What follows belongs to an exercise in optimizing a design on an open flow for small area; a production flow would make more cautious choices.
RTL that was checked went through simulation tests only; none was proved equivalent to the original.
Not every run is shown, and edits may drop behaviour that the tests do not exercise.
Only the layout flow was run in runs 4 to 7; the RTL was not checked for function there.

**flow/design.v**
```verilog
module    configure #(
		parameter	DEFAULT_SND_BUFFER_SIZE	=	32'd8192 ,
		parameter	DEFAULT_REV_BUFFER_SIZE =   32'd8192 ,
		parameter	DEFAULT_FLIGHT_FLAG_SIZE =	32'd256000,
		parameter	MAX_MSSize	= 32'd8000	,
		parameter	MAX_MEMORY_SIZE	=   32'd1024*1024 ,
		parameter	DEFAULT_INIT_SEQ	=	0	,
		parameter	INIT_STATE	=	32'h0000_0000 ,
		parameter	CONNECTING	=	32'h0000_0001 ,
		parameter	CONNECTED	=	32'h0000_0010 ,
		parameter	CLOSING	=	32'h0000_0100	,
		parameter	CLOSED	=	32'h0000_1000	
)(
	input	ctrl_s_axi_aclk,							 
	input   ctrl_s_axi_aresetn,							 
	input	[31:0]	ctrl_s_axi_awaddr,					 
	input	ctrl_s_axi_awvalid,							 
	output	reg	ctrl_s_axi_awready,						 
	input	[31:0]	ctrl_s_axi_wdata,					 
	input	[3:0]	ctrl_s_axi_wstrb,					 
	input	ctrl_s_axi_wvalid,							 
	output	reg	ctrl_s_axi_wready,						 
	output	reg	[1:0]	ctrl_s_axi_bresp,				 
	output	reg	ctrl_s_axi_bvalid,						 
	input	ctrl_s_axi_bready,							 
	input   [31:0]	ctrl_s_axi_araddr,					 
	input	ctrl_s_axi_arvalid,							 
	output	reg	ctrl_s_axi_arready,							 
	output  reg [31:0]	ctrl_s_axi_rdata,					 
	output	reg [1:0]	ctrl_s_axi_rresp,					 
	output	reg	ctrl_s_axi_rvalid,							 
	input	ctrl_s_axi_rready,							 
	input	[31:0]	udt_state ,							 
	input	state_valid,								 
	output	reg	state_ready,							 
	output	reg	Req_Connect ,							 
	input	Res_Connect ,								 
	output	reg	Req_Close	,							 
	input	Res_Close	,								 
	input	Peer_Req_Close ,						
	output	reg	Peer_Res_Close ,
	output	reg	user_valid	,							 
	input	user_ready	,								 
	output	reg	[31:0]	Snd_Buffer_Size ,					 
	output	reg	[31:0]	Rev_Buffer_Size	,					 
	output	reg [31:0]	 FlightFlagSize ,					 
	output	reg [31:0]	MSSize	,							 
	output	reg	[31:0]	INIT_SEQ							 
);
reg	[31:0]	CTRL_state_reg ; 
reg	[31:0]	REG_address ;
(* mark_debug = "TRUE" *)	integer	CTRL_State  ;
(* mark_debug = "TRUE" *)	integer CTRL_Next_State ;
(* mark_debug = "TRUE" *)	integer	READ_CTRL_State ;
(* mark_debug = "TRUE" *)	integer READ_CTRL_Next_State ;
(* mark_debug = "TRUE" *)	reg		init_paramter ;
localparam  CTRL_IDLE = 0 ,  
	CTRL_INIT = 1 ,	CTRL_SEL = 17 ,
	CTRL_CONNECT = 2 , CTRL_CLOSE  = 3 ,
	CTRL_SND_BUFFER = 4 , CTRL_REV_BUFFER = 5 ,CTRL_FLIGHT_SIZE = 6 , CTRL_MSSIZE = 7 , CTRL_INIT_SEQ = 8 ,
	CTRL_UNKOWN = 9 ,
	WRESP_IDLE = 10 , WRESP_OK = 11 ,WRESP_SLVERR = 12 ,WRESP_DECERR = 13 ,
	CTRL_CLOSE2CORE = 14 ,  CTRL_CONNECT2CORE = 15  ,
	CTRL_UDT_STATE  = 16 ;
localparam	READ_IDLE   =  1  , READ_ADDRESS  = 2 ,  READ_OK  = 3 , READ_SLVERR = 4 , READ_DECERR = 5  , RRESP_IDLE = 6;
(* mark_debug = "TRUE" *)	reg	[7:0]	sel ;
(* mark_debug = "TRUE" *)	reg			sel_en	;
(* mark_debug = "TRUE" *)	reg [31:0]	rd_sel ;
parameter	SEL_SND_PARAMETER	=	8'b0000_0001 ;
parameter	SEL_RCV_PARAMETER	=	8'b0000_0010 ;
parameter	SEL_FIGHT_SIZE		=	8'b0000_0100 ;
parameter	SEL_MSSIZE			=	8'b0000_1000 ;
parameter	SEL_INIT_SEQ		=	8'b0001_0000 ;
parameter	SEL_CONNECT			=	8'b0010_0000 ;
parameter	SEL_CLOSE			=	8'b0100_0000 ;
parameter	SEL_UNKNOW			=	8'b1000_0000 ;
always@(posedge ctrl_s_axi_aclk or negedge ctrl_s_axi_aresetn)
begin
	if(!ctrl_s_axi_aresetn)
	begin
		user_valid <= 0 ;
		Peer_Res_Close <= 0 ;
	end
	else	if(Peer_Req_Close || Res_Close ) begin
		user_valid <= 1 ;
		Peer_Res_Close <= 0 ;
	end
	else	if(user_ready) begin
		user_valid <= 0 ;
		Peer_Res_Close <= 1 ;
	end
end
always@(posedge  ctrl_s_axi_aclk or  negedge ctrl_s_axi_aresetn)
begin
	if(!ctrl_s_axi_aresetn)
		READ_CTRL_State  <= READ_IDLE ;
	else
		READ_CTRL_State  <= READ_CTRL_Next_State ;
end
always@(*)
begin
	case(READ_CTRL_State)
		READ_IDLE:
			if(ctrl_s_axi_arvalid)
				READ_CTRL_Next_State =  READ_ADDRESS ;
			else
				READ_CTRL_Next_State =  READ_IDLE ;
		READ_ADDRESS:
			if(ctrl_s_axi_araddr > 32'h0000_0006)
				READ_CTRL_Next_State	=	READ_DECERR	;
			else
				READ_CTRL_Next_State	=	RRESP_IDLE ;
		RRESP_IDLE:
			if(rd_sel == 32'hffff_ffff)
				READ_CTRL_Next_State	=	READ_SLVERR ;
			else
				READ_CTRL_Next_State	=	READ_OK ;
		READ_DECERR:
			READ_CTRL_Next_State =  READ_IDLE ;
		READ_OK:
			READ_CTRL_Next_State =  READ_IDLE ; 
		READ_SLVERR:
			READ_CTRL_Next_State =  READ_IDLE ; 
		default:
			READ_CTRL_Next_State = READ_IDLE ;
	endcase
end
always@(posedge	ctrl_s_axi_aclk or  negedge  ctrl_s_axi_aresetn)
begin
	if(!ctrl_s_axi_aresetn)
	begin
		ctrl_s_axi_arready <= 0 ;
		ctrl_s_axi_rdata	<= 32'h 0;
		ctrl_s_axi_rresp	<= 2'b0;
		ctrl_s_axi_rvalid	<= 1'b0;
		rd_sel <= 0 ;
	end
	else
	begin
		case(READ_CTRL_Next_State)
			READ_IDLE:
			begin
				ctrl_s_axi_arready 	<= 1 ;
				ctrl_s_axi_rdata	<= 32'h 0;
				ctrl_s_axi_rresp	<= 2'b0;
				ctrl_s_axi_rvalid	<=  0;
				rd_sel <= 0 ;
			end
			READ_ADDRESS:
			begin
				case(ctrl_s_axi_araddr)
					32'h0000_0000:
						rd_sel <= MSSize ;
					32'h0000_0001:
						rd_sel <= Snd_Buffer_Size ;
					32'h0000_0002:
						rd_sel <= Rev_Buffer_Size ;
					32'h0000_0003:
						rd_sel <= FlightFlagSize ;
					32'h0000_0004:
						rd_sel <= INIT_SEQ	;
					32'h0000_0005:
						rd_sel <= CTRL_state_reg ;
					32'h0000_0006:
						rd_sel <= CTRL_state_reg ;
					default:
						rd_sel <= 32'hffff_ffff ;	
				endcase
				ctrl_s_axi_arready <= 0 ;
			end
			READ_OK:
			begin
				ctrl_s_axi_rdata <= rd_sel ;
				ctrl_s_axi_rresp <= 2'b00 ;
				ctrl_s_axi_rvalid <= 1 ;
			end
			READ_DECERR:
			begin
				ctrl_s_axi_rdata <= rd_sel ;
				ctrl_s_axi_rresp <= 2'b01 ;
				ctrl_s_axi_rvalid <= 1  ;
			end
			READ_SLVERR:
			begin
				ctrl_s_axi_rdata <= rd_sel ;
				ctrl_s_axi_rresp <= 2'b11 ;
				ctrl_s_axi_rvalid <= 1 ;
			end
		endcase
	end
end
always@(posedge	ctrl_s_axi_aclk or negedge ctrl_s_axi_aresetn)
begin
	if(!ctrl_s_axi_aresetn)
		CTRL_State	<=	CTRL_IDLE ;
	else
		CTRL_State	<=	CTRL_Next_State	;
end		
always@(*)
begin
	case(CTRL_State)
		CTRL_IDLE:
		if(init_paramter == 0 )
			CTRL_Next_State = CTRL_INIT ;
		else	if(ctrl_s_axi_awvalid)
			CTRL_Next_State = CTRL_SEL ;
		else	if(state_valid)
			CTRL_Next_State = CTRL_UDT_STATE ;
		else
			CTRL_Next_State = CTRL_IDLE ;
		CTRL_SEL:
		begin
			if(sel_en && ctrl_s_axi_wvalid)
			begin
				case(sel)
				SEL_SND_PARAMETER:CTRL_Next_State = CTRL_SND_BUFFER ;
				SEL_RCV_PARAMETER:CTRL_Next_State = CTRL_REV_BUFFER ;
				SEL_FIGHT_SIZE:CTRL_Next_State = CTRL_FLIGHT_SIZE ;
				SEL_MSSIZE:CTRL_Next_State = CTRL_MSSIZE ;
				SEL_INIT_SEQ:CTRL_Next_State = CTRL_INIT_SEQ ;
				SEL_CONNECT:CTRL_Next_State = CTRL_CONNECT ;
				SEL_CLOSE:CTRL_Next_State = CTRL_CLOSE ;
				SEL_UNKNOW:CTRL_Next_State = CTRL_UNKOWN ;
				default:CTRL_Next_State = CTRL_SEL ;
				endcase
			end
			else
				CTRL_Next_State =  CTRL_SEL ;
		end
		CTRL_UDT_STATE:
		begin
			CTRL_Next_State = CTRL_IDLE ;
		end
		CTRL_INIT:
		begin
			CTRL_Next_State	=	CTRL_IDLE	;
		end
		CTRL_CONNECT:
		begin
			CTRL_Next_State =	WRESP_IDLE	;
		end
		CTRL_SND_BUFFER:
		begin
				CTRL_Next_State =	WRESP_IDLE	;
		end
		CTRL_REV_BUFFER:
		begin
				CTRL_Next_State =	WRESP_IDLE	;
		end
		CTRL_FLIGHT_SIZE:
		begin
				CTRL_Next_State =	WRESP_IDLE	;
		end
		CTRL_MSSIZE:
		begin
				CTRL_Next_State =	WRESP_IDLE	;
		end
		CTRL_INIT_SEQ:
		begin
				CTRL_Next_State =	WRESP_IDLE	;
		end
		CTRL_CLOSE:
		begin
				CTRL_Next_State =	WRESP_IDLE	;
		end
		CTRL_UNKOWN:
		begin
				CTRL_Next_State =	WRESP_IDLE	;
		end
		WRESP_IDLE:
		begin
			if(sel <  8'b0010_0000 ) begin
				if(sel == SEL_MSSIZE && MSSize <= MAX_MSSize)
					CTRL_Next_State =	WRESP_OK ;
				else	if(	sel == SEL_SND_PARAMETER && (Snd_Buffer_Size << 3) <= MAX_MEMORY_SIZE)
					CTRL_Next_State =	WRESP_OK ;
				else	if(sel == SEL_RCV_PARAMETER &&  (Rev_Buffer_Size << 3) <= MAX_MEMORY_SIZE)
					CTRL_Next_State =	WRESP_OK ;
				else	if(sel == SEL_FIGHT_SIZE && Rev_Buffer_Size < FlightFlagSize )
					CTRL_Next_State =	WRESP_OK ;
				else	if(sel == SEL_INIT_SEQ )
					CTRL_Next_State =	WRESP_OK ;
				else
					CTRL_Next_State =	WRESP_SLVERR ;
			end  else	if(sel == SEL_CONNECT && (CTRL_state_reg == INIT_STATE || CTRL_state_reg == CLOSED))
				CTRL_Next_State =	WRESP_OK ;
			else	if(sel == SEL_CLOSE &&  CTRL_state_reg == CONNECTED )
				CTRL_Next_State = 	WRESP_OK ;
			else	if(sel == SEL_UNKNOW)
				CTRL_Next_State =	WRESP_DECERR ;
			else
				CTRL_Next_State =  WRESP_SLVERR ;
		end
		WRESP_OK:
		begin
			if( sel == SEL_CONNECT &&  ctrl_s_axi_bready)
				CTRL_Next_State = CTRL_CONNECT2CORE ;
			else	if(sel == SEL_CLOSE && ctrl_s_axi_bready)
				CTRL_Next_State = CTRL_CLOSE2CORE	;
			else	if(ctrl_s_axi_bready)
				CTRL_Next_State = CTRL_IDLE ;
			else
				CTRL_Next_State =  WRESP_OK ;
		end
		WRESP_SLVERR:
		begin
			if(ctrl_s_axi_bready)
				CTRL_Next_State = CTRL_IDLE ;
			else
				CTRL_Next_State =  WRESP_SLVERR ;
		end
		WRESP_DECERR:
		begin
			if(ctrl_s_axi_bready)
				CTRL_Next_State = CTRL_IDLE ;
			else
				CTRL_Next_State =  WRESP_DECERR ;
		end
		CTRL_CLOSE2CORE:
		begin
			if(Res_Close)
				CTRL_Next_State = CTRL_IDLE ;
			else
				CTRL_Next_State = CTRL_CLOSE2CORE ;
		end
		CTRL_CONNECT2CORE:
		begin
			if(Res_Connect)
				CTRL_Next_State = CTRL_IDLE ;
			else
				CTRL_Next_State = CTRL_CONNECT2CORE ;
		end
		default:
			CTRL_Next_State = CTRL_IDLE ;
	endcase
end
always@(posedge	ctrl_s_axi_aclk or negedge	ctrl_s_axi_aresetn)
begin
	if(!ctrl_s_axi_aresetn)
	begin
		init_paramter <= 0;
		ctrl_s_axi_awready <= 0 ;
		ctrl_s_axi_wready  <= 0 ;
		ctrl_s_axi_bresp  <= 2'b00 ;
		ctrl_s_axi_bvalid <= 0 ;
		sel <= 8'b0 ;
		Snd_Buffer_Size  <= 32'h0 ;
		Rev_Buffer_Size	<= 32'h0 ;
		FlightFlagSize <= 32'h0 ;
		MSSize <= 32'h0 ;
		INIT_SEQ <= 32'h0 ;
		CTRL_state_reg	<=	INIT_STATE ;
		Req_Close <= 0 ;
		sel_en <= 0 ;
		state_ready <= 0 ;
		Req_Connect <= 0 ;
	end
	else	begin
		case(CTRL_Next_State)
			CTRL_IDLE:
			begin
				sel <= 8'b0 ;
				state_ready <= 0 ;
				if(init_paramter)
					ctrl_s_axi_awready <= 1 ;
				ctrl_s_axi_wready  <= 0 ;
				ctrl_s_axi_bresp  <= 2'b00 ;
				ctrl_s_axi_bvalid <= 0 ;
				Req_Close <= 0 ;
				sel_en <= 0 ;
				Req_Connect <= 0 ;
			end
			CTRL_INIT:
			begin
				init_paramter <= 1 ;
				Snd_Buffer_Size <= DEFAULT_SND_BUFFER_SIZE ;
				Rev_Buffer_Size <= DEFAULT_REV_BUFFER_SIZE ;
				FlightFlagSize <= DEFAULT_FLIGHT_FLAG_SIZE ;
				INIT_SEQ <=  DEFAULT_INIT_SEQ ;
				MSSize <= MAX_MSSize ;
			end
			CTRL_SEL:
			begin
				ctrl_s_axi_wready <= 1 ;
				REG_address	<= ctrl_s_axi_awaddr ;
				if(!sel_en)begin
				case(ctrl_s_axi_awaddr)
					32'h0000_0000:	sel<=SEL_MSSIZE;
					32'h0000_0001:	sel<=SEL_SND_PARAMETER ;
					32'h0000_0002:	sel<=SEL_RCV_PARAMETER ;
					32'h0000_0003:	sel<=SEL_FIGHT_SIZE ;
					32'h0000_0004:	sel<=SEL_INIT_SEQ ;
					32'h0000_0005:	sel<=SEL_CONNECT ;
					32'h0000_0006:	sel<=SEL_CLOSE	;
					default:
						sel	<= SEL_UNKNOW ;
				endcase
				end
				sel_en	<=	1 ;
			end
			CTRL_UDT_STATE:
			begin
				if(CTRL_state_reg != 32'hffff_ffff)
					CTRL_state_reg	<= udt_state ;
				state_ready <= 1 ;
				ctrl_s_axi_awready <= 0 ;
			end
			CTRL_CONNECT: 
			begin
				ctrl_s_axi_wready  <= 0 ;
				ctrl_s_axi_awready <= 0 ;
				sel <= SEL_CONNECT ;
			end
			CTRL_CLOSE:
			begin
				ctrl_s_axi_wready <= 0 ;
				ctrl_s_axi_awready <= 0 ;
			end
			CTRL_MSSIZE:
			begin
				ctrl_s_axi_wready <= 0 ;
				ctrl_s_axi_awready <= 0 ;
				MSSize[31:24] <= ctrl_s_axi_wdata[31:24] & {8{ctrl_s_axi_wstrb[3]}};
				MSSize[23:16] <= ctrl_s_axi_wdata[23:16] & {8{ctrl_s_axi_wstrb[2]}};
				MSSize[15:8]  <= ctrl_s_axi_wdata[15:8] & {8{ctrl_s_axi_wstrb[1]}};
				MSSize[7:0]   <= ctrl_s_axi_wdata[7:0] & {8{ctrl_s_axi_wstrb[0]}};
			end
			CTRL_FLIGHT_SIZE:
			begin
				ctrl_s_axi_wready <= 0 ;
				ctrl_s_axi_awready <= 0 ;
				FlightFlagSize[31:24] <= ctrl_s_axi_wdata[31:24] & {8{ctrl_s_axi_wstrb[3]}};
				FlightFlagSize[23:16] <= ctrl_s_axi_wdata[23:16] & {8{ctrl_s_axi_wstrb[2]}};
				FlightFlagSize[15:8]  <= ctrl_s_axi_wdata[15:8] & {8{ctrl_s_axi_wstrb[1]}};
				FlightFlagSize[7:0]   <= ctrl_s_axi_wdata[7:0] & {8{ctrl_s_axi_wstrb[0]}};
			end
			CTRL_SND_BUFFER:
			begin
				ctrl_s_axi_wready <=  0 ;
				ctrl_s_axi_awready <= 0 ;
				Snd_Buffer_Size[31:24] <= ctrl_s_axi_wdata[31:24] & {8{ctrl_s_axi_wstrb[3]}};
				Snd_Buffer_Size[23:16] <= ctrl_s_axi_wdata[23:16] & {8{ctrl_s_axi_wstrb[2]}};
				Snd_Buffer_Size[15:8]  <= ctrl_s_axi_wdata[15:8] & {8{ctrl_s_axi_wstrb[1]}};
				Snd_Buffer_Size[7:0]   <= ctrl_s_axi_wdata[7:0] & {8{ctrl_s_axi_wstrb[0]}};
			end
			CTRL_REV_BUFFER:
			begin
				ctrl_s_axi_wready <=  0 ;
				ctrl_s_axi_awready <= 0 ;
				Rev_Buffer_Size[31:24] <= ctrl_s_axi_wdata[31:24] & {8{ctrl_s_axi_wstrb[3]}};
				Rev_Buffer_Size[23:16] <= ctrl_s_axi_wdata[23:16] & {8{ctrl_s_axi_wstrb[2]}};
				Rev_Buffer_Size[15:8]  <= ctrl_s_axi_wdata[15:8] & {8{ctrl_s_axi_wstrb[1]}};
				Rev_Buffer_Size[7:0]   <= ctrl_s_axi_wdata[7:0] & {8{ctrl_s_axi_wstrb[0]}};
			end
			CTRL_INIT_SEQ:
			begin
				ctrl_s_axi_wready <=  0 ;
				ctrl_s_axi_awready <= 0 ;
				INIT_SEQ[31:24] <= ctrl_s_axi_wdata[31:24] & {8{ctrl_s_axi_wstrb[3]}};
				INIT_SEQ[23:16] <= ctrl_s_axi_wdata[23:16] & {8{ctrl_s_axi_wstrb[2]}};
				INIT_SEQ[15:8]  <= ctrl_s_axi_wdata[15:8] & {8{ctrl_s_axi_wstrb[1]}};
				INIT_SEQ[7:0]   <= ctrl_s_axi_wdata[7:0] & {8{ctrl_s_axi_wstrb[0]}};
			end
			WRESP_IDLE:
			begin
				sel_en <= 0 ;
				ctrl_s_axi_wready <= 0 ;
			end
			WRESP_OK:
			begin
				sel_en <= 0 ;
				ctrl_s_axi_bvalid <= 1 ;
				ctrl_s_axi_bresp  <= 2'b00 ;
			end
			WRESP_DECERR:
			begin
				sel_en <= 0 ;
				ctrl_s_axi_bvalid <= 1 ;
				ctrl_s_axi_bresp  <= 2'b11 ;
			end
			WRESP_SLVERR:
			begin
				ctrl_s_axi_bvalid <= 1 ;
				ctrl_s_axi_bresp  <= 2'b11 ;
				case(sel)
					SEL_MSSIZE:
					begin
						MSSize <= 32'hffff_ffff ;
					end
					SEL_SND_PARAMETER:
					begin
						Snd_Buffer_Size <= 32'hffff_ffff ;
					end
					SEL_RCV_PARAMETER:
					begin
						Rev_Buffer_Size  <=32'hffff_ffff ;
					end
					SEL_FIGHT_SIZE:
					begin
						FlightFlagSize <=32'hffff_ffff ;
					end
					SEL_INIT_SEQ:
					begin
						INIT_SEQ <=32'hffff_ffff ;
					end
					SEL_CONNECT:
					begin
						CTRL_state_reg <=32'hffff_ffff ;
					end
					SEL_CLOSE:
					begin
						CTRL_state_reg <=32'hffff_ffff ;
					end
				endcase
			end
			CTRL_CLOSE2CORE:
			begin
				ctrl_s_axi_bvalid <= 0 ;
				Req_Close <= 1 ;
				CTRL_state_reg  <= CLOSING ;
			end
			CTRL_CONNECT2CORE:
			begin
				ctrl_s_axi_bvalid <= 0 ;
				Req_Connect <= 1 ;
				CTRL_state_reg  <= CONNECTING ;
			end
		endcase
	end
end
endmodule
```
**flow/constraint.sdc**
```tcl
create_clock -name core_clock -period 5.0 [get_ports {ctrl_s_axi_aclk}]
set_input_delay 1.0000 -clock core_clock [delete_from_list [all_inputs] [get_ports {ctrl_s_axi_aclk}]]
set_output_delay 1.0000 -clock core_clock [all_outputs]
set_load 0.01 [all_outputs]
```
**flow/run.sh**
```bash
#!/bin/bash
# synth_recipe.tcl (not shown) runs the flow's synth.tcl, then flattens the netlist and writes it again
# the make line also repeats each setting of config.mk as NAME=value (left out here)
make -C /OpenROAD-flow-scripts/flow DESIGN_CONFIG=/design/flow/config.mk WORK_HOME=/design/flow/orfs CLKGATE_MAP_FILE= SYNTH_SCRIPT=/design/flow/synth_recipe.tcl finish
```
**flow/config.mk**
```make
export PLATFORM = sky130hd
export DESIGN_NAME = configure
export DESIGN_NICKNAME = configure
export VERILOG_FILES = /design/flow/design.v
export SDC_FILE = /design/flow/constraint.sdc
export NUM_CORES = 4
export LEC_CHECK = 0
export CAP_MARGIN = 20
export CORE_MARGIN = 2
export CORE_UTILIZATION = 40
export SLEW_MARGIN = 20
```
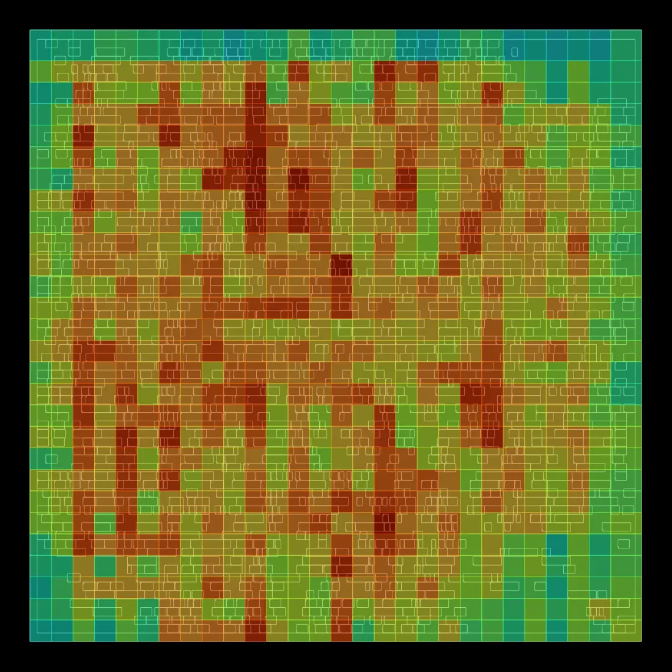
**Above:** run 1 (track usage over the die).
drt wl/cell: 27.2 um
GR Util met3: 0.0662
met1 usage: 0.436
fin util: 0.544
busiest layer in global routing: met2

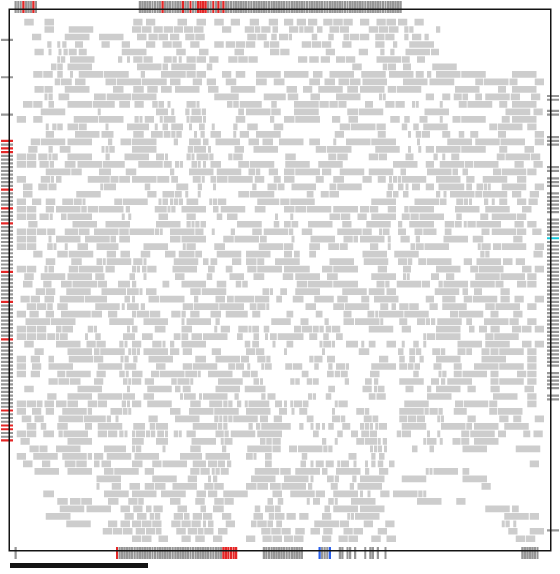
**Above:** run 1 (pin map).
Bar = 50 um. Pins as bars across the die edge, other pins in grey.
ctrl_s_axi_bresp: drawn in blue, pins 2, direction output, edge bottom. FlightFlagSize: drawn in red, pins 32, direction output, edge 13 left, 12 top, 7 bottom. ctrl_s_axi_arvalid: drawn in cyan, pins 1, direction input, edge right.

==> results.cfg, run 1 <==
[outcome]
outcome = no timing/DRC/antenna violations

[worst_setup_path]
arrival_ns = 4.65
crit_end = INIT_SEQ[0]$_DFFE_PN0P_
path_max_fanout = 25
max_stage_delay_ns = 0.68
cpMaxStageDelayCell = a221oi_4
r2r_slack_ns = 0.80
r2r_cells = 12

[clocking]
clockRootBuffer = clkbuf_16
cts_tree = yes
cts_buffers = 35
insertion_delay_ns = 0.53
cts_setup_buffers = 0
hold_buffers = 0
cts_sinks = 287
ctsHtreeMaxLevel = 2

[layout]
layout_common_cells = 346 x clkdlybuf4s50_1, 286 x dfrtp_1, 115 x o221a_2, 103 x nand2_1, 69 x o21ai_0
multi_input_area_share = 0.349
clkbuf_count = 48
final-clk-cell-share = 0.0570
inverters = 45
drive_above_1_share = 0.155
seq_area_um2 = 7180
antenna_cells = 1
final_common_cell = clkdlybuf4s50_1
multi_input_gates = 881
nFillCells = 3196
largest_class = sequential cells
seq_cell_count = 287
seq_share = 0.362

[timing]
rsz0062_at_grt = false
slew_headroom = 0.323
fin_skew_ns = 0.0204
fin_crit_sh = 0.841
fmax_ghz = 0.238
slew_violations = 0
setup_viol = 0
hold_violations = 0

[logic_synthesis]
synth.distinct_cells = 77
ys_seq_area_frac = 0.486
synth_ff_type = dfrtp_1
synth_edf_count = 0
yosysTopAreaCell = dfrtp_1
yosysTopAreaCellShare = 0.485
synth_area_leaders = dfrtp_1 48%, o221a_2 8.8%, a22o_1 3.9%, a221o_1 3.7%, ha_1 2.6%
ys_ff_latch = 287
syn_area_um2 = 14800
synth_common_cells = 286 x dfrtp_1, 115 x o221a_2, 103 x nand2_1
ys_async_sr_fraction = 1.00

[floorplan]
tap_cells = 468
rows = 70
die_y_um = 196
start_util = 0.404
ios = 350
core_um2 = 36500

[global_route]
grt_pass1_wl_um = 87100
grt_max_degree = 125
grt_pass1_vias = 13400

[drt]
drt_iter0_markers = 1192
wl_met1_um = 25900
drc = 0

[hold_path]
min_delay_worst_endpoint = Req_Close$_DFFE_PN0P_
hp-class = reg -> reg
hold_depth = 2

[power]
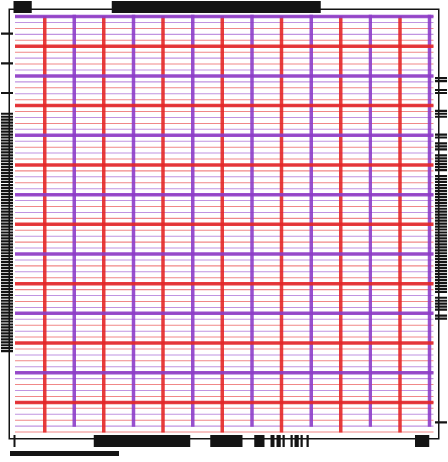
**Above:** run 1 (PDN straps and rails).
Bar = 50 um. Pins as bars on the die edge.
VSS: drawn in red. VDD: drawn in purple.
14 straps on met5. 71 met1 rails follow the rows. The core has 70 rows. 350 signal pins sit on the boundary.

[run 1: metrics by stage]
step | hold WS (ns) | worst slack (ns) | instance area, um^2
after floorplan | 0.474 | 1.61 | 14800
after global placement | 0.467 | 0.375 | 18700
after detailed placement | 0.473 | 0.381 | 18700
after CTS | 0.492 | 0.826 | 19900
after global routing | 0.519 | 0.604 | 19900
final | 0.481 | 0.796 | 19900
[run 1: cells by family after synthesis]
family,synth area share
and+or+nand+nor,0.120
AOI/OAI and AO/OA,0.280
buffers and inverters,0.0487
xor gates and xnor gates,0.00356
adders and majority gates,0.0263
DFF,0.486
muxes,0.0354
[run 1: routing by layer]
metal  vias to the layer above  GRT usage
li1                       5946          -
met1                      6819      0.436
met2                       665      0.441
met3                       102     0.0662
met4                         0     0.0859
met5                         -          0
[run 1: critical path: cells and delay by family (launching register included)]
kind | cells | cell delay [ns]
AO/OA/AOI/OAI | 6 | 2.07
AND/OR/NAND/NOR | 4 | 1.13
flip-flops | 1 | 0.55
buffers and inverters | 2 | 0.35
**Run 1: cell outlines without signal wires**

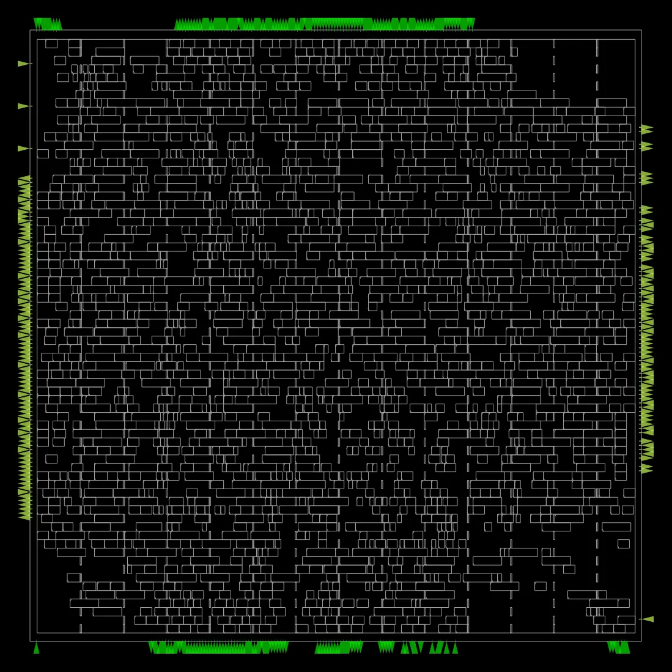

==> run 2: a larger rewrite; changed files in full <==
removed: flow/run.sh
==> flow/design.v <==
module configure (
	input             ctrl_s_axi_aclk,
	input             ctrl_s_axi_aresetn,
	input      [31:0] ctrl_s_axi_awaddr,
	input             ctrl_s_axi_awvalid,
	output            ctrl_s_axi_awready,
	input      [31:0] ctrl_s_axi_wdata,
	input      [3:0]  ctrl_s_axi_wstrb,
	input             ctrl_s_axi_wvalid,
	output            ctrl_s_axi_wready,
	output     [1:0]  ctrl_s_axi_bresp,
	output            ctrl_s_axi_bvalid,
	input             ctrl_s_axi_bready,
	input      [31:0] ctrl_s_axi_araddr,
	input             ctrl_s_axi_arvalid,
	output            ctrl_s_axi_arready,
	output     [31:0] ctrl_s_axi_rdata,
	output     [1:0]  ctrl_s_axi_rresp,
	output            ctrl_s_axi_rvalid,
	input             ctrl_s_axi_rready,
	input      [31:0] udt_state,
	input             state_valid,
	output            state_ready,
	output            Req_Connect,
	input             Res_Connect,
	output            Req_Close,
	input             Res_Close,
	input             Peer_Req_Close,
	output reg        Peer_Res_Close,
	output reg        user_valid,
	input             user_ready,
	output reg [31:0] Snd_Buffer_Size,
	output reg [31:0] Rev_Buffer_Size,
	output reg [31:0] FlightFlagSize,
	output reg [31:0] MSSize,
	output reg [31:0] INIT_SEQ
);
localparam [31:0] DEF_SND = 32'd8192, DEF_REV = 32'd8192,
                  DEF_FLT = 32'd256000, DEF_MSS = 32'd8000;
localparam [2:0] S_MSS = 3'd0, S_SND = 3'd1, S_REV = 3'd2, S_FLT = 3'd3,
                 S_SEQ = 3'd4, S_CON = 3'd5, S_CLS = 3'd6, S_UNK = 3'd7;
localparam [3:0] W_RST = 4'd0, W_INIT = 4'd1, W_IDLE = 4'd2, W_UPD = 4'd3,
                 W_SEL = 4'd4, W_WR = 4'd5, W_CHK = 4'd6, W_OK = 4'd7,
                 W_ERR = 4'd8, W_CORE = 4'd9;
localparam [2:0] R_RST = 3'd0, R_IDLE = 3'd1, R_ADDR = 3'd2, R_WAIT = 3'd3,
                 R_VAL = 3'd4, R_DEC = 3'd5;
reg [3:0]  ws;
reg [2:0]  sel;
reg [2:0]  rs;
reg [31:0] st;         
reg [31:0] rd_sel;     
wire [2:0] aw_sel = (|ctrl_s_axi_awaddr[31:3]) ? S_UNK : ctrl_s_axi_awaddr[2:0];
wire [2:0] ar_sel = (|ctrl_s_axi_araddr[31:3]) ? S_UNK : ctrl_s_axi_araddr[2:0];
wire st_ff  = &st;
wire sel_ok =
	(sel == S_MSS) ? (MSSize <= DEF_MSS) :
	(sel == S_SND) ? ((Snd_Buffer_Size << 3) <= 32'd1048576) :
	(sel == S_REV) ? ((Rev_Buffer_Size << 3) <= 32'd1048576) :
	(sel == S_FLT) ? (Rev_Buffer_Size < FlightFlagSize) :
	(sel == S_SEQ) ? 1'b1 :
	(sel == S_CON) ? (st == 32'h0 || st == 32'h1000) :
	(sel == S_CLS) ? (st == 32'h10) : 1'b0;
wire wr_go  = (ws == W_SEL) && ctrl_s_axi_wvalid;
wire err_go = (ws == W_CHK) && !sel_ok;
wire [31:0] mwd = ctrl_s_axi_wdata & {{8{ctrl_s_axi_wstrb[3]}}, {8{ctrl_s_axi_wstrb[2]}},
                                      {8{ctrl_s_axi_wstrb[1]}}, {8{ctrl_s_axi_wstrb[0]}}};
always @(posedge ctrl_s_axi_aclk or negedge ctrl_s_axi_aresetn)
	if (!ctrl_s_axi_aresetn)
		ws <= W_RST;
	else
		case (ws)
			W_RST:  ws <= W_INIT;
			W_INIT: ws <= W_IDLE;
			W_IDLE: ws <= ctrl_s_axi_awvalid ? W_SEL : state_valid ? W_UPD : W_IDLE;
			W_UPD:  ws <= W_IDLE;
			W_SEL:  if (ctrl_s_axi_wvalid) ws <= W_WR;
			W_WR:   ws <= W_CHK;
			W_CHK:  ws <= (sel_ok && sel != S_UNK) ? W_OK : W_ERR;
			W_OK:   if (ctrl_s_axi_bready) ws <= (sel == S_CON || sel == S_CLS) ? W_CORE : W_IDLE;
			W_ERR:  if (ctrl_s_axi_bready) ws <= W_IDLE;
			W_CORE: if (sel == S_CON ? Res_Connect : Res_Close) ws <= W_IDLE;
			default: ws <= W_IDLE;
		endcase
always @(posedge ctrl_s_axi_aclk)
	if (ws == W_IDLE)
		sel <= aw_sel;
assign ctrl_s_axi_awready = (ws == W_IDLE) || (ws == W_SEL) ||
	(sel == S_UNK && (ws == W_WR || ws == W_CHK || ws == W_ERR));
assign ctrl_s_axi_wready  = (ws == W_SEL) || (ws == W_WR && sel == S_UNK);
assign ctrl_s_axi_bvalid  = (ws == W_OK) || (ws == W_ERR);
assign ctrl_s_axi_bresp   = {2{ws == W_ERR}};
assign state_ready        = (ws == W_UPD);
assign Req_Connect        = (ws == W_CORE) && (sel == S_CON);
assign Req_Close          = (ws == W_CORE) && (sel == S_CLS);
always @(posedge ctrl_s_axi_aclk or negedge ctrl_s_axi_aresetn)
	if (!ctrl_s_axi_aresetn) begin
		MSSize          <= 32'h0;
		Snd_Buffer_Size <= 32'h0;
		Rev_Buffer_Size <= 32'h0;
		FlightFlagSize  <= 32'h0;
		INIT_SEQ        <= 32'h0;
	end else if (ws == W_RST) begin
		MSSize          <= MSSize | DEF_MSS;
		Snd_Buffer_Size <= Snd_Buffer_Size | DEF_SND;
		Rev_Buffer_Size <= Rev_Buffer_Size | DEF_REV;
		FlightFlagSize  <= FlightFlagSize | DEF_FLT;
	end else begin
		if (wr_go && sel == S_MSS) MSSize          <= mwd;
		if (wr_go && sel == S_SND) Snd_Buffer_Size <= mwd;
		if (wr_go && sel == S_REV) Rev_Buffer_Size <= mwd;
		if (wr_go && sel == S_FLT) FlightFlagSize  <= mwd;
		if (wr_go && sel == S_SEQ) INIT_SEQ        <= mwd;
		if (err_go && sel == S_MSS) MSSize          <= 32'hffff_ffff;
		if (err_go && sel == S_SND) Snd_Buffer_Size <= 32'hffff_ffff;
		if (err_go && sel == S_REV) Rev_Buffer_Size <= 32'hffff_ffff;
		if (err_go && sel == S_FLT) FlightFlagSize  <= 32'hffff_ffff;
		if (err_go && sel == S_SEQ) INIT_SEQ        <= 32'hffff_ffff;
	end
always @(posedge ctrl_s_axi_aclk or negedge ctrl_s_axi_aresetn)
	if (!ctrl_s_axi_aresetn)
		st <= 32'h0;
	else if (ws == W_IDLE && !ctrl_s_axi_awvalid && state_valid && !st_ff)
		st <= udt_state;
	else if (err_go && (sel == S_CON || sel == S_CLS))
		st <= 32'hffff_ffff;
	else if (ws == W_OK && ctrl_s_axi_bready && sel == S_CON)
		st <= 32'h1;
	else if (ws == W_OK && ctrl_s_axi_bready && sel == S_CLS)
		st <= 32'h100;
always @(posedge ctrl_s_axi_aclk or negedge ctrl_s_axi_aresetn)
	if (!ctrl_s_axi_aresetn)
		rs <= R_RST;
	else
		case (rs)
			R_RST, R_IDLE: rs <= ctrl_s_axi_arvalid ? R_ADDR : R_IDLE;
			R_ADDR:        rs <= (ar_sel == S_UNK) ? R_DEC : R_WAIT;
			R_WAIT:        rs <= R_VAL;
			default:       rs <= R_IDLE;
		endcase
always @(posedge ctrl_s_axi_aclk)
	if (rs == R_RST || rs == R_IDLE)
		case (ar_sel)
			S_MSS:   rd_sel <= MSSize;
			S_SND:   rd_sel <= Snd_Buffer_Size;
			S_REV:   rd_sel <= Rev_Buffer_Size;
			S_FLT:   rd_sel <= FlightFlagSize;
			S_SEQ:   rd_sel <= INIT_SEQ;
			S_CON,
			S_CLS:   rd_sel <= st;
			default: rd_sel <= 32'hffff_ffff;
		endcase
assign ctrl_s_axi_arready = (rs == R_IDLE);
assign ctrl_s_axi_rvalid  = (rs == R_VAL) || (rs == R_DEC);
assign ctrl_s_axi_rdata   = ctrl_s_axi_rvalid ? rd_sel : 32'h0;
assign ctrl_s_axi_rresp   = (rs == R_DEC) ? 2'b01 : (rs == R_VAL && &rd_sel) ? 2'b11 : 2'b00;
always @(posedge ctrl_s_axi_aclk or negedge ctrl_s_axi_aresetn)
	if (!ctrl_s_axi_aresetn) begin
		user_valid     <= 1'b0;
		Peer_Res_Close <= 1'b0;
	end else if (Peer_Req_Close || Res_Close) begin
		user_valid     <= 1'b1;
		Peer_Res_Close <= 1'b0;
	end else if (user_ready) begin
		user_valid     <= 1'b0;
		Peer_Res_Close <= 1'b1;
	end
endmodule
==> flow/flow/run.sh <==
#!/bin/bash
set -euo pipefail
export BUFFER_PORTS_ARGS="-buffer_cell sky130_fd_sc_hd__buf_1"
bash standard.sh > standard.log 2>&1
==> flow/standard.sh <==
#!/bin/bash
# synth_recipe.tcl (not shown) runs the flow's synth.tcl, then flattens the netlist and writes it again
# the make line also repeats each setting of config.mk as NAME=value (left out here)
make -C /OpenROAD-flow-scripts/flow DESIGN_CONFIG=/design/flow/config.mk WORK_HOME=/design/flow/orfs CLKGATE_MAP_FILE= SYNTH_SCRIPT=/design/flow/synth_recipe.tcl "${@:-finish}"
==> flow/config.mk <==
export PLATFORM = sky130hd
export DESIGN_NAME = configure
export DESIGN_NICKNAME = configure
export VERILOG_FILES = /design/flow/design.v
export SDC_FILE = /design/flow/constraint.sdc
export NUM_CORES = 4
export LEC_CHECK = 0
export ABC_AREA = 1
export CAP_MARGIN = 20
export CORE_MARGIN = 2
export CORE_UTILIZATION = 60
export SLEW_MARGIN = 20
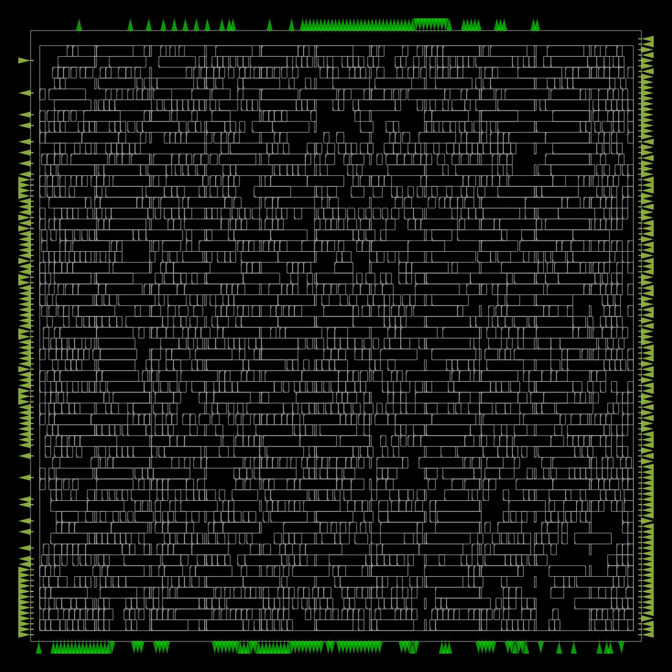
**Above:** run 2 (cell outlines without signal wires).
# Taps: 280
Fill cells: 1,871
flip-flop and latch count: 236

==> run 2 against run 1 <==
Clock skew decreased by 0.0031 ns. Final area fell by 21%. Critical path type is now reg -> out. Critical endpoint is now ctrl_s_axi_rresp[0].
==> results.cfg, run 2 <==
[logic_synthesis]
ys_ff_latch = 236
syn_nets = 1953
synth.distinct_cells = 44
ys_seq_area_frac = 0.454
synth_edf_count = 35
yosysTopAreaCell = dfrtp_1
synth_area_leaders = dfrtp_1 38%, nand2_1 16%, edfxtp_1 7.8%, nand3_1 6.7%, inv_1 5.5%
yosysTopAreaCellShare = 0.376
syn_avg_cell_area_um2 = 7.53
syn_inst = 1778
synth_ff_type = dfrtp_1
syn_area_um2 = 13400
synth_common_cells = 556 x nand2_1, 201 x dfrtp_1, 197 x inv_1
ys_async_sr_fraction = 0.852

[timing]
worst_pin_slew_ns = 0.976
fin_crit_sh = 0.669
rsz0062_at_grt = false
slew_headroom = 0.349
slew_violations = 0
setup_viol = 0
hold_violations = 0
hold_slack_ns = 0.489
fin_tns_setup_ns = 0
fin_ws_ns = 1.65
fin_skew_ns = 0.0173
fmax_ghz = 0.299

[worst_setup_path]
worstSetupPathDepth = 5
r2r_cells = 15
path_cells = inv_1, nor4_1, nand3_1, o22ai_1, buf_1
worstReg2RegEnd = MSSize[0]$_DFFE_PN0P_
startpoint = rd_sel[2]$_DFFE_PN_
start_kind = flip-flop
cpMaxStageDelayCell = nor4_1
cpLargestDelayFamily = simple AND/OR/NAND/NOR gates
max_stage_delay_ns = 0.70
r2r_slack_ns = 1.78
arrival_ns = 2.35
critPathCaptureType = output port
crit_buf_inv = 2
crit_end = ctrl_s_axi_rresp[0]
path_max_fanout = 2

[floorplan]
ios = 350
core_um2 = 21900
start_util = 0.612
rows = 54
die_y_um = 153

[hold_path]
hp-class = reg -> reg
hold_depth = 1
min_delay_worst_endpoint = Peer_Res_Close$_DFFE_PN0P_
min_from = Peer_Res_Close$_DFFE_PN0P_

[drt]
routed_wl_um = 49600
drt_iter0_markers = 2017
wl_met1_um = 19200
firstDrtPassIters = 6
highest_layer = met5
drc = 0
routedWlPerCell_um = 20.9
wl_met2_um = 21000
vias_per_cell = 6.07
vias = 14400

[clocking]
clockBufferDepth = 3
cts_tree = yes
post_cts_resized = 0
cts_sinks = 236
cts.clk_slew.worst_paths_ns = 0.06
cts_setup_buffers = 0
ctsHtreeMaxLevel = 1
clockRootBuffer = clkbuf_16
insertion_delay_ns = 0.54
cts_buffers = 26
hold_buffers = 0

[global_route]
overflow = 0
grt_antenna_before_repair = 1
grt_pass1_wl_um = 75600
top_usage_layer = met2
grt_pass1_vias = 13200
use_met1 = 0.590
use_met2 = 0.613
grt_use_total = 0.413
grtUsageMet3 = 0.123
grt_max_degree = 77

[layout]
antenna_cells = 0
layout_common_cells = 556 x nand2_1, 347 x buf_1, 201 x dfrtp_1, 197 x inv_1, 178 x nand3_1
final_common_cell = nand2_1
drive_above_1_share = 0.0487

[placement]
dp_hpwl_um = 36300
dpl.cell_count = 2328
dp_slack_ns = 1.29

[outcome]
outcome = no timing/DRC/antenna violations

[job]
max_cap_viol_count = 0
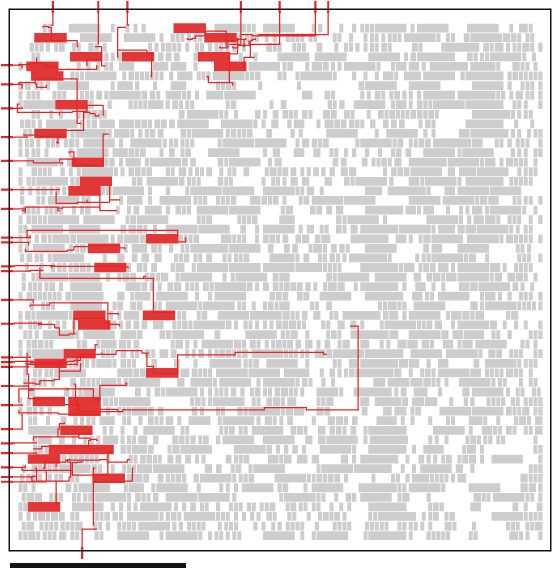
**Above:** run 2 (wires at chosen ports, followed through buffers).
Bar = 50 um.
FlightFlagSize: drawn in red, direction output, end cells 32, wire 1,420 um.

==> run 2: cell count changes after synthesis, sizes merged, moves of 30 or more <==
cell	delta
nand3	+160
and2	-35
a221o	-55
a2bb2oi	-40
nand2	+460
nor2	+118
dfrtp	-85
edfxtp	+35
a22o	-65
o311ai	+30
inv	+162
a21oi	+30
o221a	-115
clkbuf	-30
==> run 2: through the flow <==
| step | util | cell area, um^2 |
|---|---|---|
| floorplan | - | 13400 |
| global placement | 0.674 | 14700 |
| detailed placement | 0.674 | 14700 |
| CTS | 0.714 | 15600 |
| global route | 0.714 | 15600 |
| finish | 0.714 | 15600 |
==> run 2: cell type report <==
cell class / count / area (um^2)
clock buffer: 40 / 826
fill: 1871 / 6250
sequential: 236 / 6080
clock inverter: 8 / 68.8
multi-input combinational: 1237 / 6060
tap: 280 / 350
timing repair buffer: 367 / 1480
inverter: 208 / 781
==> run 2: cell families after synthesis <==
kind of cell | after synthesis | synth area share
compound gates | 213 | 0.0973
fa+ha+maj | 31 | 0.0290
simple gates | 993 | 0.325
flops | 236 | 0.454
buf+inv | 305 | 0.0943
**Run 2: cell density map**

Bar = 50 um. The die is cut into 15 by 15 equal tiles; black is low, pale yellow is high, 0 to 100% covered.
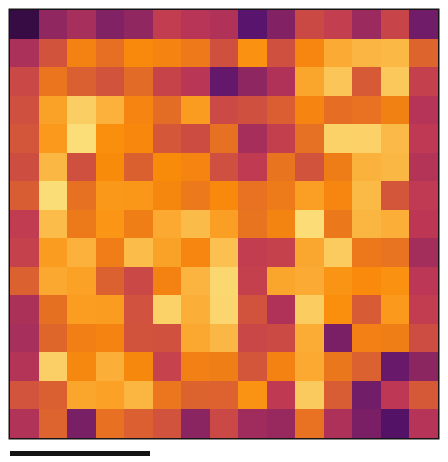

==> run 2 -> run 3 <==
==> flow/run.sh (new file) <==
#!/bin/bash
# synth_recipe.tcl (not shown) runs the flow's synth.tcl, then flattens the netlist and writes it again
# the make line also repeats each setting of config.mk as NAME=value (left out here)
make -C /OpenROAD-flow-scripts/flow DESIGN_CONFIG=/design/flow/config.mk WORK_HOME=/design/flow/orfs CLKGATE_MAP_FILE= SYNTH_SCRIPT=/design/flow/synth_recipe.tcl finish
removed: flow/flow/run.sh
removed: flow/standard.sh
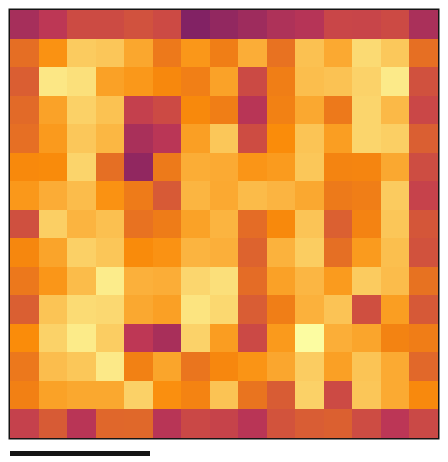
**Above:** run 3 (cell density map).
Bar = 50 um. The die is cut into 15 by 15 equal tiles; black is low, pale yellow is high, 0 to 100% covered.
52% of the tiles are over 75% full. The fullest tile reaches 99%. The mean over all tiles is 74%.

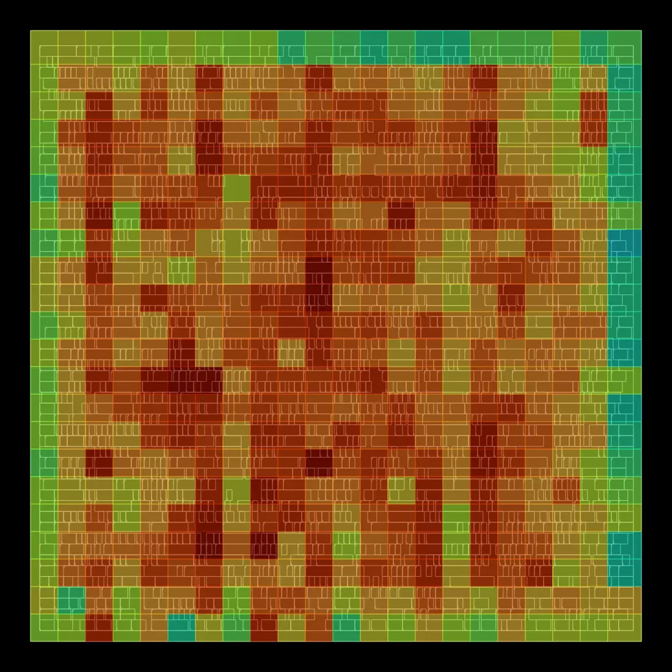
**Above:** run 3 (track usage over the die).
GR Util met3: 0.143
drt wl/cell: 21.9 um
met1 usage: 0.603
total track usage: 0.437

==> run 3 against run 2 <==
Core utilization grew 9.4 points. Maximum frequency shrank 10%. Flip-flop and latch count is the same. Setup slack lost 0.38 ns. Non-clock buffer count grew 1. Wire length grew 5.1%. Final cell count is essentially flat. Global-route usage grew 2.4 points. Critical endpoint unchanged. Highest routed layer is now met4.
==> results.cfg, run 3 <==
[outcome]
outcome = no timing/DRC/antenna violations

[clocking]
cts_sinks = 236
insertion_delay_ns = 0.54
ctsHtreeMaxLevel = 1
hold_buffers = 0
cts_buffers = 25
clockBufferDepth = 3
cts_tree = yes

[logic_synthesis]
yosysTopAreaCell = dfrtp_1
syn_area_um2 = 13400
synth_ff_type = dfrtp_1
yosysTopAreaCellShare = 0.376
ys_async_sr_fraction = 0.852
ys_seq_area_frac = 0.454
syn_avg_cell_area_um2 = 7.53
ys_ff_latch = 236
syn_nets = 1953
synth_common_cells = 556 x nand2_1, 201 x dfrtp_1, 197 x inv_1
synth_edf_count = 35
synth_area_leaders = dfrtp_1 38%, nand2_1 16%, edfxtp_1 7.8%, nand3_1 6.7%, inv_1 5.5%

[worst_setup_path]
start_kind = flip-flop
worstReg2RegEnd = FlightFlagSize[12]$_DFFE_PN0P_
arrival_ns = 2.72
startpoint = rs[2]$_DFF_PN0_
critPathCaptureType = output port
r2r_cells = 16
crit_end = ctrl_s_axi_rresp[0]

[floorplan]
ios = 350
start_util = 0.612
rows = 54
core_um2 = 21900

[hold_path]
min_from = Peer_Res_Close$_DFFE_PN0P_
hp-class = reg -> reg
min_delay_worst_endpoint = Peer_Res_Close$_DFFE_PN0P_
hold_depth = 1

[timing]
fin_crit_sh = 0.745
slew_violations = 0
fmax_ghz = 0.269
fin_skew_ns = 0.0114
fin_ws_ns = 1.28
rsz0062_at_grt = false
fin_tns_setup_ns = 0
worst_pin_slew_ns = 0.988
setup_viol = 0
slew_headroom = 0.341
hold_slack_ns = 0.476

[global_route]
grt_pass1_wl_um = 80400
overflow = 0
use_met2 = 0.650

[drt]
highest_layer = met4
wl_met1_um = 19000
vias = 14900
routed_wl_um = 52100
firstDrtPassIters = 6
drc = 0
wl_met2_um = 22400

[layout]
layout_common_cells = 556 x nand2_1, 347 x clkdlybuf4s50_1, 201 x dfrtp_1, 197 x inv_1, 178 x nand3_1
finalInstanceArea_um2 = 17700
drive_above_1_share = 0.0449
utilization = 0.808

[placement]
dp_slack_ns = 1.10
dp_hpwl_um = 37700
dpl.cell_count = 2329
-- run 3: cell counts after synthesis --
No cell type changed its count.
-- run 3: critical path, cell delays in order, from the launching register on --
cell	delay (ns)
dfrtp_1	0.38
inv_1	0.08
nor2_1	0.14
inv_1	0.43
nor2_1	0.32
nand3_1	0.13
o22ai_1	0.16
clkdlybuf4s50_1	0.57
-- run 3: area by class of cell --
type                       count  area (um^2)
antenna                        1         2.50
clock buffer                  34          691
clock inverter                10         76.3
fill                        1449         4200
inverter                     208          781
multi-input combinational   1237         6060
sequential                   236         6080
tap                          280          350
timing repair buffer         368         3650
-- run 3: cells by family (layout without fill, tap and decap cells) --
logic type	Yosys count	count (layout)	share of synthesized area
AND/OR/NAND/NOR	993	993	0.325
buffers and inverters	305	620	0.0943
flip-flops	236	236	0.454
AO/OA/AOI/OAI	213	213	0.0973
adder cells (fa/ha/maj)	31	31	0.0290
other	0	1	0
**Run 3: wires at chosen ports, followed through buffers**

Bar = 50 um.
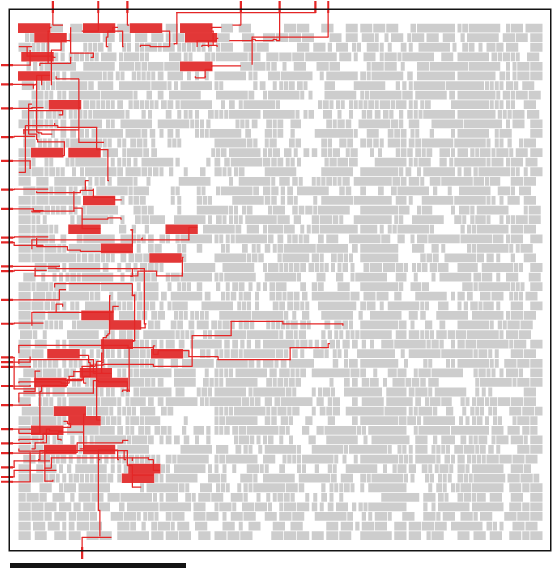

==> run 3 -> run 4 <==
--- a/flow/design.v
+++ b/flow/design.v
@@ -51,2 +51,11 @@
 reg [31:0] rd_sel;     
+function lt32;
+	input [31:0] a, b;
+	integer i;
+	begin
+		lt32 = 1'b0;
+		for (i = 0; i < 32; i = i + 1)
+			lt32 = (~a[i] & b[i]) | (~a[i] & lt32) | (b[i] & lt32);
+	end
+endfunction
 wire [2:0] aw_sel = (|ctrl_s_axi_awaddr[31:3]) ? S_UNK : ctrl_s_axi_awaddr[2:0];
@@ -54,7 +63,11 @@
 wire st_ff  = &st;
+wire mss_ok = ~lt32(DEF_MSS, MSSize);
+wire snd_ok = ~lt32(32'd1048576, Snd_Buffer_Size << 3);
+wire rev_ok = ~lt32(32'd1048576, Rev_Buffer_Size << 3);
+wire flt_ok = lt32(Rev_Buffer_Size, FlightFlagSize);
 wire sel_ok =
-	(sel == S_MSS) ? (MSSize <= DEF_MSS) :
-	(sel == S_SND) ? ((Snd_Buffer_Size << 3) <= 32'd1048576) :
-	(sel == S_REV) ? ((Rev_Buffer_Size << 3) <= 32'd1048576) :
-	(sel == S_FLT) ? (Rev_Buffer_Size < FlightFlagSize) :
+	(sel == S_MSS) ? mss_ok :
+	(sel == S_SND) ? snd_ok :
+	(sel == S_REV) ? rev_ok :
+	(sel == S_FLT) ? flt_ok :
 	(sel == S_SEQ) ? 1'b1 :
@@ -94,2 +107,4 @@
 assign Req_Close          = (ws == W_CORE) && (sel == S_CLS);
+wire [31:0] pv = mwd | {32{ws == W_CHK}};
+wire        pl = wr_go || err_go;
 always @(posedge ctrl_s_axi_aclk or negedge ctrl_s_axi_aresetn)
@@ -106,13 +121,8 @@
 		FlightFlagSize  <= FlightFlagSize | DEF_FLT;
-	end else begin
-		if (wr_go && sel == S_MSS) MSSize          <= mwd;
-		if (wr_go && sel == S_SND) Snd_Buffer_Size <= mwd;
-		if (wr_go && sel == S_REV) Rev_Buffer_Size <= mwd;
-		if (wr_go && sel == S_FLT) FlightFlagSize  <= mwd;
-		if (wr_go && sel == S_SEQ) INIT_SEQ        <= mwd;
-		if (err_go && sel == S_MSS) MSSize          <= 32'hffff_ffff;
-		if (err_go && sel == S_SND) Snd_Buffer_Size <= 32'hffff_ffff;
-		if (err_go && sel == S_REV) Rev_Buffer_Size <= 32'hffff_ffff;
-		if (err_go && sel == S_FLT) FlightFlagSize  <= 32'hffff_ffff;
-		if (err_go && sel == S_SEQ) INIT_SEQ        <= 32'hffff_ffff;
+	end else if (pl) begin
+		if (sel == S_MSS) MSSize          <= pv;
+		if (sel == S_SND) Snd_Buffer_Size <= pv;
+		if (sel == S_REV) Rev_Buffer_Size <= pv;
+		if (sel == S_FLT) FlightFlagSize  <= pv;
+		if (sel == S_SEQ) INIT_SEQ        <= pv;
 	end
==> flow/flow/run.sh (new file) <==
#!/bin/bash
set -euo pipefail
export BUFFER_PORTS_ARGS="-buffer_cell sky130_fd_sc_hd__buf_1"
bash standard.sh > standard.log 2>&1
==> flow/standard.sh (new file) <==
#!/bin/bash
# synth_recipe.tcl (not shown) runs the flow's synth.tcl, then flattens the netlist and writes it again
# the make line also repeats each setting of config.mk as NAME=value (left out here)
make -C /OpenROAD-flow-scripts/flow DESIGN_CONFIG=/design/flow/config.mk WORK_HOME=/design/flow/orfs CLKGATE_MAP_FILE= SYNTH_SCRIPT=/design/flow/synth_recipe.tcl "${@:-finish}"
--- a/flow/config.mk
+++ b/flow/config.mk
@@ -7,6 +7,5 @@
 export LEC_CHECK = 0
-export ABC_AREA = 1
 export CAP_MARGIN = 20
 export CORE_MARGIN = 2
-export CORE_UTILIZATION = 60
+export CORE_UTILIZATION = 40
 export SLEW_MARGIN = 20
removed: flow/run.sh
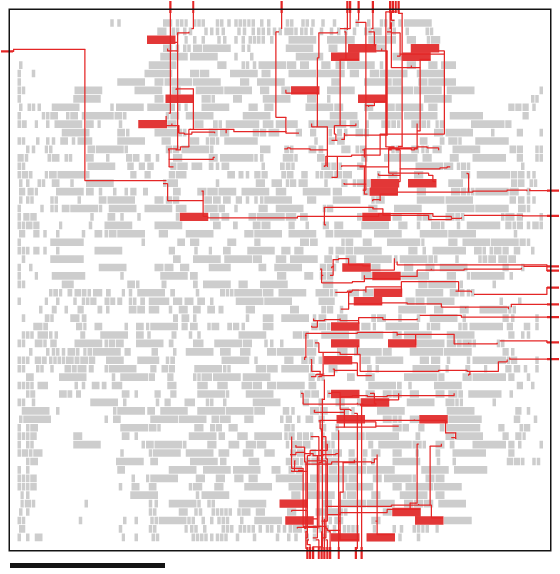
**Above:** run 4 (wires at chosen ports, followed through buffers).
Bar = 50 um.
FlightFlagSize: drawn in red, direction output, end cells 32, wire 2,860 um.

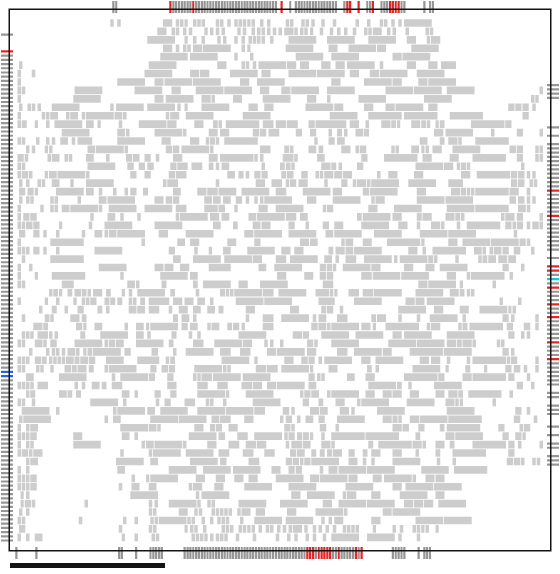
**Above:** run 4 (pin map).
Bar = 50 um. Pins as bars across the die edge, other pins in grey.
FlightFlagSize: drawn in red, pins 32, direction output, edge 11 bottom, 11 top, 9 right, 1 left. ctrl_s_axi_bresp: drawn in blue, pins 2, direction output, edge left. ctrl_s_axi_arvalid: drawn in cyan, pins 1, direction input, edge right.
All pins by edge: 118 left, 82 bottom, 76 top, 74 right.

==> run 4 against run 3 <==
Final area down 21%. Maximum frequency increased by 2.7%. Hold slack better by 0.020 ns. Core utilization shrank 32 points. First-iteration DRC count shrank 38%. Highest routed layer unchanged. Via count decreased by 24%. Flip-flop and latch count is the same. Synthesized cell count fell by 37%. Synthesized area fell by 13%. Critical endpoint is now FlightFlagSize[7]$_DFFE_PN0P_.
==> results.cfg, run 4 <==
[clocking]
ctsHtreeMaxLevel = 1
clockRootBuffer = clkbuf_16
hold_buffers = 0
cts.clk_slew.worst_paths_ns = 0.06
cts_buffers = 27
insertion_delay_ns = 0.53
cts_sinks = 236
cts_setup_buffers = 0
cts_tree = yes
clockBufferDepth = 3
post_cts_resized = 0

[worst_setup_path]
cpLargestDelayFamily = compound AO/OA/AOI/OAI gates
max_stage_delay_ns = 0.70
path_max_fanout = 34
r2r_slack_ns = 1.38
r2r_cells = 8
crit_buf_inv = 2
critPathCaptureType = flip-flop
startpoint = sel[2]$_SDFFCE_PP1P_
worstSetupPathDepth = 8
worstReg2RegEnd = FlightFlagSize[7]$_DFFE_PN0P_
cpMaxStageDelayCell = a21oi_2
arrival_ns = 4.07
path_common_cell = buf_4
start_kind = flip-flop
crit_end = FlightFlagSize[7]$_DFFE_PN0P_
path_cells = nand3b_1, buf_4, a211oi_1, nor3_1, o21bai_4, a21oi_2, buf_4, o22a_1

[timing]
fin_skew_ns = 0.0206
worst_pin_slew_ns = 1.05
hold_violations = 0
slew_violations = 0
fmax_ghz = 0.276
setup_viol = 0
slew_headroom = 0.300
hold_slack_ns = 0.495
fin_tns_setup_ns = 0
layout_min_cycle_time_ns = 3.62
rsz0062_at_grt = false

[layout]
antenna_cells = 0
layout_common_cells = 347 x buf_1, 201 x dfrtp_1, 176 x nand2_1, 145 x o22a_1, 40 x nand3_1
nFillCells = 2819
final_common_cell = buf_1
utilization = 0.490
drive_above_1_share = 0.0566

[logic_synthesis]
yosysTopAreaCell = dfrtp_1
syn_avg_cell_area_um2 = 10.3
syn_area_um2 = 11600
synth_common_cells = 201 x dfrtp_1, 177 x nand2_1, 145 x o22a_1
synth_ff_type = dfrtp_1
syn_inst = 1124
ys_ff_latch = 236
ys_async_sr_fraction = 0.852
synth.distinct_cells = 63
synth_area_leaders = dfrtp_1 43%, o22a_1 11%, edfxtp_1 9.1%, nand2_1 5.7%, a222oi_1 2.5%
synth_edf_count = 35
ys_seq_area_frac = 0.525
yosysTopAreaCellShare = 0.434

[hold_path]
min_from = Peer_Res_Close$_DFFE_PN0P_
hold_depth = 1
min_delay_worst_endpoint = Peer_Res_Close$_DFFE_PN0P_
hp-class = reg -> reg

[global_route]
overflow = 0
grt_use_total = 0.290
grt_pass1_wl_um = 67100
grt_max_degree = 80
grt_antenna_before_repair = 1
grt_pass1_vias = 10600

[placement]
dp_hpwl_um = 33600
dpl.cell_count = 1785

[floorplan]
die_y_um = 174
rows = 62
start_util = 0.405
ios = 350
core_um2 = 28600

[drt]
firstDrtPassIters = 9
vias = 11300
drc = 0
routed_wl_um = 45700
vias_per_cell = 6.15
routedWlPerCell_um = 24.9
drt_iter0_markers = 1352

[job]
max_cap_viol_count = 0

[outcome]
outcome = no timing/DRC/antenna violations
==> run 4: metal layers <==
metal	track usage	up-vias	wire length, um
li1	-	4938	-
met1	0.412	5607	19400
met2	0.449	660	20400
met3	0.0604	65	4630
met4	0.0844	0	1250
met5	0	-	0
==> run 4: cell families (layout without fill, tap and decap cells) <==
logic type                 after synthesis  in the layout  synth area share
buffers and inverters                  121            445            0.0421
DFF                                    236            236             0.525
muxes                                    3              3           0.00259
adders and majority gates                2              2           0.00173
and+or+nand+nor                        419            419             0.179
xor gates and xnor gates                 1              1          0.000756
AOI/OAI and AO/OA                      342            342             0.248
==> run 4: cell type report <==
cell class / count / area (um^2) / share of cell area
clock buffers: 40 / 754 / 0.0538
clock inverters: 7 / 41.3 / 0.00295
inverters: 28 / 105 / 0.00750
multi-input cells: 767 / 5050 / 0.361
flip-flops and latches: 236 / 6080 / 0.434
well taps: 384 / 480 / 0.0343
repair buffers: 370 / 1500 / 0.107
==> run 4: metrics by stage <==
| stage | area [um^2] | setup WS [ns] |
|---|---|---|
| floorplan | 11600 | 1.88 |
| global placement | 13200 | 1.31 |
| detailed placement | 13200 | 1.27 |
| CTS | 14000 | 1.43 |
| global route | 14000 | 1.26 |
| finish | 14000 | 1.38 |
**Run 4: cell outlines without signal wires**

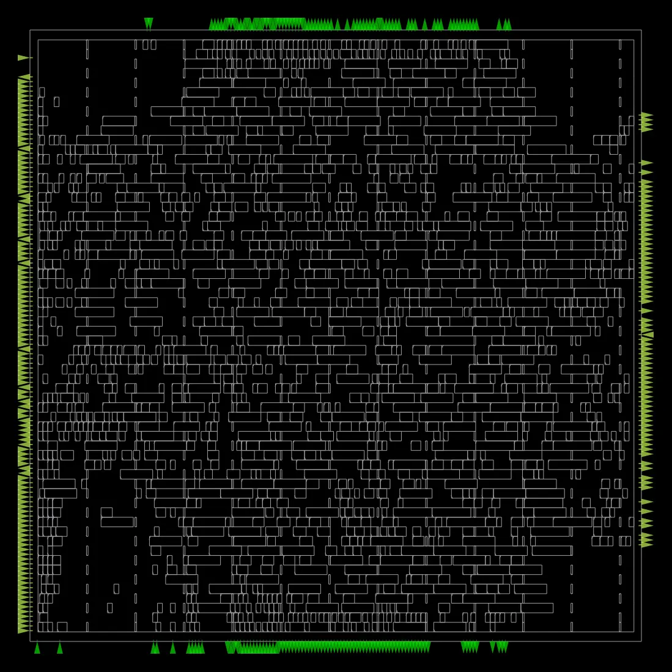

==> run 4 -> run 5 <==
--- a/flow/config.mk
+++ b/flow/config.mk
@@ -10,2 +10,3 @@
 export CORE_UTILIZATION = 40
+export CTS_BUF_LIST = sky130_fd_sc_hd__clkbuf_4
 export SLEW_MARGIN = 20
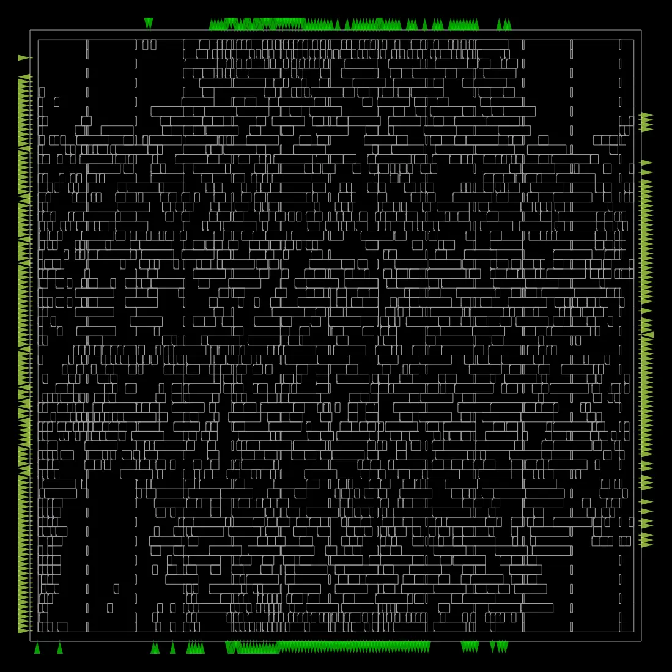
**Above:** run 5 (cell outlines without signal wires).
non-filler cells, final: 1,908
# Taps: 384
sequential cell area share: 0.430

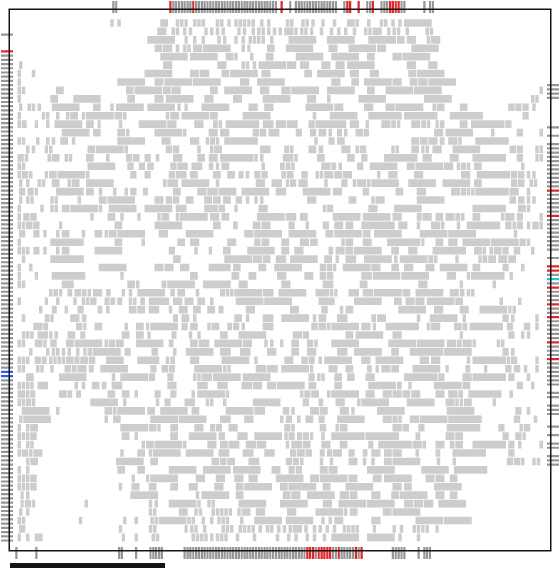
**Above:** run 5 (pin map).
Bar = 50 um. Pins as bars across the die edge, other pins in grey.
ctrl_s_axi_arvalid: drawn in cyan, pins 1, direction input, edge right. ctrl_s_axi_bresp: drawn in blue, pins 2, direction output, edge left. FlightFlagSize: drawn in red, pins 32, direction output, edge 11 bottom, 11 top, 9 right, 1 left.
All pins by edge: 118 left, 82 bottom, 76 top, 74 right.

==> run 5 against run 4 <==
Register-to-register slack lost 0.03 ns. Highest routed layer unchanged. Largest cell class unchanged. Still clean. Non-clock buffer count is the same. Hold slack lost 0.016 ns. Final area grew 0.81%. Core utilization grew 0.40 points. Synthesized area is the same. Die area is the same. Wire length grew 0.69%. Global-route usage grew 0.53 points. Maximum frequency shrank 0.91%.
==> results.cfg, run 5 <==
[logic_synthesis]
ys_async_sr_fraction = 0.852
syn_nets = 1268
ys_seq_area_frac = 0.525
syn_inst = 1124
syn_area_um2 = 11600
synth_area_leaders = dfrtp_1 43%, o22a_1 11%, edfxtp_1 9.1%, nand2_1 5.7%, a222oi_1 2.5%
synth_ff_type = dfrtp_1
synth.distinct_cells = 63

[timing]
fin_crit_sh = 0.731
fmax_ghz = 0.273
rsz0062_at_grt = false
fin_tns_setup_ns = 0
worst_pin_slew_ns = 1.07
fin_ws_ns = 1.34
hold_slack_ns = 0.479

[layout]
final-nonclk-buf-share = 0.106
largest_class = sequential cells
seq_cell_count = 236
antenna_cells = 1
clkbuf_count = 109
final_common_cell = buf_1
drive_above_1_share = 0.106
finalInstanceArea_um2 = 14100
multi_input_gates = 767
nFillCells = 2864
seq_area_um2 = 6080
layout_common_cells = 347 x buf_1, 201 x dfrtp_1, 176 x nand2_1, 145 x o22a_1, 110 x clkbuf_4
utilization = 0.494
inverters = 28
multi_input_area_um2 = 5050

[drt]
wl_met1_um = 19000
drt_iter0_markers = 1271
vias = 11500
vias_per_cell = 6.05
firstDrtPassIters = 9
wl_met2_um = 20600

[clocking]
clockBufferDepth = 3
hold_buffers = 0
cts_tree = yes
insertion_delay_ns = 0.67
ctsHtreeMaxLevel = 3
post_cts_resized = 0

[worst_setup_path]
worstSetupPathDepth = 8
cpLargestDelayFamily = compound AO/OA/AOI/OAI gates
critPathCaptureType = flip-flop
path_max_fanout = 34
cpMaxStageDelayCell = a21oi_2
crit_buf_inv = 2
max_stage_delay_ns = 0.70
r2r_cells = 8
startpoint = sel[2]$_SDFFCE_PP1P_
crit_end = FlightFlagSize[19]$_DFFE_PN0P_
arrival_ns = 4.23
r2r_slack_ns = 1.34
start_kind = flip-flop

[global_route]
use_met2 = 0.450
use_met1 = 0.407
top_usage_layer = met2
grtUsageMet3 = 0.0776

[floorplan]
die_y_um = 174
core_um2 = 28600
rows = 62

[placement]
dpl.cell_count = 1785
place_area_um2 = 13200
dp_slack_ns = 1.27
dp_hpwl_um = 33600

[hold_path]
hp-class = in -> async

[outcome]
outcome = no timing/DRC/antenna violations
-- run 5: cell counts after synthesis --
No cell type changed its count.
-- run 5: logic make-up after synthesis --
family,after synthesis,share of synthesized area
flip-flops,236,0.525
AO/OA/AOI/OAI,342,0.248
multiplexers,3,0.00259
XOR/XNOR,1,0.000756
buffers and inverters,121,0.0421
adder cells (fa/ha/maj),2,0.00173
AND/OR/NAND/NOR,419,0.179
-- run 5: how the worst min path moves through the flow --
stage | start | to | slack (ns) | cells after the start
2_1_floorplan | rs[2]$_DFF_PN0_ | rs[1]$_DFF_PN0_ | 0.46 | 1
3_3_place_gp | Peer_Res_Close$_DFFE_PN0P_ | Peer_Res_Close$_DFFE_PN0P_ | 0.46 | 1
3_5_place_dp | Peer_Res_Close$_DFFE_PN0P_ | Peer_Res_Close$_DFFE_PN0P_ | 0.49 | 1
4_1_cts | ctrl_s_axi_aresetn | st[8]$_DFFE_PN0P_ | 0.45 | 1
5_1_grt | ctrl_s_axi_aresetn | st[8]$_DFFE_PN0P_ | 0.51 | 1
6_report | ctrl_s_axi_aresetn | user_valid$_DFFE_PN0P_ | 0.48 | 1
**Run 5: cell density map**

Bar = 50 um. The die is cut into 17 by 17 equal tiles; black is low, pale yellow is high, 0 to 100% covered.
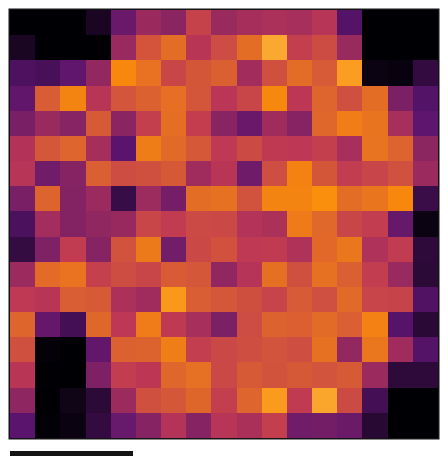

==> run 5 -> run 6 <==
--- a/flow/config.mk
+++ b/flow/config.mk
@@ -10,3 +10,4 @@
 export CORE_UTILIZATION = 40
-export CTS_BUF_LIST = sky130_fd_sc_hd__clkbuf_4
+export CTS_CLUSTER_DIAMETER = 60
+export CTS_CLUSTER_SIZE = 20
 export SLEW_MARGIN = 20
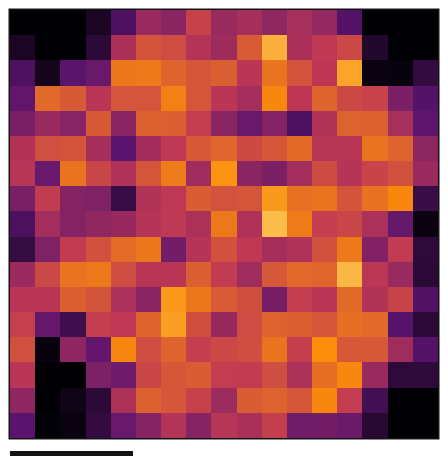
**Above:** run 6 (cell density map).
Bar = 50 um. The die is cut into 17 by 17 equal tiles; black is low, pale yellow is high, 0 to 100% covered.
6.2% of the tiles are nearly empty. 3.1% of the tiles are over 75% full. The fullest tile reaches 85%.

==> run 6 against run 5 <==
Clock skew down 0.021 ns. Hold slack better by 0.018 ns. Critical path depth is the same. Synthesized area unchanged. First-iteration DRC count down 5.4%. Final area shrank 1.3%. Critical endpoint is now FlightFlagSize[5]$_DFFE_PN0P_.
==> results.cfg, run 6 <==
[worst_setup_path]
worstReg2RegEnd = FlightFlagSize[5]$_DFFE_PN0P_
max_stage_delay_ns = 0.71
startpoint = sel[2]$_SDFFCE_PP1P_
path_common_cell = buf_4
arrival_ns = 4.08
crit_end = FlightFlagSize[5]$_DFFE_PN0P_

[layout]
finalInstanceArea_um2 = 13900
layout.cells.non_filler = 1822
final_common_cell = buf_1
layout_common_cells = 347 x buf_1, 201 x dfrtp_1, 176 x nand2_1, 145 x o22a_1, 40 x nand3_1

[logic_synthesis]
synth_ff_type = dfrtp_1
synth_area_leaders = dfrtp_1 43%, o22a_1 11%, edfxtp_1 9.1%, nand2_1 5.7%, a222oi_1 2.5%
ys_seq_area_frac = 0.525
synth_edf_count = 35
synth_common_cells = 201 x dfrtp_1, 177 x nand2_1, 145 x o22a_1

[hold_path]
min_delay_worst_endpoint = Peer_Res_Close$_DFFE_PN0P_
hp-class = reg -> reg
hold_depth = 1

[clocking]
clockBufferDepth = 3
clockRootBuffer = clkbuf_16
cts_sinks = 236
hold_buffers = 0
cts_buffers = 21
ctsHtreeMaxLevel = 1
post_cts_resized = 0

[drt]
vias_per_cell = 6.17
drt_iter0_markers = 1202
routed_wl_um = 45600
wl_met3_um = 4500
wl_met2_um = 20600

[placement]
dp_slack_ns = 1.27

[global_route]
grt_pass1_wl_um = 66900
top_usage_layer = met2
use_met2 = 0.449

[timing]
fin_ws_ns = 1.37
worst_pin_slew_ns = 1.05
fin_crit_sh = 0.726
slew_violations = 0
setup_viol = 0
fmax_ghz = 0.275
hold_violations = 0

[floorplan]
core_um2 = 28600
rows = 62
start_util = 0.405
die_y_um = 174

[outcome]
outcome = no timing/DRC/antenna violations
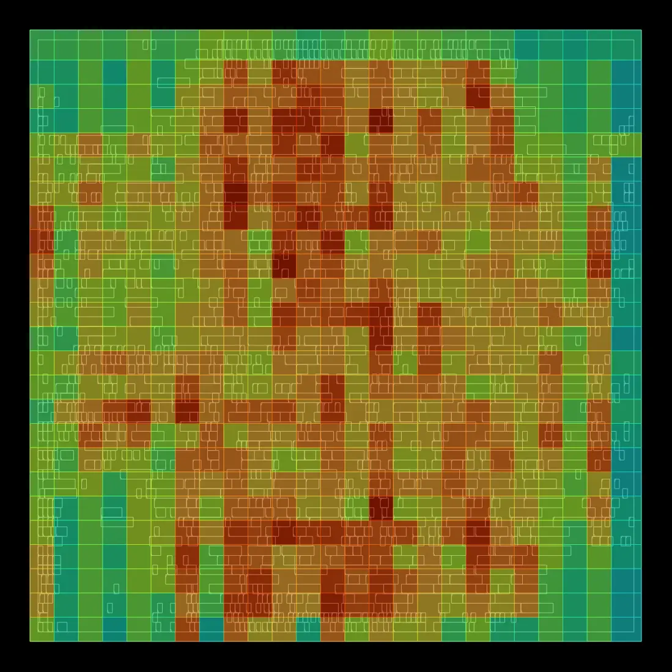
**Above:** run 6 (track usage over the die).
fin util: 0.487
drt wl/cell: 25.0 um
GR Util met3: 0.0619

-- run 6: changes by cell type in the layout (fill, tap and decap cells not counted) --
| cell | change |
|---|---|
| clkinv_4 | -1 |
| inv_12 | +1 |
| clkinv_1 | -5 |
| inv_6 | +3 |
| clkinv_2 | +1 |
| clkinv_8 | +2 |
| clkbuf_4 | -109 |
| clkbuf_16 | +21 |
| clkbuf_1 | +3 |
| diode_2 | -1 |
| clkinvlp_4 | -1 |
| inv_2 | -2 |
| bufinv_16 | +2 |
-- run 6: cell type report --
class	instances	area (um^2)
fill	2838	14700
sequential	236	6080
multi-input combinational	767	5050
timing repair buffer	370	1500
clock buffer	24	537
tap	384	480
clock inverter	13	186
inverter	28	105
-- run 6: cell families (layout without fill, tap and decap cells) --
| logic type | count (synthesis) | count (layout) | synth area share |
|---|---|---|---|
| fa+ha+maj | 2 | 2 | 0.00173 |
| compound gates | 342 | 342 | 0.248 |
| flops | 236 | 236 | 0.525 |
| buf+inv | 121 | 435 | 0.0421 |
| xor+xnor | 1 | 1 | 0.000756 |
| simple gates | 419 | 419 | 0.179 |
| mux | 3 | 3 | 0.00259 |
**Run 6: pin map**

Bar = 50 um. Pins as bars across the die edge, other pins in grey.
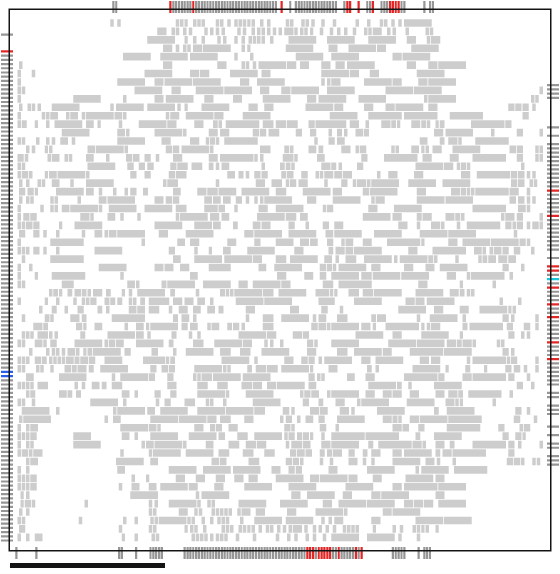

==> run 6 -> run 7 <==
--- a/flow/config.mk
+++ b/flow/config.mk
@@ -9,5 +9,5 @@
 export CORE_MARGIN = 2
-export CORE_UTILIZATION = 40
+export CORE_UTILIZATION = 65
 export CTS_CLUSTER_DIAMETER = 60
-export CTS_CLUSTER_SIZE = 20
+export CTS_CLUSTER_SIZE = 30
 export SLEW_MARGIN = 20
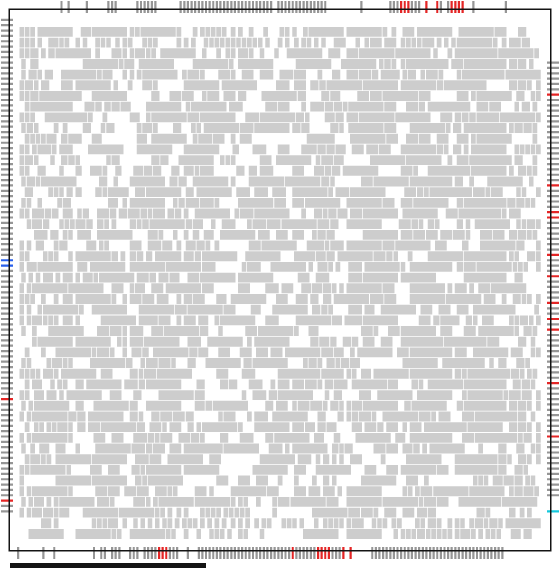
**Above:** run 7 (pin map).
Bar = 50 um. Pins as bars across the die edge, other pins in grey.
FlightFlagSize: drawn in red, pins 32, direction output, edge 11 right, 10 bottom, 9 top, 2 left. ctrl_s_axi_bresp: drawn in blue, pins 2, direction output, edge left. ctrl_s_axi_arvalid: drawn in cyan, pins 1, direction input, edge right.

==> run 7 against run 6 <==
Still clean on timing, DRC and antenna. Hold slack worse by 0.017 ns. Setup slack improved by 0.15 ns. Die area down 38%. Flip-flop and latch count unchanged. Clock skew down 0.00058 ns. Final cell count shrank 9.1%. Wire length down 12%. Critical path type unchanged. Highest routed layer is now met5.
==> results.cfg, run 7 <==
[timing]
layout_min_cycle_time_ns = 3.48
slew_violations = 0
worst_pin_slew_ns = 1.07
fmax_ghz = 0.287
fin_crit_sh = 0.697
slew_headroom = 0.284
hold_slack_ns = 0.479
rsz0062_at_grt = false
fin_tns_setup_ns = 0

[layout]
layout_common_cells = 347 x buf_1, 201 x dfrtp_1, 177 x nand2_1, 145 x o22a_1, 40 x nand3_1
drive_above_1_share = 0.0503
final_common_cell = buf_1
utilization = 0.783

[floorplan]
ios = 350
die_y_um = 137
core_um2 = 17400
rows = 48

[logic_synthesis]
synth-compound-area-share = 0.248
yosys.area_share.simple = 0.179
ys_ff_latch = 236
synth_common_cells = 201 x dfrtp_1, 177 x nand2_1, 145 x o22a_1
syn_area_um2 = 11600
synth_area_leaders = dfrtp_1 43%, o22a_1 11%, edfxtp_1 9.1%, nand2_1 5.7%, a222oi_1 2.5%
yosysTopAreaCellShare = 0.434
synth_top_family_by_area = compound AO/OA/AOI/OAI gates
syn_avg_cell_area_um2 = 10.3
syn_inst = 1124
syn_nets = 1268
synth_fa_ha_area_frac = 0.00173
ys_async_sr_fraction = 0.852

[drt]
wl_met3_um = 5710
drt_iter0_markers = 1631
wl_met1_um = 14600
routedWlPerCell_um = 24.2
firstDrtPassIters = 8

[placement]
place_area_um2 = 13000
dp_slack_ns = 1.37

[clocking]
cts_sinks = 236
insertion_delay_ns = 0.50
hold_buffers = 0
clockRootBuffer = clkbuf_16
cts_setup_buffers = 0
cts.clk_slew.worst_paths_ns = 0.08

[outcome]
outcome = no timing/DRC/antenna violations

[worst_setup_path]
cpMaxStageDelayCell = a21oi_2
worstReg2RegEnd = MSSize[7]$_DFFE_PN0P_
worstSetupPathDepth = 8
path_max_fanout = 34
critPathCaptureType = flip-flop
r2r_slack_ns = 1.52
start_kind = flip-flop
crit_end = MSSize[7]$_DFFE_PN0P_
max_stage_delay_ns = 0.81
arrival_ns = 3.91
crit_buf_inv = 2

[global_route]
grt_use_total = 0.420
grt_antenna_before_repair = 2
grtUsageMet3 = 0.124
use_met1 = 0.581
grt_pass1_vias = 10300
grt_pass1_wl_um = 59700
grt_max_degree = 92
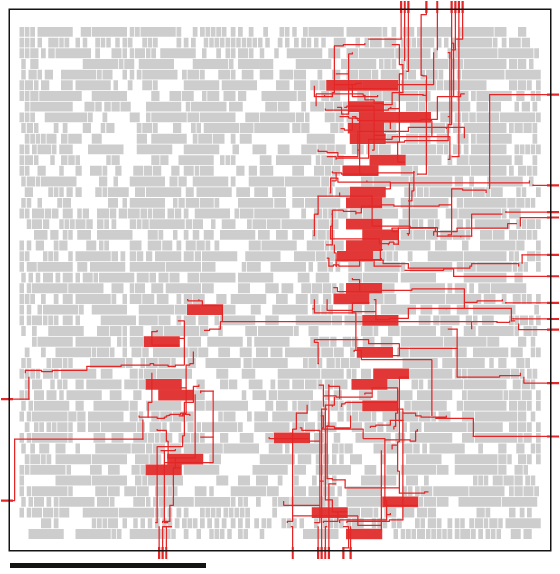
**Above:** run 7 (wires at chosen ports, followed through buffers).
Bar = 50 um.
FlightFlagSize: drawn in red, direction output, end cells 32, wire 2,510 um.

-- run 7: cell counts after synthesis --
Identical to the previous run, type by type.
-- run 7: cell type report --
cell class / count / area [um^2]
inverter: 28 / 105
clock buffer: 21 / 470
tap: 225 / 282
antenna: 1 / 2.50
sequential: 236 / 6080
multi-input combinational: 767 / 5040
clock inverter: 7 / 92.6
timing repair buffer: 372 / 1510
fill: 1196 / 3770
-- run 7: worst min path at each step --
stage	from	end	slack [ns]	depth (start not counted)
2_1_floorplan	rs[2]$_DFF_PN0_	rs[1]$_DFF_PN0_	0.46	1
3_3_place_gp	Peer_Res_Close$_DFFE_PN0P_	Peer_Res_Close$_DFFE_PN0P_	0.46	1
3_5_place_dp	Peer_Res_Close$_DFFE_PN0P_	Peer_Res_Close$_DFFE_PN0P_	0.47	1
4_1_cts	Peer_Res_Close$_DFFE_PN0P_	Peer_Res_Close$_DFFE_PN0P_	0.48	1
5_1_grt	Peer_Res_Close$_DFFE_PN0P_	Peer_Res_Close$_DFFE_PN0P_	0.51	1
6_report	Peer_Res_Close$_DFFE_PN0P_	Peer_Res_Close$_DFFE_PN0P_	0.48	1
**Run 7: track usage over the die**

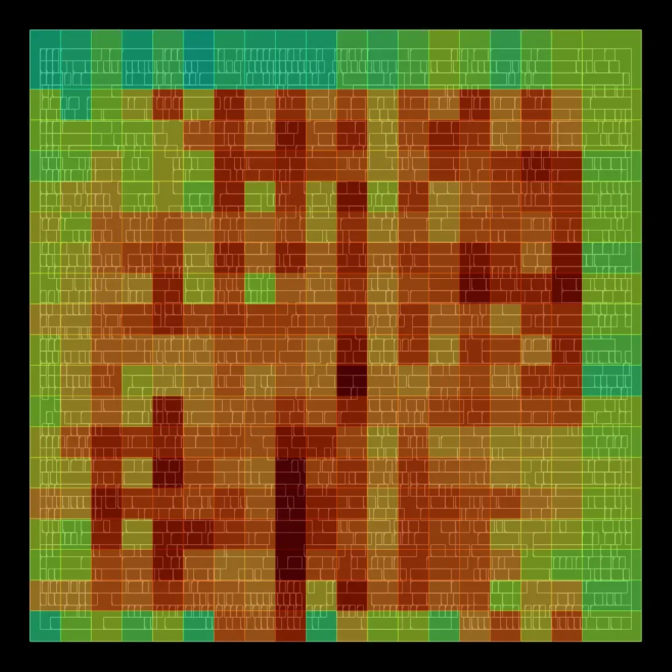

==> run 7 -> run 8 <==
--- a/flow/design.v
+++ b/flow/design.v
@@ -128,2 +128,7 @@
 	end
+wire st_upd = (ws == W_IDLE) && !ctrl_s_axi_awvalid && state_valid && !st_ff;
+wire st_err = err_go && (sel == S_CON || sel == S_CLS);
+wire st_con = (ws == W_OK) && ctrl_s_axi_bready && (sel == S_CON);
+wire st_cls = (ws == W_OK) && ctrl_s_axi_bready && (sel == S_CLS);
+wire st_ld  = st_upd || st_err || st_con || st_cls;
 always @(posedge ctrl_s_axi_aclk or negedge ctrl_s_axi_aresetn)
@@ -131,10 +136,5 @@
 		st <= 32'h0;
-	else if (ws == W_IDLE && !ctrl_s_axi_awvalid && state_valid && !st_ff)
-		st <= udt_state;
-	else if (err_go && (sel == S_CON || sel == S_CLS))
-		st <= 32'hffff_ffff;
-	else if (ws == W_OK && ctrl_s_axi_bready && sel == S_CON)
-		st <= 32'h1;
-	else if (ws == W_OK && ctrl_s_axi_bready && sel == S_CLS)
-		st <= 32'h100;
+	else
+		st <= ({32{st_upd}} & udt_state) | {32{st_err}} |
+		      {23'h0, st_cls, 7'h0, st_con} | ({32{!st_ld}} & st);
 always @(posedge ctrl_s_axi_aclk or negedge ctrl_s_axi_aresetn)
==> flow/flow/run.sh (replaced) <==
#!/bin/bash
set -euo pipefail
export BUFFER_PORTS_ARGS="-buffer_cell sky130_fd_sc_hd__buf_1"
export CTS_ARGS="-sink_clustering_enable -repair_clock_nets -dont_use_dummy_load -sink_clustering_size 20 -sink_clustering_max_diameter 60"
bash standard.sh > standard.log 2>&1
--- a/flow/config.mk
+++ b/flow/config.mk
@@ -9,5 +9,3 @@
 export CORE_MARGIN = 2
-export CORE_UTILIZATION = 65
-export CTS_CLUSTER_DIAMETER = 60
-export CTS_CLUSTER_SIZE = 30
+export CORE_UTILIZATION = 40
 export SLEW_MARGIN = 20
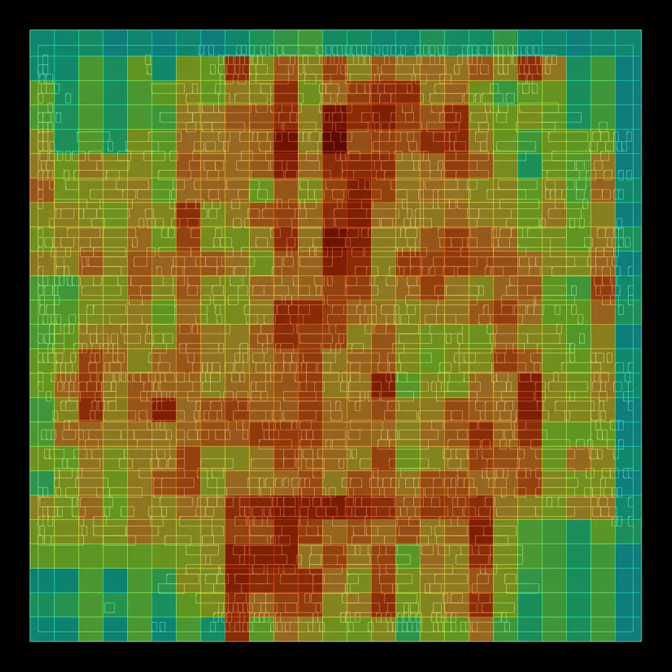
**Above:** run 8 (track usage over the die).
fin util: 0.491
met2 Usage GRT: 0.476
GR Util met3: 0.0679
total track usage: 0.304

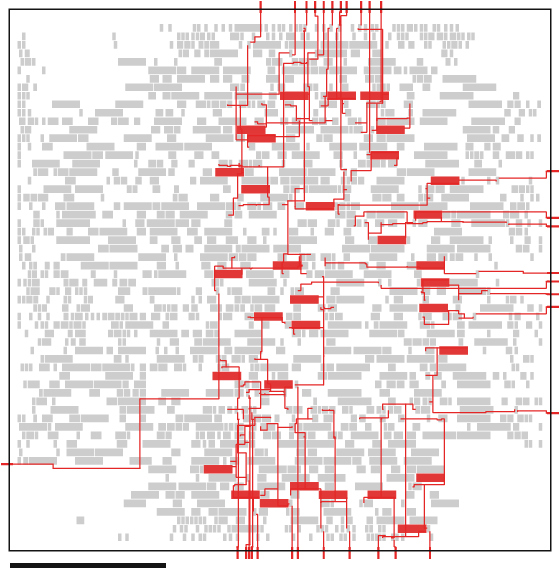
**Above:** run 8 (wires at chosen ports, followed through buffers).
Bar = 50 um.
FlightFlagSize: drawn in red, direction output, end cells 32, wire 2,510 um.

==> run 8 against run 7 <==
First-iteration DRC count shrank 30%. Via count shrank 3.8%. Global-route usage shrank 12 points. Clock-buffer cell count is the same. Sequential share of layout area shrank 0.44 points. Clock skew grew 0.0060 ns. Core utilization shrank 29 points. Die area grew 58%.
==> results.cfg, run 8 <==
[logic_synthesis]
synth_mux_area_frac = 0.00197
syn_inst = 1059
ys_ff_latch = 236
synthXorXnorAreaFrac = 0.000767
yosysTopAreaCellShare = 0.440
ys_async_sr_fraction = 0.852
synth_edf_count = 35
yosys.area_share.simple = 0.163
syn_nets = 1203
synth_top_family_by_area = compound AO/OA/AOI/OAI gates
synth.distinct_cells = 60

[layout]
final-clk-cell-share = 0.0383
final_common_cell = buf_1
clkbuf_count = 21
largest_class = sequential cells
seq_area_um2 = 6080
seq_share = 0.443
final-nonclk-buf-share = 0.112
seq_cell_count = 236
nFillCells = 2739
multi_input_gates = 719

[drt]
routedWlPerCell_um = 26.7
vias = 11100
routed_wl_um = 46900
vias_per_cell = 6.34
drc = 0

[global_route]
grt_max_degree = 125
overflow = 0
grt_pass1_vias = 10500

[worst_setup_path]
path_max_fanout = 22
critPathCaptureType = flip-flop
path_cells = nor2b_1, a2111oi_0, o2111ai_1, a211oi_1, o311a_1, nand3_2, a21boi_2, buf_4, a2bb2oi_1
start_kind = flip-flop
worstReg2RegEnd = INIT_SEQ[11]$_DFFE_PN0P_

[clocking]
cts.clk_slew.worst_paths_ns = 0.07
post_cts_resized = 0
hold_buffers = 0
clockRootBuffer = clkbuf_16
cts_buffers = 21

[floorplan]
start_util = 0.409
tap_cells = 378
core_um2 = 27900
die_y_um = 173
ios = 350

[placement]
dp_hpwl_um = 34200

[outcome]
outcome = no timing/DRC/antenna violations

[timing]
rsz0062_at_grt = false
fin_crit_sh = 0.768
fin_skew_ns = 0.0324
[run 8: cell count changes after synthesis, moves of 13 or more]
| cell | change |
|---|---|
| a222oi_1 | -27 |
| a2bb2oi_1 | +100 |
| o211ai_1 | -30 |
| o22a_1 | -99 |
| a22oi_1 | +57 |
| nand2_1 | -115 |
| buf_2 | -13 |
| and2_1 | +18 |
| a221o_1 | +30 |
| nor2_1 | +18 |
[run 8: stage by stage]
step	instance area [um^2]	std cells	util	setup WS, ns
5_1_grt	13700	1754	0.491	0.987
4_1_cts	13700	1754	0.491	1.24
3_3_place_gp	13200	1733	0.472	1.26
3_5_place_dp	13200	1733	0.472	1.25
6_report	13700	1754	0.491	1.16
2_1_floorplan	11400	1059	-	1.88
[run 8: routing by layer]
metal	vias up	GRT usage	wire [um]
met5	-	0	0
met4	0	0.0749	1310
met3	93	0.0679	5060
met2	679	0.476	21200
met1	5555	0.431	19300
li1	4787	-	-
[run 8: worst max-delay path: cells and delay by family (launching register included)]
family / cells / cell delay [ns]
buffers and inverters: 1 / 0.46
and+or+nand+nor: 2 / 0.50
DFF: 1 / 0.42
AOI/OAI and AO/OA: 6 / 2.36
**Run 8: pin map**

Bar = 50 um. Pins as bars across the die edge, other pins in grey.
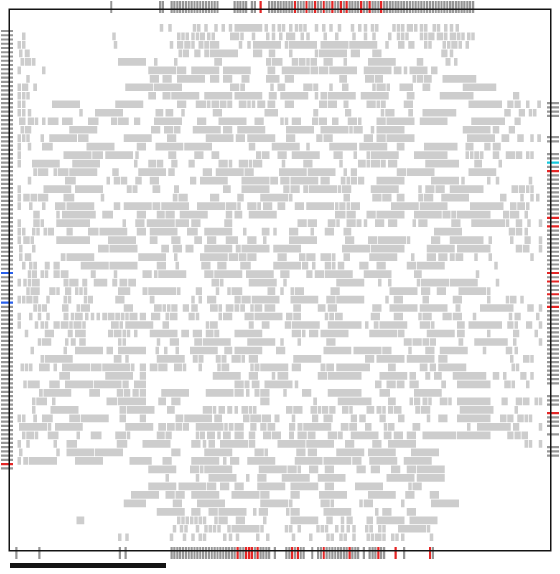

==> run 8 -> run 9 <==
==> flow/flow/run.sh (replaced) <==
#!/bin/bash
set -euo pipefail
export BUFFER_PORTS_ARGS="-buffer_cell sky130_fd_sc_hd__buf_1"
export CTS_ARGS="-sink_clustering_enable -repair_clock_nets -dont_use_dummy_load -sink_clustering_size 16 -sink_clustering_max_diameter 40 -buf_list sky130_fd_sc_hd__clkbuf_8"
bash standard.sh > standard.log 2>&1
--- a/flow/config.mk
+++ b/flow/config.mk
@@ -9,3 +9,3 @@
 export CORE_MARGIN = 2
-export CORE_UTILIZATION = 40
+export CORE_UTILIZATION = 65
 export SLEW_MARGIN = 20
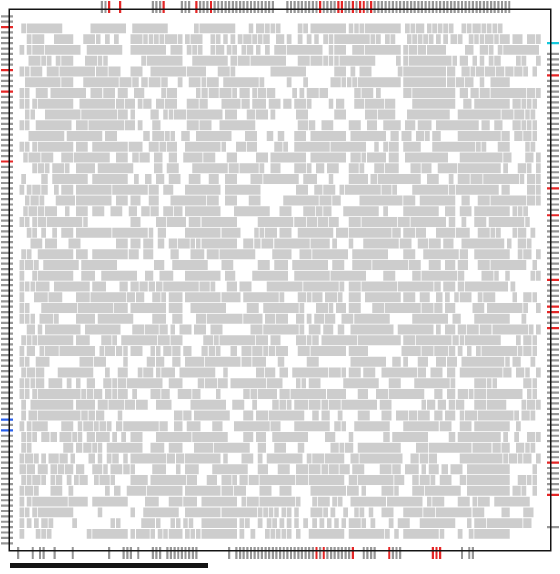
**Above:** run 9 (pin map).
Bar = 50 um. Pins as bars across the die edge, other pins in grey.
ctrl_s_axi_bresp: drawn in blue, pins 2, direction output, edge left. FlightFlagSize: drawn in red, pins 32, direction output, edge 12 top, 9 right, 7 bottom, 4 left. ctrl_s_axi_arvalid: drawn in cyan, pins 1, direction input, edge right.
All pins by edge: 99 left, 95 top, 85 right, 71 bottom.

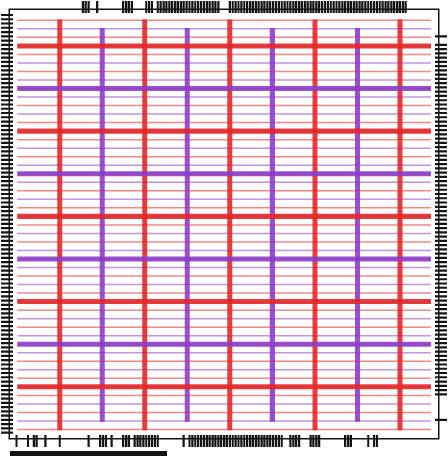
**Above:** run 9 (PDN straps and rails).
Bar = 50 um. Pins as bars on the die edge.
VDD: drawn in purple. VSS: drawn in red.
9 straps on met5. The core has 48 rows. 49 met1 rails follow the rows.

==> run 9 against run 8 <==
Still clean on timing, DRC and antenna. Final cell count shrank 7.8%. First-iteration DRC count increased by 59%. Global-route usage grew 14 points. Core utilization rose by 29 points. Clock skew rose by 0.023 ns. Flip-flop and latch count did not move. Synthesized area stayed put. Die area down 38%.
==> results.cfg, run 9 <==
[drt]
routedWlPerCell_um = 26.1
vias_per_cell = 7.16
routed_wl_um = 42200

[clocking]
ctsHtreeMaxLevel = 2
cts_buffers = 35
hold_buffers = 0
cts_sinks = 236
cts_setup_buffers = 0
cts_tree = yes
cts.clk_slew.worst_paths_ns = 0.07
clockBufferDepth = 3

[hold_path]
hp-class = reg -> reg
min_from = Peer_Res_Close$_DFFE_PN0P_
min_delay_worst_endpoint = Peer_Res_Close$_DFFE_PN0P_

[worst_setup_path]
path_max_fanout = 18
start_kind = flip-flop
worstReg2RegEnd = FlightFlagSize[5]$_DFFE_PN0P_
r2r_cells = 9
r2r_slack_ns = 0.90

[logic_synthesis]
syn_area_um2 = 11400
synth_ff_type = dfrtp_1
synth_fa_ha_area_frac = 0.00438
syn_inst = 1059
synth_common_cells = 201 x dfrtp_1, 102 x a2bb2oi_1, 65 x a22oi_1
yosysTopAreaCellShare = 0.440
ys_seq_area_frac = 0.532
synth.distinct_cells = 60

[layout]
layout_common_cells = 347 x buf_1, 201 x dfrtp_1, 102 x a2bb2oi_1, 65 x a22oi_1, 62 x nand2_1
finalInstanceArea_um2 = 13500
nFillCells = 1176
layout.cells.non_filler = 1617
antenna_cells = 0

[global_route]
grt_max_degree = 68
grt_pass1_wl_um = 61900
top_usage_layer = met2
grt_antenna_before_repair = 0
grt_pass1_vias = 10500

[timing]
slew_headroom = 0.255
fin_crit_sh = 0.819
fin_skew_ns = 0.0557
rsz0062_at_grt = false
setup_viol = 0
fmax_ghz = 0.244
layout_min_cycle_time_ns = 4.10

[floorplan]
rows = 48
start_util = 0.663
ios = 350
die_y_um = 137

[outcome]
outcome = no timing/DRC/antenna violations

[job]
max_cap_viol_count = 0

[placement]
place_area_um2 = 13000
-- run 9: worst max-delay path: stages (launching register included) --
cell and delay, ns:
dfrtp_1 0.43, nor2b_1 0.17, a2111oi_0 0.71, o221ai_1 0.25
o211ai_1 0.30, a31o_2 0.25, nand3_2 0.31, a21oi_2 0.93
buf_4 0.43, a2bb2oi_1 0.20
-- run 9: metal layers --
metal / up-vias / wire length (um)
met5: - / 0
met3: 208 / 6470
met1: 5426 / 14600
met2: 1126 / 18800
li1: 4816 / -
met4: 0 / 2280
-- run 9: final cells by class --
cell class | count | area, um^2 | area share
repair buffers | 377 | 1530 | 0.113
clock buffers | 35 | 482 | 0.0358
multi-input cells | 719 | 5000 | 0.371
flip-flops and latches | 236 | 6080 | 0.452
inverters | 25 | 93.8 | 0.00697
well taps | 225 | 282 | 0.0209
-- run 9: stage by stage --
| step | setup WS (ns) | hold WS (ns) |
|---|---|---|
| 6_report | 0.903 | 0.487 |
| 5_1_grt | 0.756 | 0.524 |
| 3_3_place_gp | 1.15 | 0.474 |
| 3_5_place_dp | 1.12 | 0.484 |
| 2_1_floorplan | 1.88 | 0.456 |
| 4_1_cts | 1.09 | 0.492 |
**Run 9: cell outlines without signal wires**

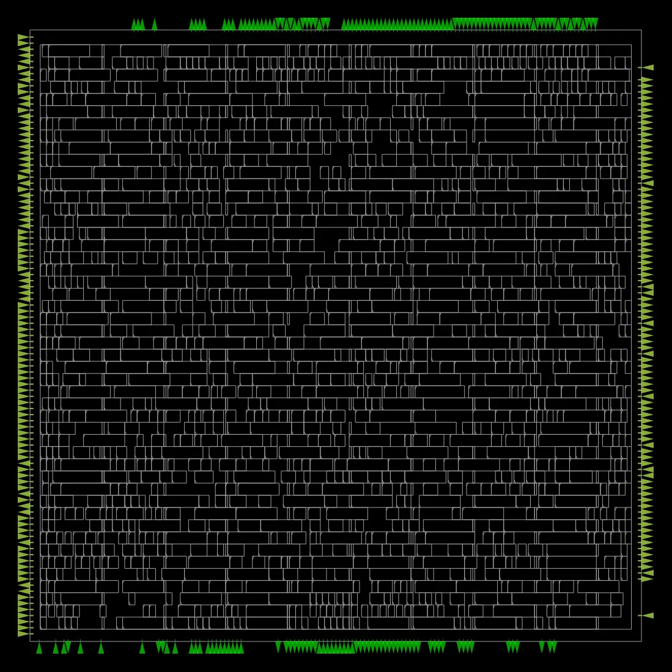

==> run 9 -> run 10 <==
==> flow/flow/run.sh (replaced) <==
#!/bin/bash
# The standard layout with these changes:
#  - after the standard synthesis, the combinational cells are re-mapped for
#    area (flow/reopt.sh); the flip-flops stay exactly as synthesis made them
#  - the port buffers are the smallest buffer cell
#  - clock tree synthesis inserts no dummy loads and uses larger sink clusters
set -euo pipefail
export BUFFER_PORTS_ARGS="-buffer_cell sky130_fd_sc_hd__buf_1"
export CTS_ARGS="-sink_clustering_enable -repair_clock_nets -dont_use_dummy_load -sink_clustering_size 30 -sink_clustering_max_diameter 50"
R=orfs/results/sky130hd/configure/base
bash standard.sh synth > synth.log 2>&1
cp $R/1_2_yosys.v standard_1_2_yosys.v
bash flow/reopt.sh "$PWD/standard_1_2_yosys.v" "$PWD/reopt_1_2_yosys.v" "$PWD/reopt.log"
cp reopt_1_2_yosys.v $R/1_2_yosys.v
rm -f $R/1_synth.odb $R/1_synth.sdc
bash standard.sh > standard.log 2>&1
==> flow/flow/reopt.sh (new file) <==
#!/bin/bash
# reopt.sh IN.v OUT.v LOG
# Re-maps the combinational cells of a mapped netlist for area with ABC, keeping
# every flip-flop instance (its name and cell type) exactly as it is.
set -euo pipefail
IN=$1; OUT=$2; LOG=$3
PLAT=$FLOW_HOME/platforms/sky130hd
LIB=$PLAT/lib/sky130_fd_sc_hd__tt_025C_1v80.lib
DU=$(sed -n '/^export DONT_USE_CELLS/,/^$/p' $PLAT/config.mk | grep -o 'sky130_fd_sc_hd__[a-z0-9_]*' | sed 's/^/-dont_use /' | tr '\n' ' ')
FLOPS=$(grep -o 'sky130_fd_sc_hd__[a-z0-9_]*' $IN | sort -u | grep -E '__(df|edf|sdf|sedf|dl)' | tr '\n' ' ')
W=$(dirname $OUT)
cat > $W/reopt_abc.script <<EOS
&get -n
&st
&syn2
&dch -f
&nf -a -R 1000
&syn2
&dch -f
&nf -a -R 1000
&put
EOS
cat > $W/reopt.ys <<EOS
read_liberty -ignore_miss_func $LIB
read_verilog $IN
hierarchy -top configure
setattr -mod -set keep_hierarchy 1 $FLOPS
flatten
select configure
opt_clean -purge
abc -liberty $LIB $DU -script $W/reopt_abc.script
opt_clean -purge
hilomap -singleton -hicell sky130_fd_sc_hd__conb_1 HI -locell sky130_fd_sc_hd__conb_1 LO
splitnets
opt_clean -purge
stat -liberty $LIB
write_verilog -noattr -nohex -nodec -selected $OUT
EOS
yosys -l $LOG $W/reopt.ys > /dev/null
--- a/flow/config.mk
+++ b/flow/config.mk
@@ -9,3 +9,3 @@
 export CORE_MARGIN = 2
-export CORE_UTILIZATION = 65
+export CORE_UTILIZATION = 50
 export SLEW_MARGIN = 20
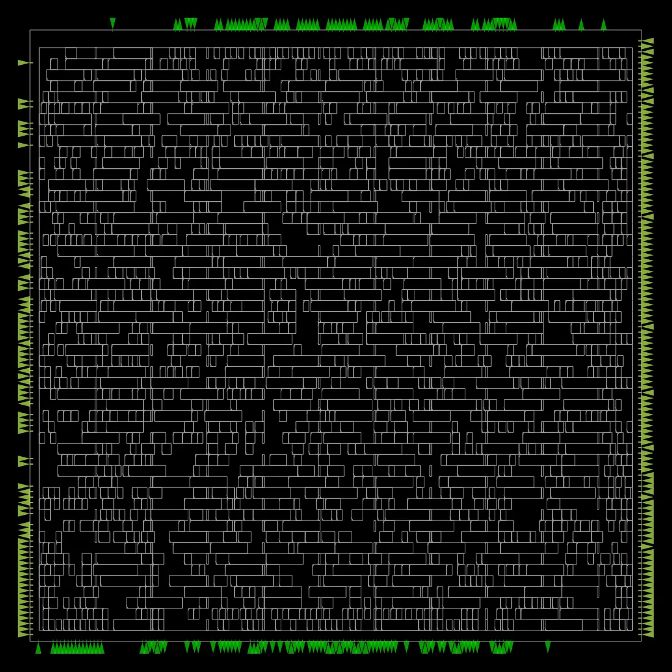
**Above:** run 10 (cell outlines without signal wires).
non-filler cells, final: 1,802
# Taps: 275
Fill cells: 1,903

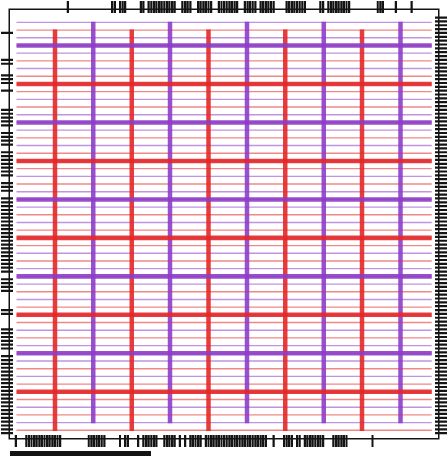
**Above:** run 10 (PDN straps and rails).
Bar = 50 um. Pins as bars on the die edge.
VDD: drawn in purple. VSS: drawn in red.
350 signal pins sit on the boundary. 54 met1 rails follow the rows. 10 straps on met4.

==> run 10 against run 9 <==
Register-to-register slack lost 0.41 ns. Final area is 0.17% lower. Hold slack better by 0.0043 ns. First-iteration DRC count decreased by 24%. Highest routed layer unchanged. Critical path type unchanged. Setup slack lost 0.41 ns. Clock-buffer cell count is 9 lower. Critical path depth up 5. Final cell count increased by 11%. Wire length increased by 6.2%.
==> results.cfg, run 10 <==
[outcome]
outcome = no timing/DRC/antenna violations

[logic_synthesis]
syn_avg_cell_area_um2 = 9.65
syn_area_um2 = 10800

[clocking]
ctsHtreeMaxLevel = 1
clockBufferDepth = 3
cts.clk_slew.worst_paths_ns = 0.05
clockRootBuffer = clkbuf_16
cts_tree = yes
post_cts_resized = 0
hold_buffers = 0
cts_buffers = 26

[layout]
buffers = 377
seq_share = 0.452
largest_class = sequential cells
seq_cell_count = 236
final-nonclk-buf-share = 0.115
multi_input_area_um2 = 4680
final_common_cell = buf_1
clkbuf_count = 26
finalInstanceArea_um2 = 13400
utilization = 0.635
layout_common_cells = 347 x buf_1, 201 x dfrtp_1, 147 x nand2_1, 131 x nor2_1, 117 x a21oi_1
seq_area_um2 = 6080
antenna_cells = 1

[placement]
dpl.cell_count = 1775
place_area_um2 = 12800
dp_hpwl_um = 31900

[drt]
highest_layer = met4
vias = 11600
drt_iter0_markers = 1376
routed_wl_um = 44700
routedWlPerCell_um = 24.8
wl_met1_um = 17100
drc = 0

[global_route]
grt_pass1_vias = 10700
grt_use_total = 0.384
top_usage_layer = met2
grt_antenna_before_repair = 1
overflow = 0

[hold_path]
hp-class = reg -> reg
min_delay_worst_endpoint = rs[2]$_DFF_PN0_
min_from = rs[2]$_DFF_PN0_

[timing]
fin_skew_ns = 0.0666
setup_viol = 0
rsz0062_at_grt = false
slew_violations = 0
fin_crit_sh = 0.901
slew_headroom = 0.309
fmax_ghz = 0.222
hold_slack_ns = 0.491
hold_violations = 0

[worst_setup_path]
path_common_cell = a21oi_1
max_stage_delay_ns = 0.64
critPathCaptureType = flip-flop
start_kind = flip-flop
worstReg2RegEnd = FlightFlagSize[22]$_DFFE_PN0P_
r2r_cells = 14
path_cells = nor2b_1, maj3_1, a21oi_1, nor3_1, a2111oi_0, a21oi_1, o21ai_0, nor3b_1, nand4_1, and2_0, nor2_2, buf_4, nor2_1, a21oi_1
cpMaxStageDelayCell = nor2_2
path_max_fanout = 10

[floorplan]
ios = 350
rows = 53
[run 10: worst max-delay path: cells and delay by family (launching register included)]
family / cells / cell delay, ns
simple gates: 7 / 2.11
compound gates: 5 / 1.18
flops: 1 / 0.40
fa+ha+maj: 1 / 0.38
buf+inv: 1 / 0.30
[run 10: worst max path at each step]
stage	startpoint	to	slack, ns	depth (start not counted)
after floorplan	ctrl_s_axi_araddr[23]	rd_sel[0]$_DFFE_PN_	0.64	6
after global placement	FlightFlagSize[0]$_DFFE_PN0P_	FlightFlagSize[10]$_DFFE_PN0P_	0.74	14
after detailed placement	FlightFlagSize[0]$_DFFE_PN0P_	FlightFlagSize[4]$_DFFE_PN0P_	0.66	14
after CTS	FlightFlagSize[0]$_DFFE_PN0P_	Rev_Buffer_Size[17]$_DFFE_PN0P_	0.64	14
after global routing	FlightFlagSize[0]$_DFFE_PN0P_	Rev_Buffer_Size[10]$_DFFE_PN0P_	0.35	14
final	FlightFlagSize[0]$_DFFE_PN0P_	FlightFlagSize[22]$_DFFE_PN0P_	0.50	14
**Run 10: cell density map**

Bar = 50 um. The die is cut into 15 by 15 equal tiles; black is low, pale yellow is high, 0 to 100% covered.
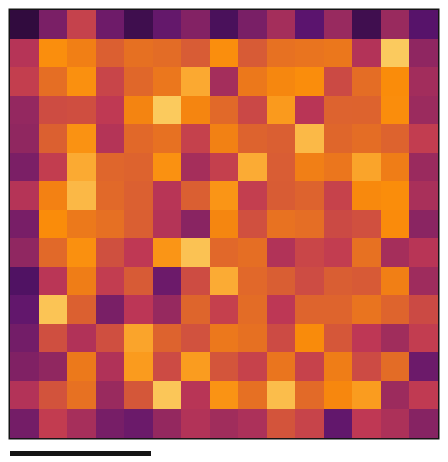

==> run 10 -> run 11 <==
--- a/flow/config.mk
+++ b/flow/config.mk
@@ -7,5 +7,5 @@
 export LEC_CHECK = 0
-export CAP_MARGIN = 20
+export CAP_MARGIN = 0
 export CORE_MARGIN = 2
 export CORE_UTILIZATION = 50
-export SLEW_MARGIN = 20
+export SLEW_MARGIN = 0
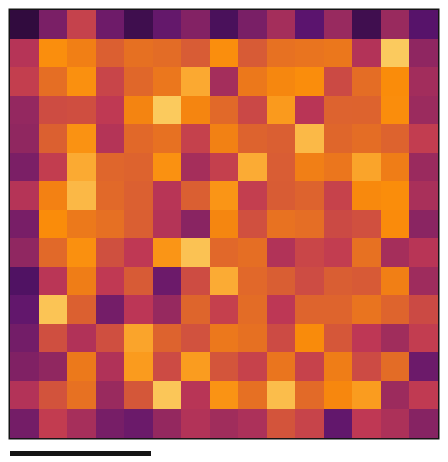
**Above:** run 11 (cell density map).
Bar = 50 um. The die is cut into 15 by 15 equal tiles; black is low, pale yellow is high, 0 to 100% covered.
The mean over all tiles is 57%. 13% of the tiles are over 75% full. The fullest tile reaches 89%.

==> run 11 against run 10 <==
Clock-buffer cell count unchanged. Highest routed layer unchanged. Maximum frequency increased by 0.20%. Core utilization about the same. Via count about the same. Final cell count unchanged. Still clean. Non-clock buffer count unchanged. Wire length decreased by 0.19%. Largest cell class unchanged.
==> results.cfg, run 11 <==
[outcome]
outcome = no timing/DRC/antenna violations

[worst_setup_path]
cpLargestDelayFamily = simple AND/OR/NAND/NOR gates
start_kind = flip-flop
cp.required_ns = 5.42
critPathCaptureType = flip-flop
path_cells = nor2b_1, maj3_1, a21oi_1, nor3_1, a2111oi_0, a21oi_1, o21ai_0, nor3b_1, nand4_1, and2_0, nor2_2, buf_4, nor2_1, a21oi_1
arrival_ns = 4.92
startpoint = FlightFlagSize[0]$_DFFE_PN0P_
r2r_start = FlightFlagSize[0]$_DFFE_PN0P_
path_common_cell = a21oi_1
r2r_slack_ns = 0.50
critPathKind = reg -> reg
max_stage_delay_ns = 0.62
worstReg2RegEnd = FlightFlagSize[22]$_DFFE_PN0P_
cpMaxStageDelayCell = nor2_2
crit_buf_inv = 1
path_max_fanout = 10
r2r_cells = 14

[global_route]
use_met2 = 0.583
use_met1 = 0.527
grt_pass1_wl_um = 65200
overflow = 0
grt_use_total = 0.384
grt_pass1_vias = 10700
grt_antenna_before_repair = 1
grt_max_degree = 103
grtUsageMet3 = 0.104
top_usage_layer = met2

[drt]
vias_per_cell = 6.42
drc = 0
ant_nets = 0
drt_iter0_markers = 1384
wl_met2_um = 20100
highest_layer = met4
routedWlPerCell_um = 24.8
routed_wl_um = 44700
firstDrtPassIters = 8
wl_met1_um = 17100
vias = 11600
wl_met3_um = 5740

[clocking]
cts_setup_buffers = 0
cts.clk_slew.worst_paths_ns = 0.05
post_cts_resized = 0
insertion_delay_ns = 0.56
cts_sinks = 236
clockRootBuffer = clkbuf_16
clockBufferDepth = 3
hold_buffers = 0
cts_tree = yes
cts_buffers = 26
ctsHtreeMaxLevel = 1

[layout]
finalInstanceArea_um2 = 13400
final_common_cell = buf_1
layout_common_cells = 347 x buf_1, 201 x dfrtp_1, 147 x nand2_1, 131 x nor2_1, 117 x a21oi_1
layout.cells.non_filler = 1802
nNetsFinal = 1672
nFillCells = 1904
utilization = 0.635
drive_above_1_share = 0.0465
area_delta_synth_final_pct = 23.9

[timing]
fin_skew_ns = 0.0637
rsz0062_at_grt = false
slew_headroom = 0.218
worst_pin_slew_ns = 1.17
fin_ws_ns = 0.505
fin_tns_setup_ns = 0
hold_slack_ns = 0.491
fin_crit_sh = 0.899
hold_violations = 0
fmax_ghz = 0.222
slew_violations = 0
layout_min_cycle_time_ns = 4.50
setup_viol = 0

[floorplan]
ios = 350
core_um2 = 21200
design.die.area_um2 = 22900
die_x_um = 151
start_util = 0.513
die_y_um = 151
rows = 53

[hold_path]
hp-class = reg -> reg
min_delay_worst_endpoint = rs[2]$_DFF_PN0_
hold_depth = 1
min_from = rs[2]$_DFF_PN0_

[logic_synthesis]
syn_area_um2 = 10800
syn_avg_cell_area_um2 = 9.65
syn_inst = 1123
yosysWarnings = 1
syn_nets = 1267

[placement]
dp_slack_ns = 0.663
dp_hpwl_um = 31900
place.port_buffers = 348
place.gp.congestion = 0.936
dpl.cell_count = 1775
place_area_um2 = 12800

[job]
max_cap_viol_count = 0
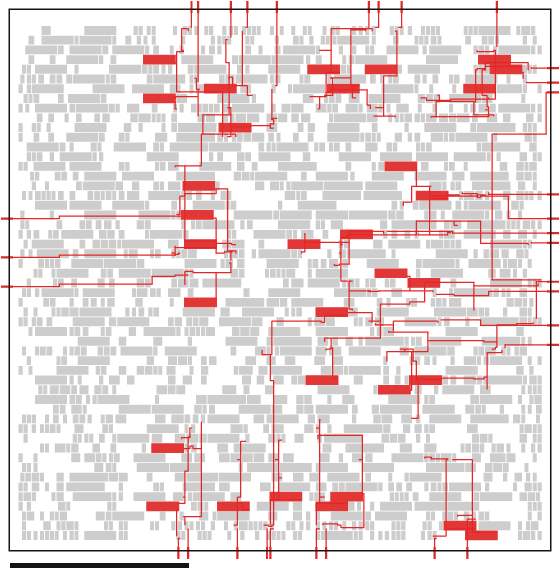
**Above:** run 11 (wires at chosen ports, followed through buffers).
Bar = 50 um.
FlightFlagSize: drawn in red, direction output, end cells 32, wire 2,110 um.

-- run 11: final cells by class --
type | count | area (um^2) | share of cell area
antenna | 1 | 2.50 | 0.000186
multi-input combinational | 849 | 4680 | 0.348
clock buffer | 26 | 651 | 0.0484
tap | 275 | 344 | 0.0256
sequential | 236 | 6080 | 0.453
inverter | 38 | 143 | 0.0106
timing repair buffer | 377 | 1540 | 0.115
-- run 11: worst max path at each step --
stage / to / slack [ns] / cells past startpoint
finish: FlightFlagSize[22]$_DFFE_PN0P_ / 0.50 / 14
global route: Rev_Buffer_Size[10]$_DFFE_PN0P_ / 0.35 / 14
CTS: Rev_Buffer_Size[17]$_DFFE_PN0P_ / 0.64 / 14
detailed placement: FlightFlagSize[4]$_DFFE_PN0P_ / 0.66 / 14
global placement: FlightFlagSize[10]$_DFFE_PN0P_ / 0.74 / 14
floorplan: rd_sel[0]$_DFFE_PN_ / 0.64 / 6

==> layout pictures side by side <==
Cell density map.
picture 1
Bar = 50 um. The die is cut into 14 by 14 equal tiles; black is low, pale yellow is high, 0 to 100% covered.
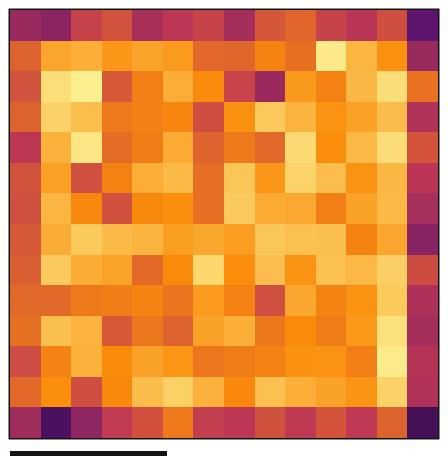
picture 2
Bar = 50 um. The die is cut into 17 by 17 equal tiles; black is low, pale yellow is high, 0 to 100% covered.
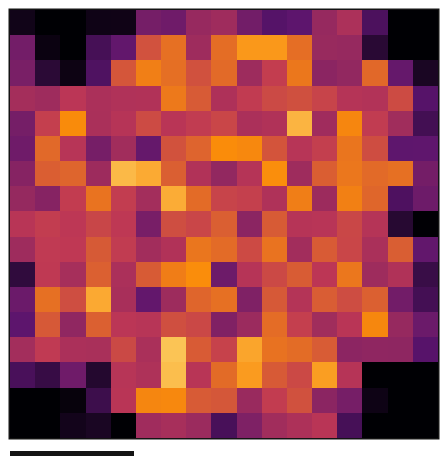
picture 3
Bar = 50 um. The die is cut into 17 by 17 equal tiles; black is low, pale yellow is high, 0 to 100% covered.
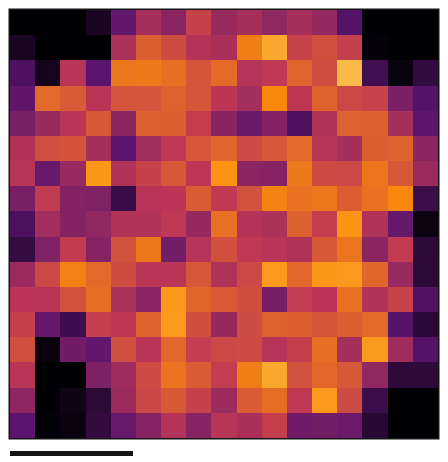
picture 4
Bar = 50 um. The die is cut into 14 by 14 equal tiles; black is low, pale yellow is high, 0 to 100% covered.
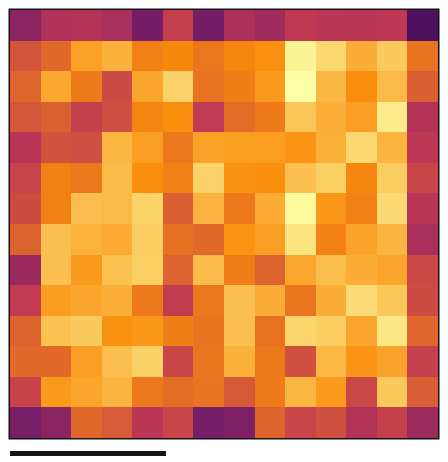
picture 5
Bar = 50 um. The die is cut into 20 by 20 equal tiles; black is low, pale yellow is high, 0 to 100% covered.
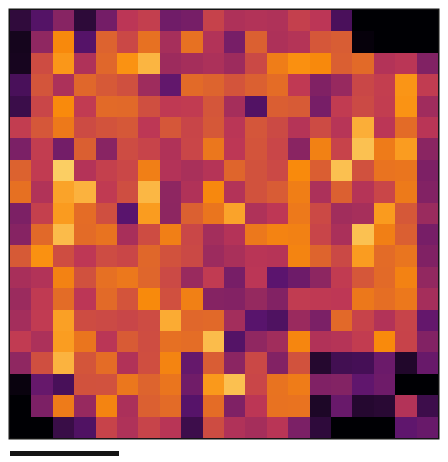
The one with the largest die is picture 5.
| picture | from |
|---|---|
| picture 5 | run 1 |
| picture 4 | run 7 |
| picture 2 | run 8 |
| picture 1 | run 9 |
| picture 3 | run 4 |

Key to picture 5:
The fullest tile reaches 89%. 4.0% of the tiles are nearly empty. The mean over all tiles is 50%. 7.2% of the tiles are over 75% full. The emptiest ninth of the die: bottom right.

## re-timing with driven ports
Ports are ideal in the flow. The routed layouts listed here were re-timed in OpenROAD. Step 1 assumes that a clkbuf_16 drives the clock port and a buf_2 every other input. Step 2 times the ports against the registers' clock, not the clock port: input delays grow and output delays shrink by t, the midpoint of the rising clock arrivals with the driver on. Three values: no drivers, after step 1, after step 2; two values: the first two.
run	t, ns	setup slack, ns	worst hold slack (ns)	latest minus earliest clock arrival (ns)
run 1	0.570	0.796 / 0.796 / 0.352	0.481 / 0.481 / 0.481	0.020 / 0.020
run 2	0.583	1.653 / 1.604 / 1.123	0.489 / 0.489 / 0.489	0.018 / 0.017
run 3	0.582	1.277 / 1.228 / 0.942	0.476 / 0.476 / 0.476	0.011 / 0.012
run 4	0.570	1.376 / 1.376 / 1.149	0.495 / 0.495 / 0.495	0.021 / 0.021
run 5	0.693	1.343 / 1.343 / 1.164	0.479 / 0.451 / 0.495	0.049 / 0.048
run 6	0.561	1.369 / 1.369 / 1.143	0.497 / 0.497 / 0.497	0.027 / 0.027
run 7	0.532	1.516 / 1.516 / 1.277	0.479 / 0.479 / 0.479	0.026 / 0.027
run 8	0.550	1.161 / 1.161 / 1.161	0.384 / 0.367 / 0.488	0.032 / 0.032
run 9	0.555	0.903 / 0.903 / 0.903	0.487 / 0.487 / 0.487	0.056 / 0.055
run 10	0.570	0.495 / 0.495 / 0.495	0.491 / 0.491 / 0.491	0.067 / 0.066
run 11	0.570	0.505 / 0.505 / 0.505	0.491 / 0.491 / 0.491	0.063 / 0.064
After both steps every run listed still meets setup and hold. The setup slack of run 2, which loses most, moves by -0.049 ns with the drivers and by -0.530 ns with both steps.
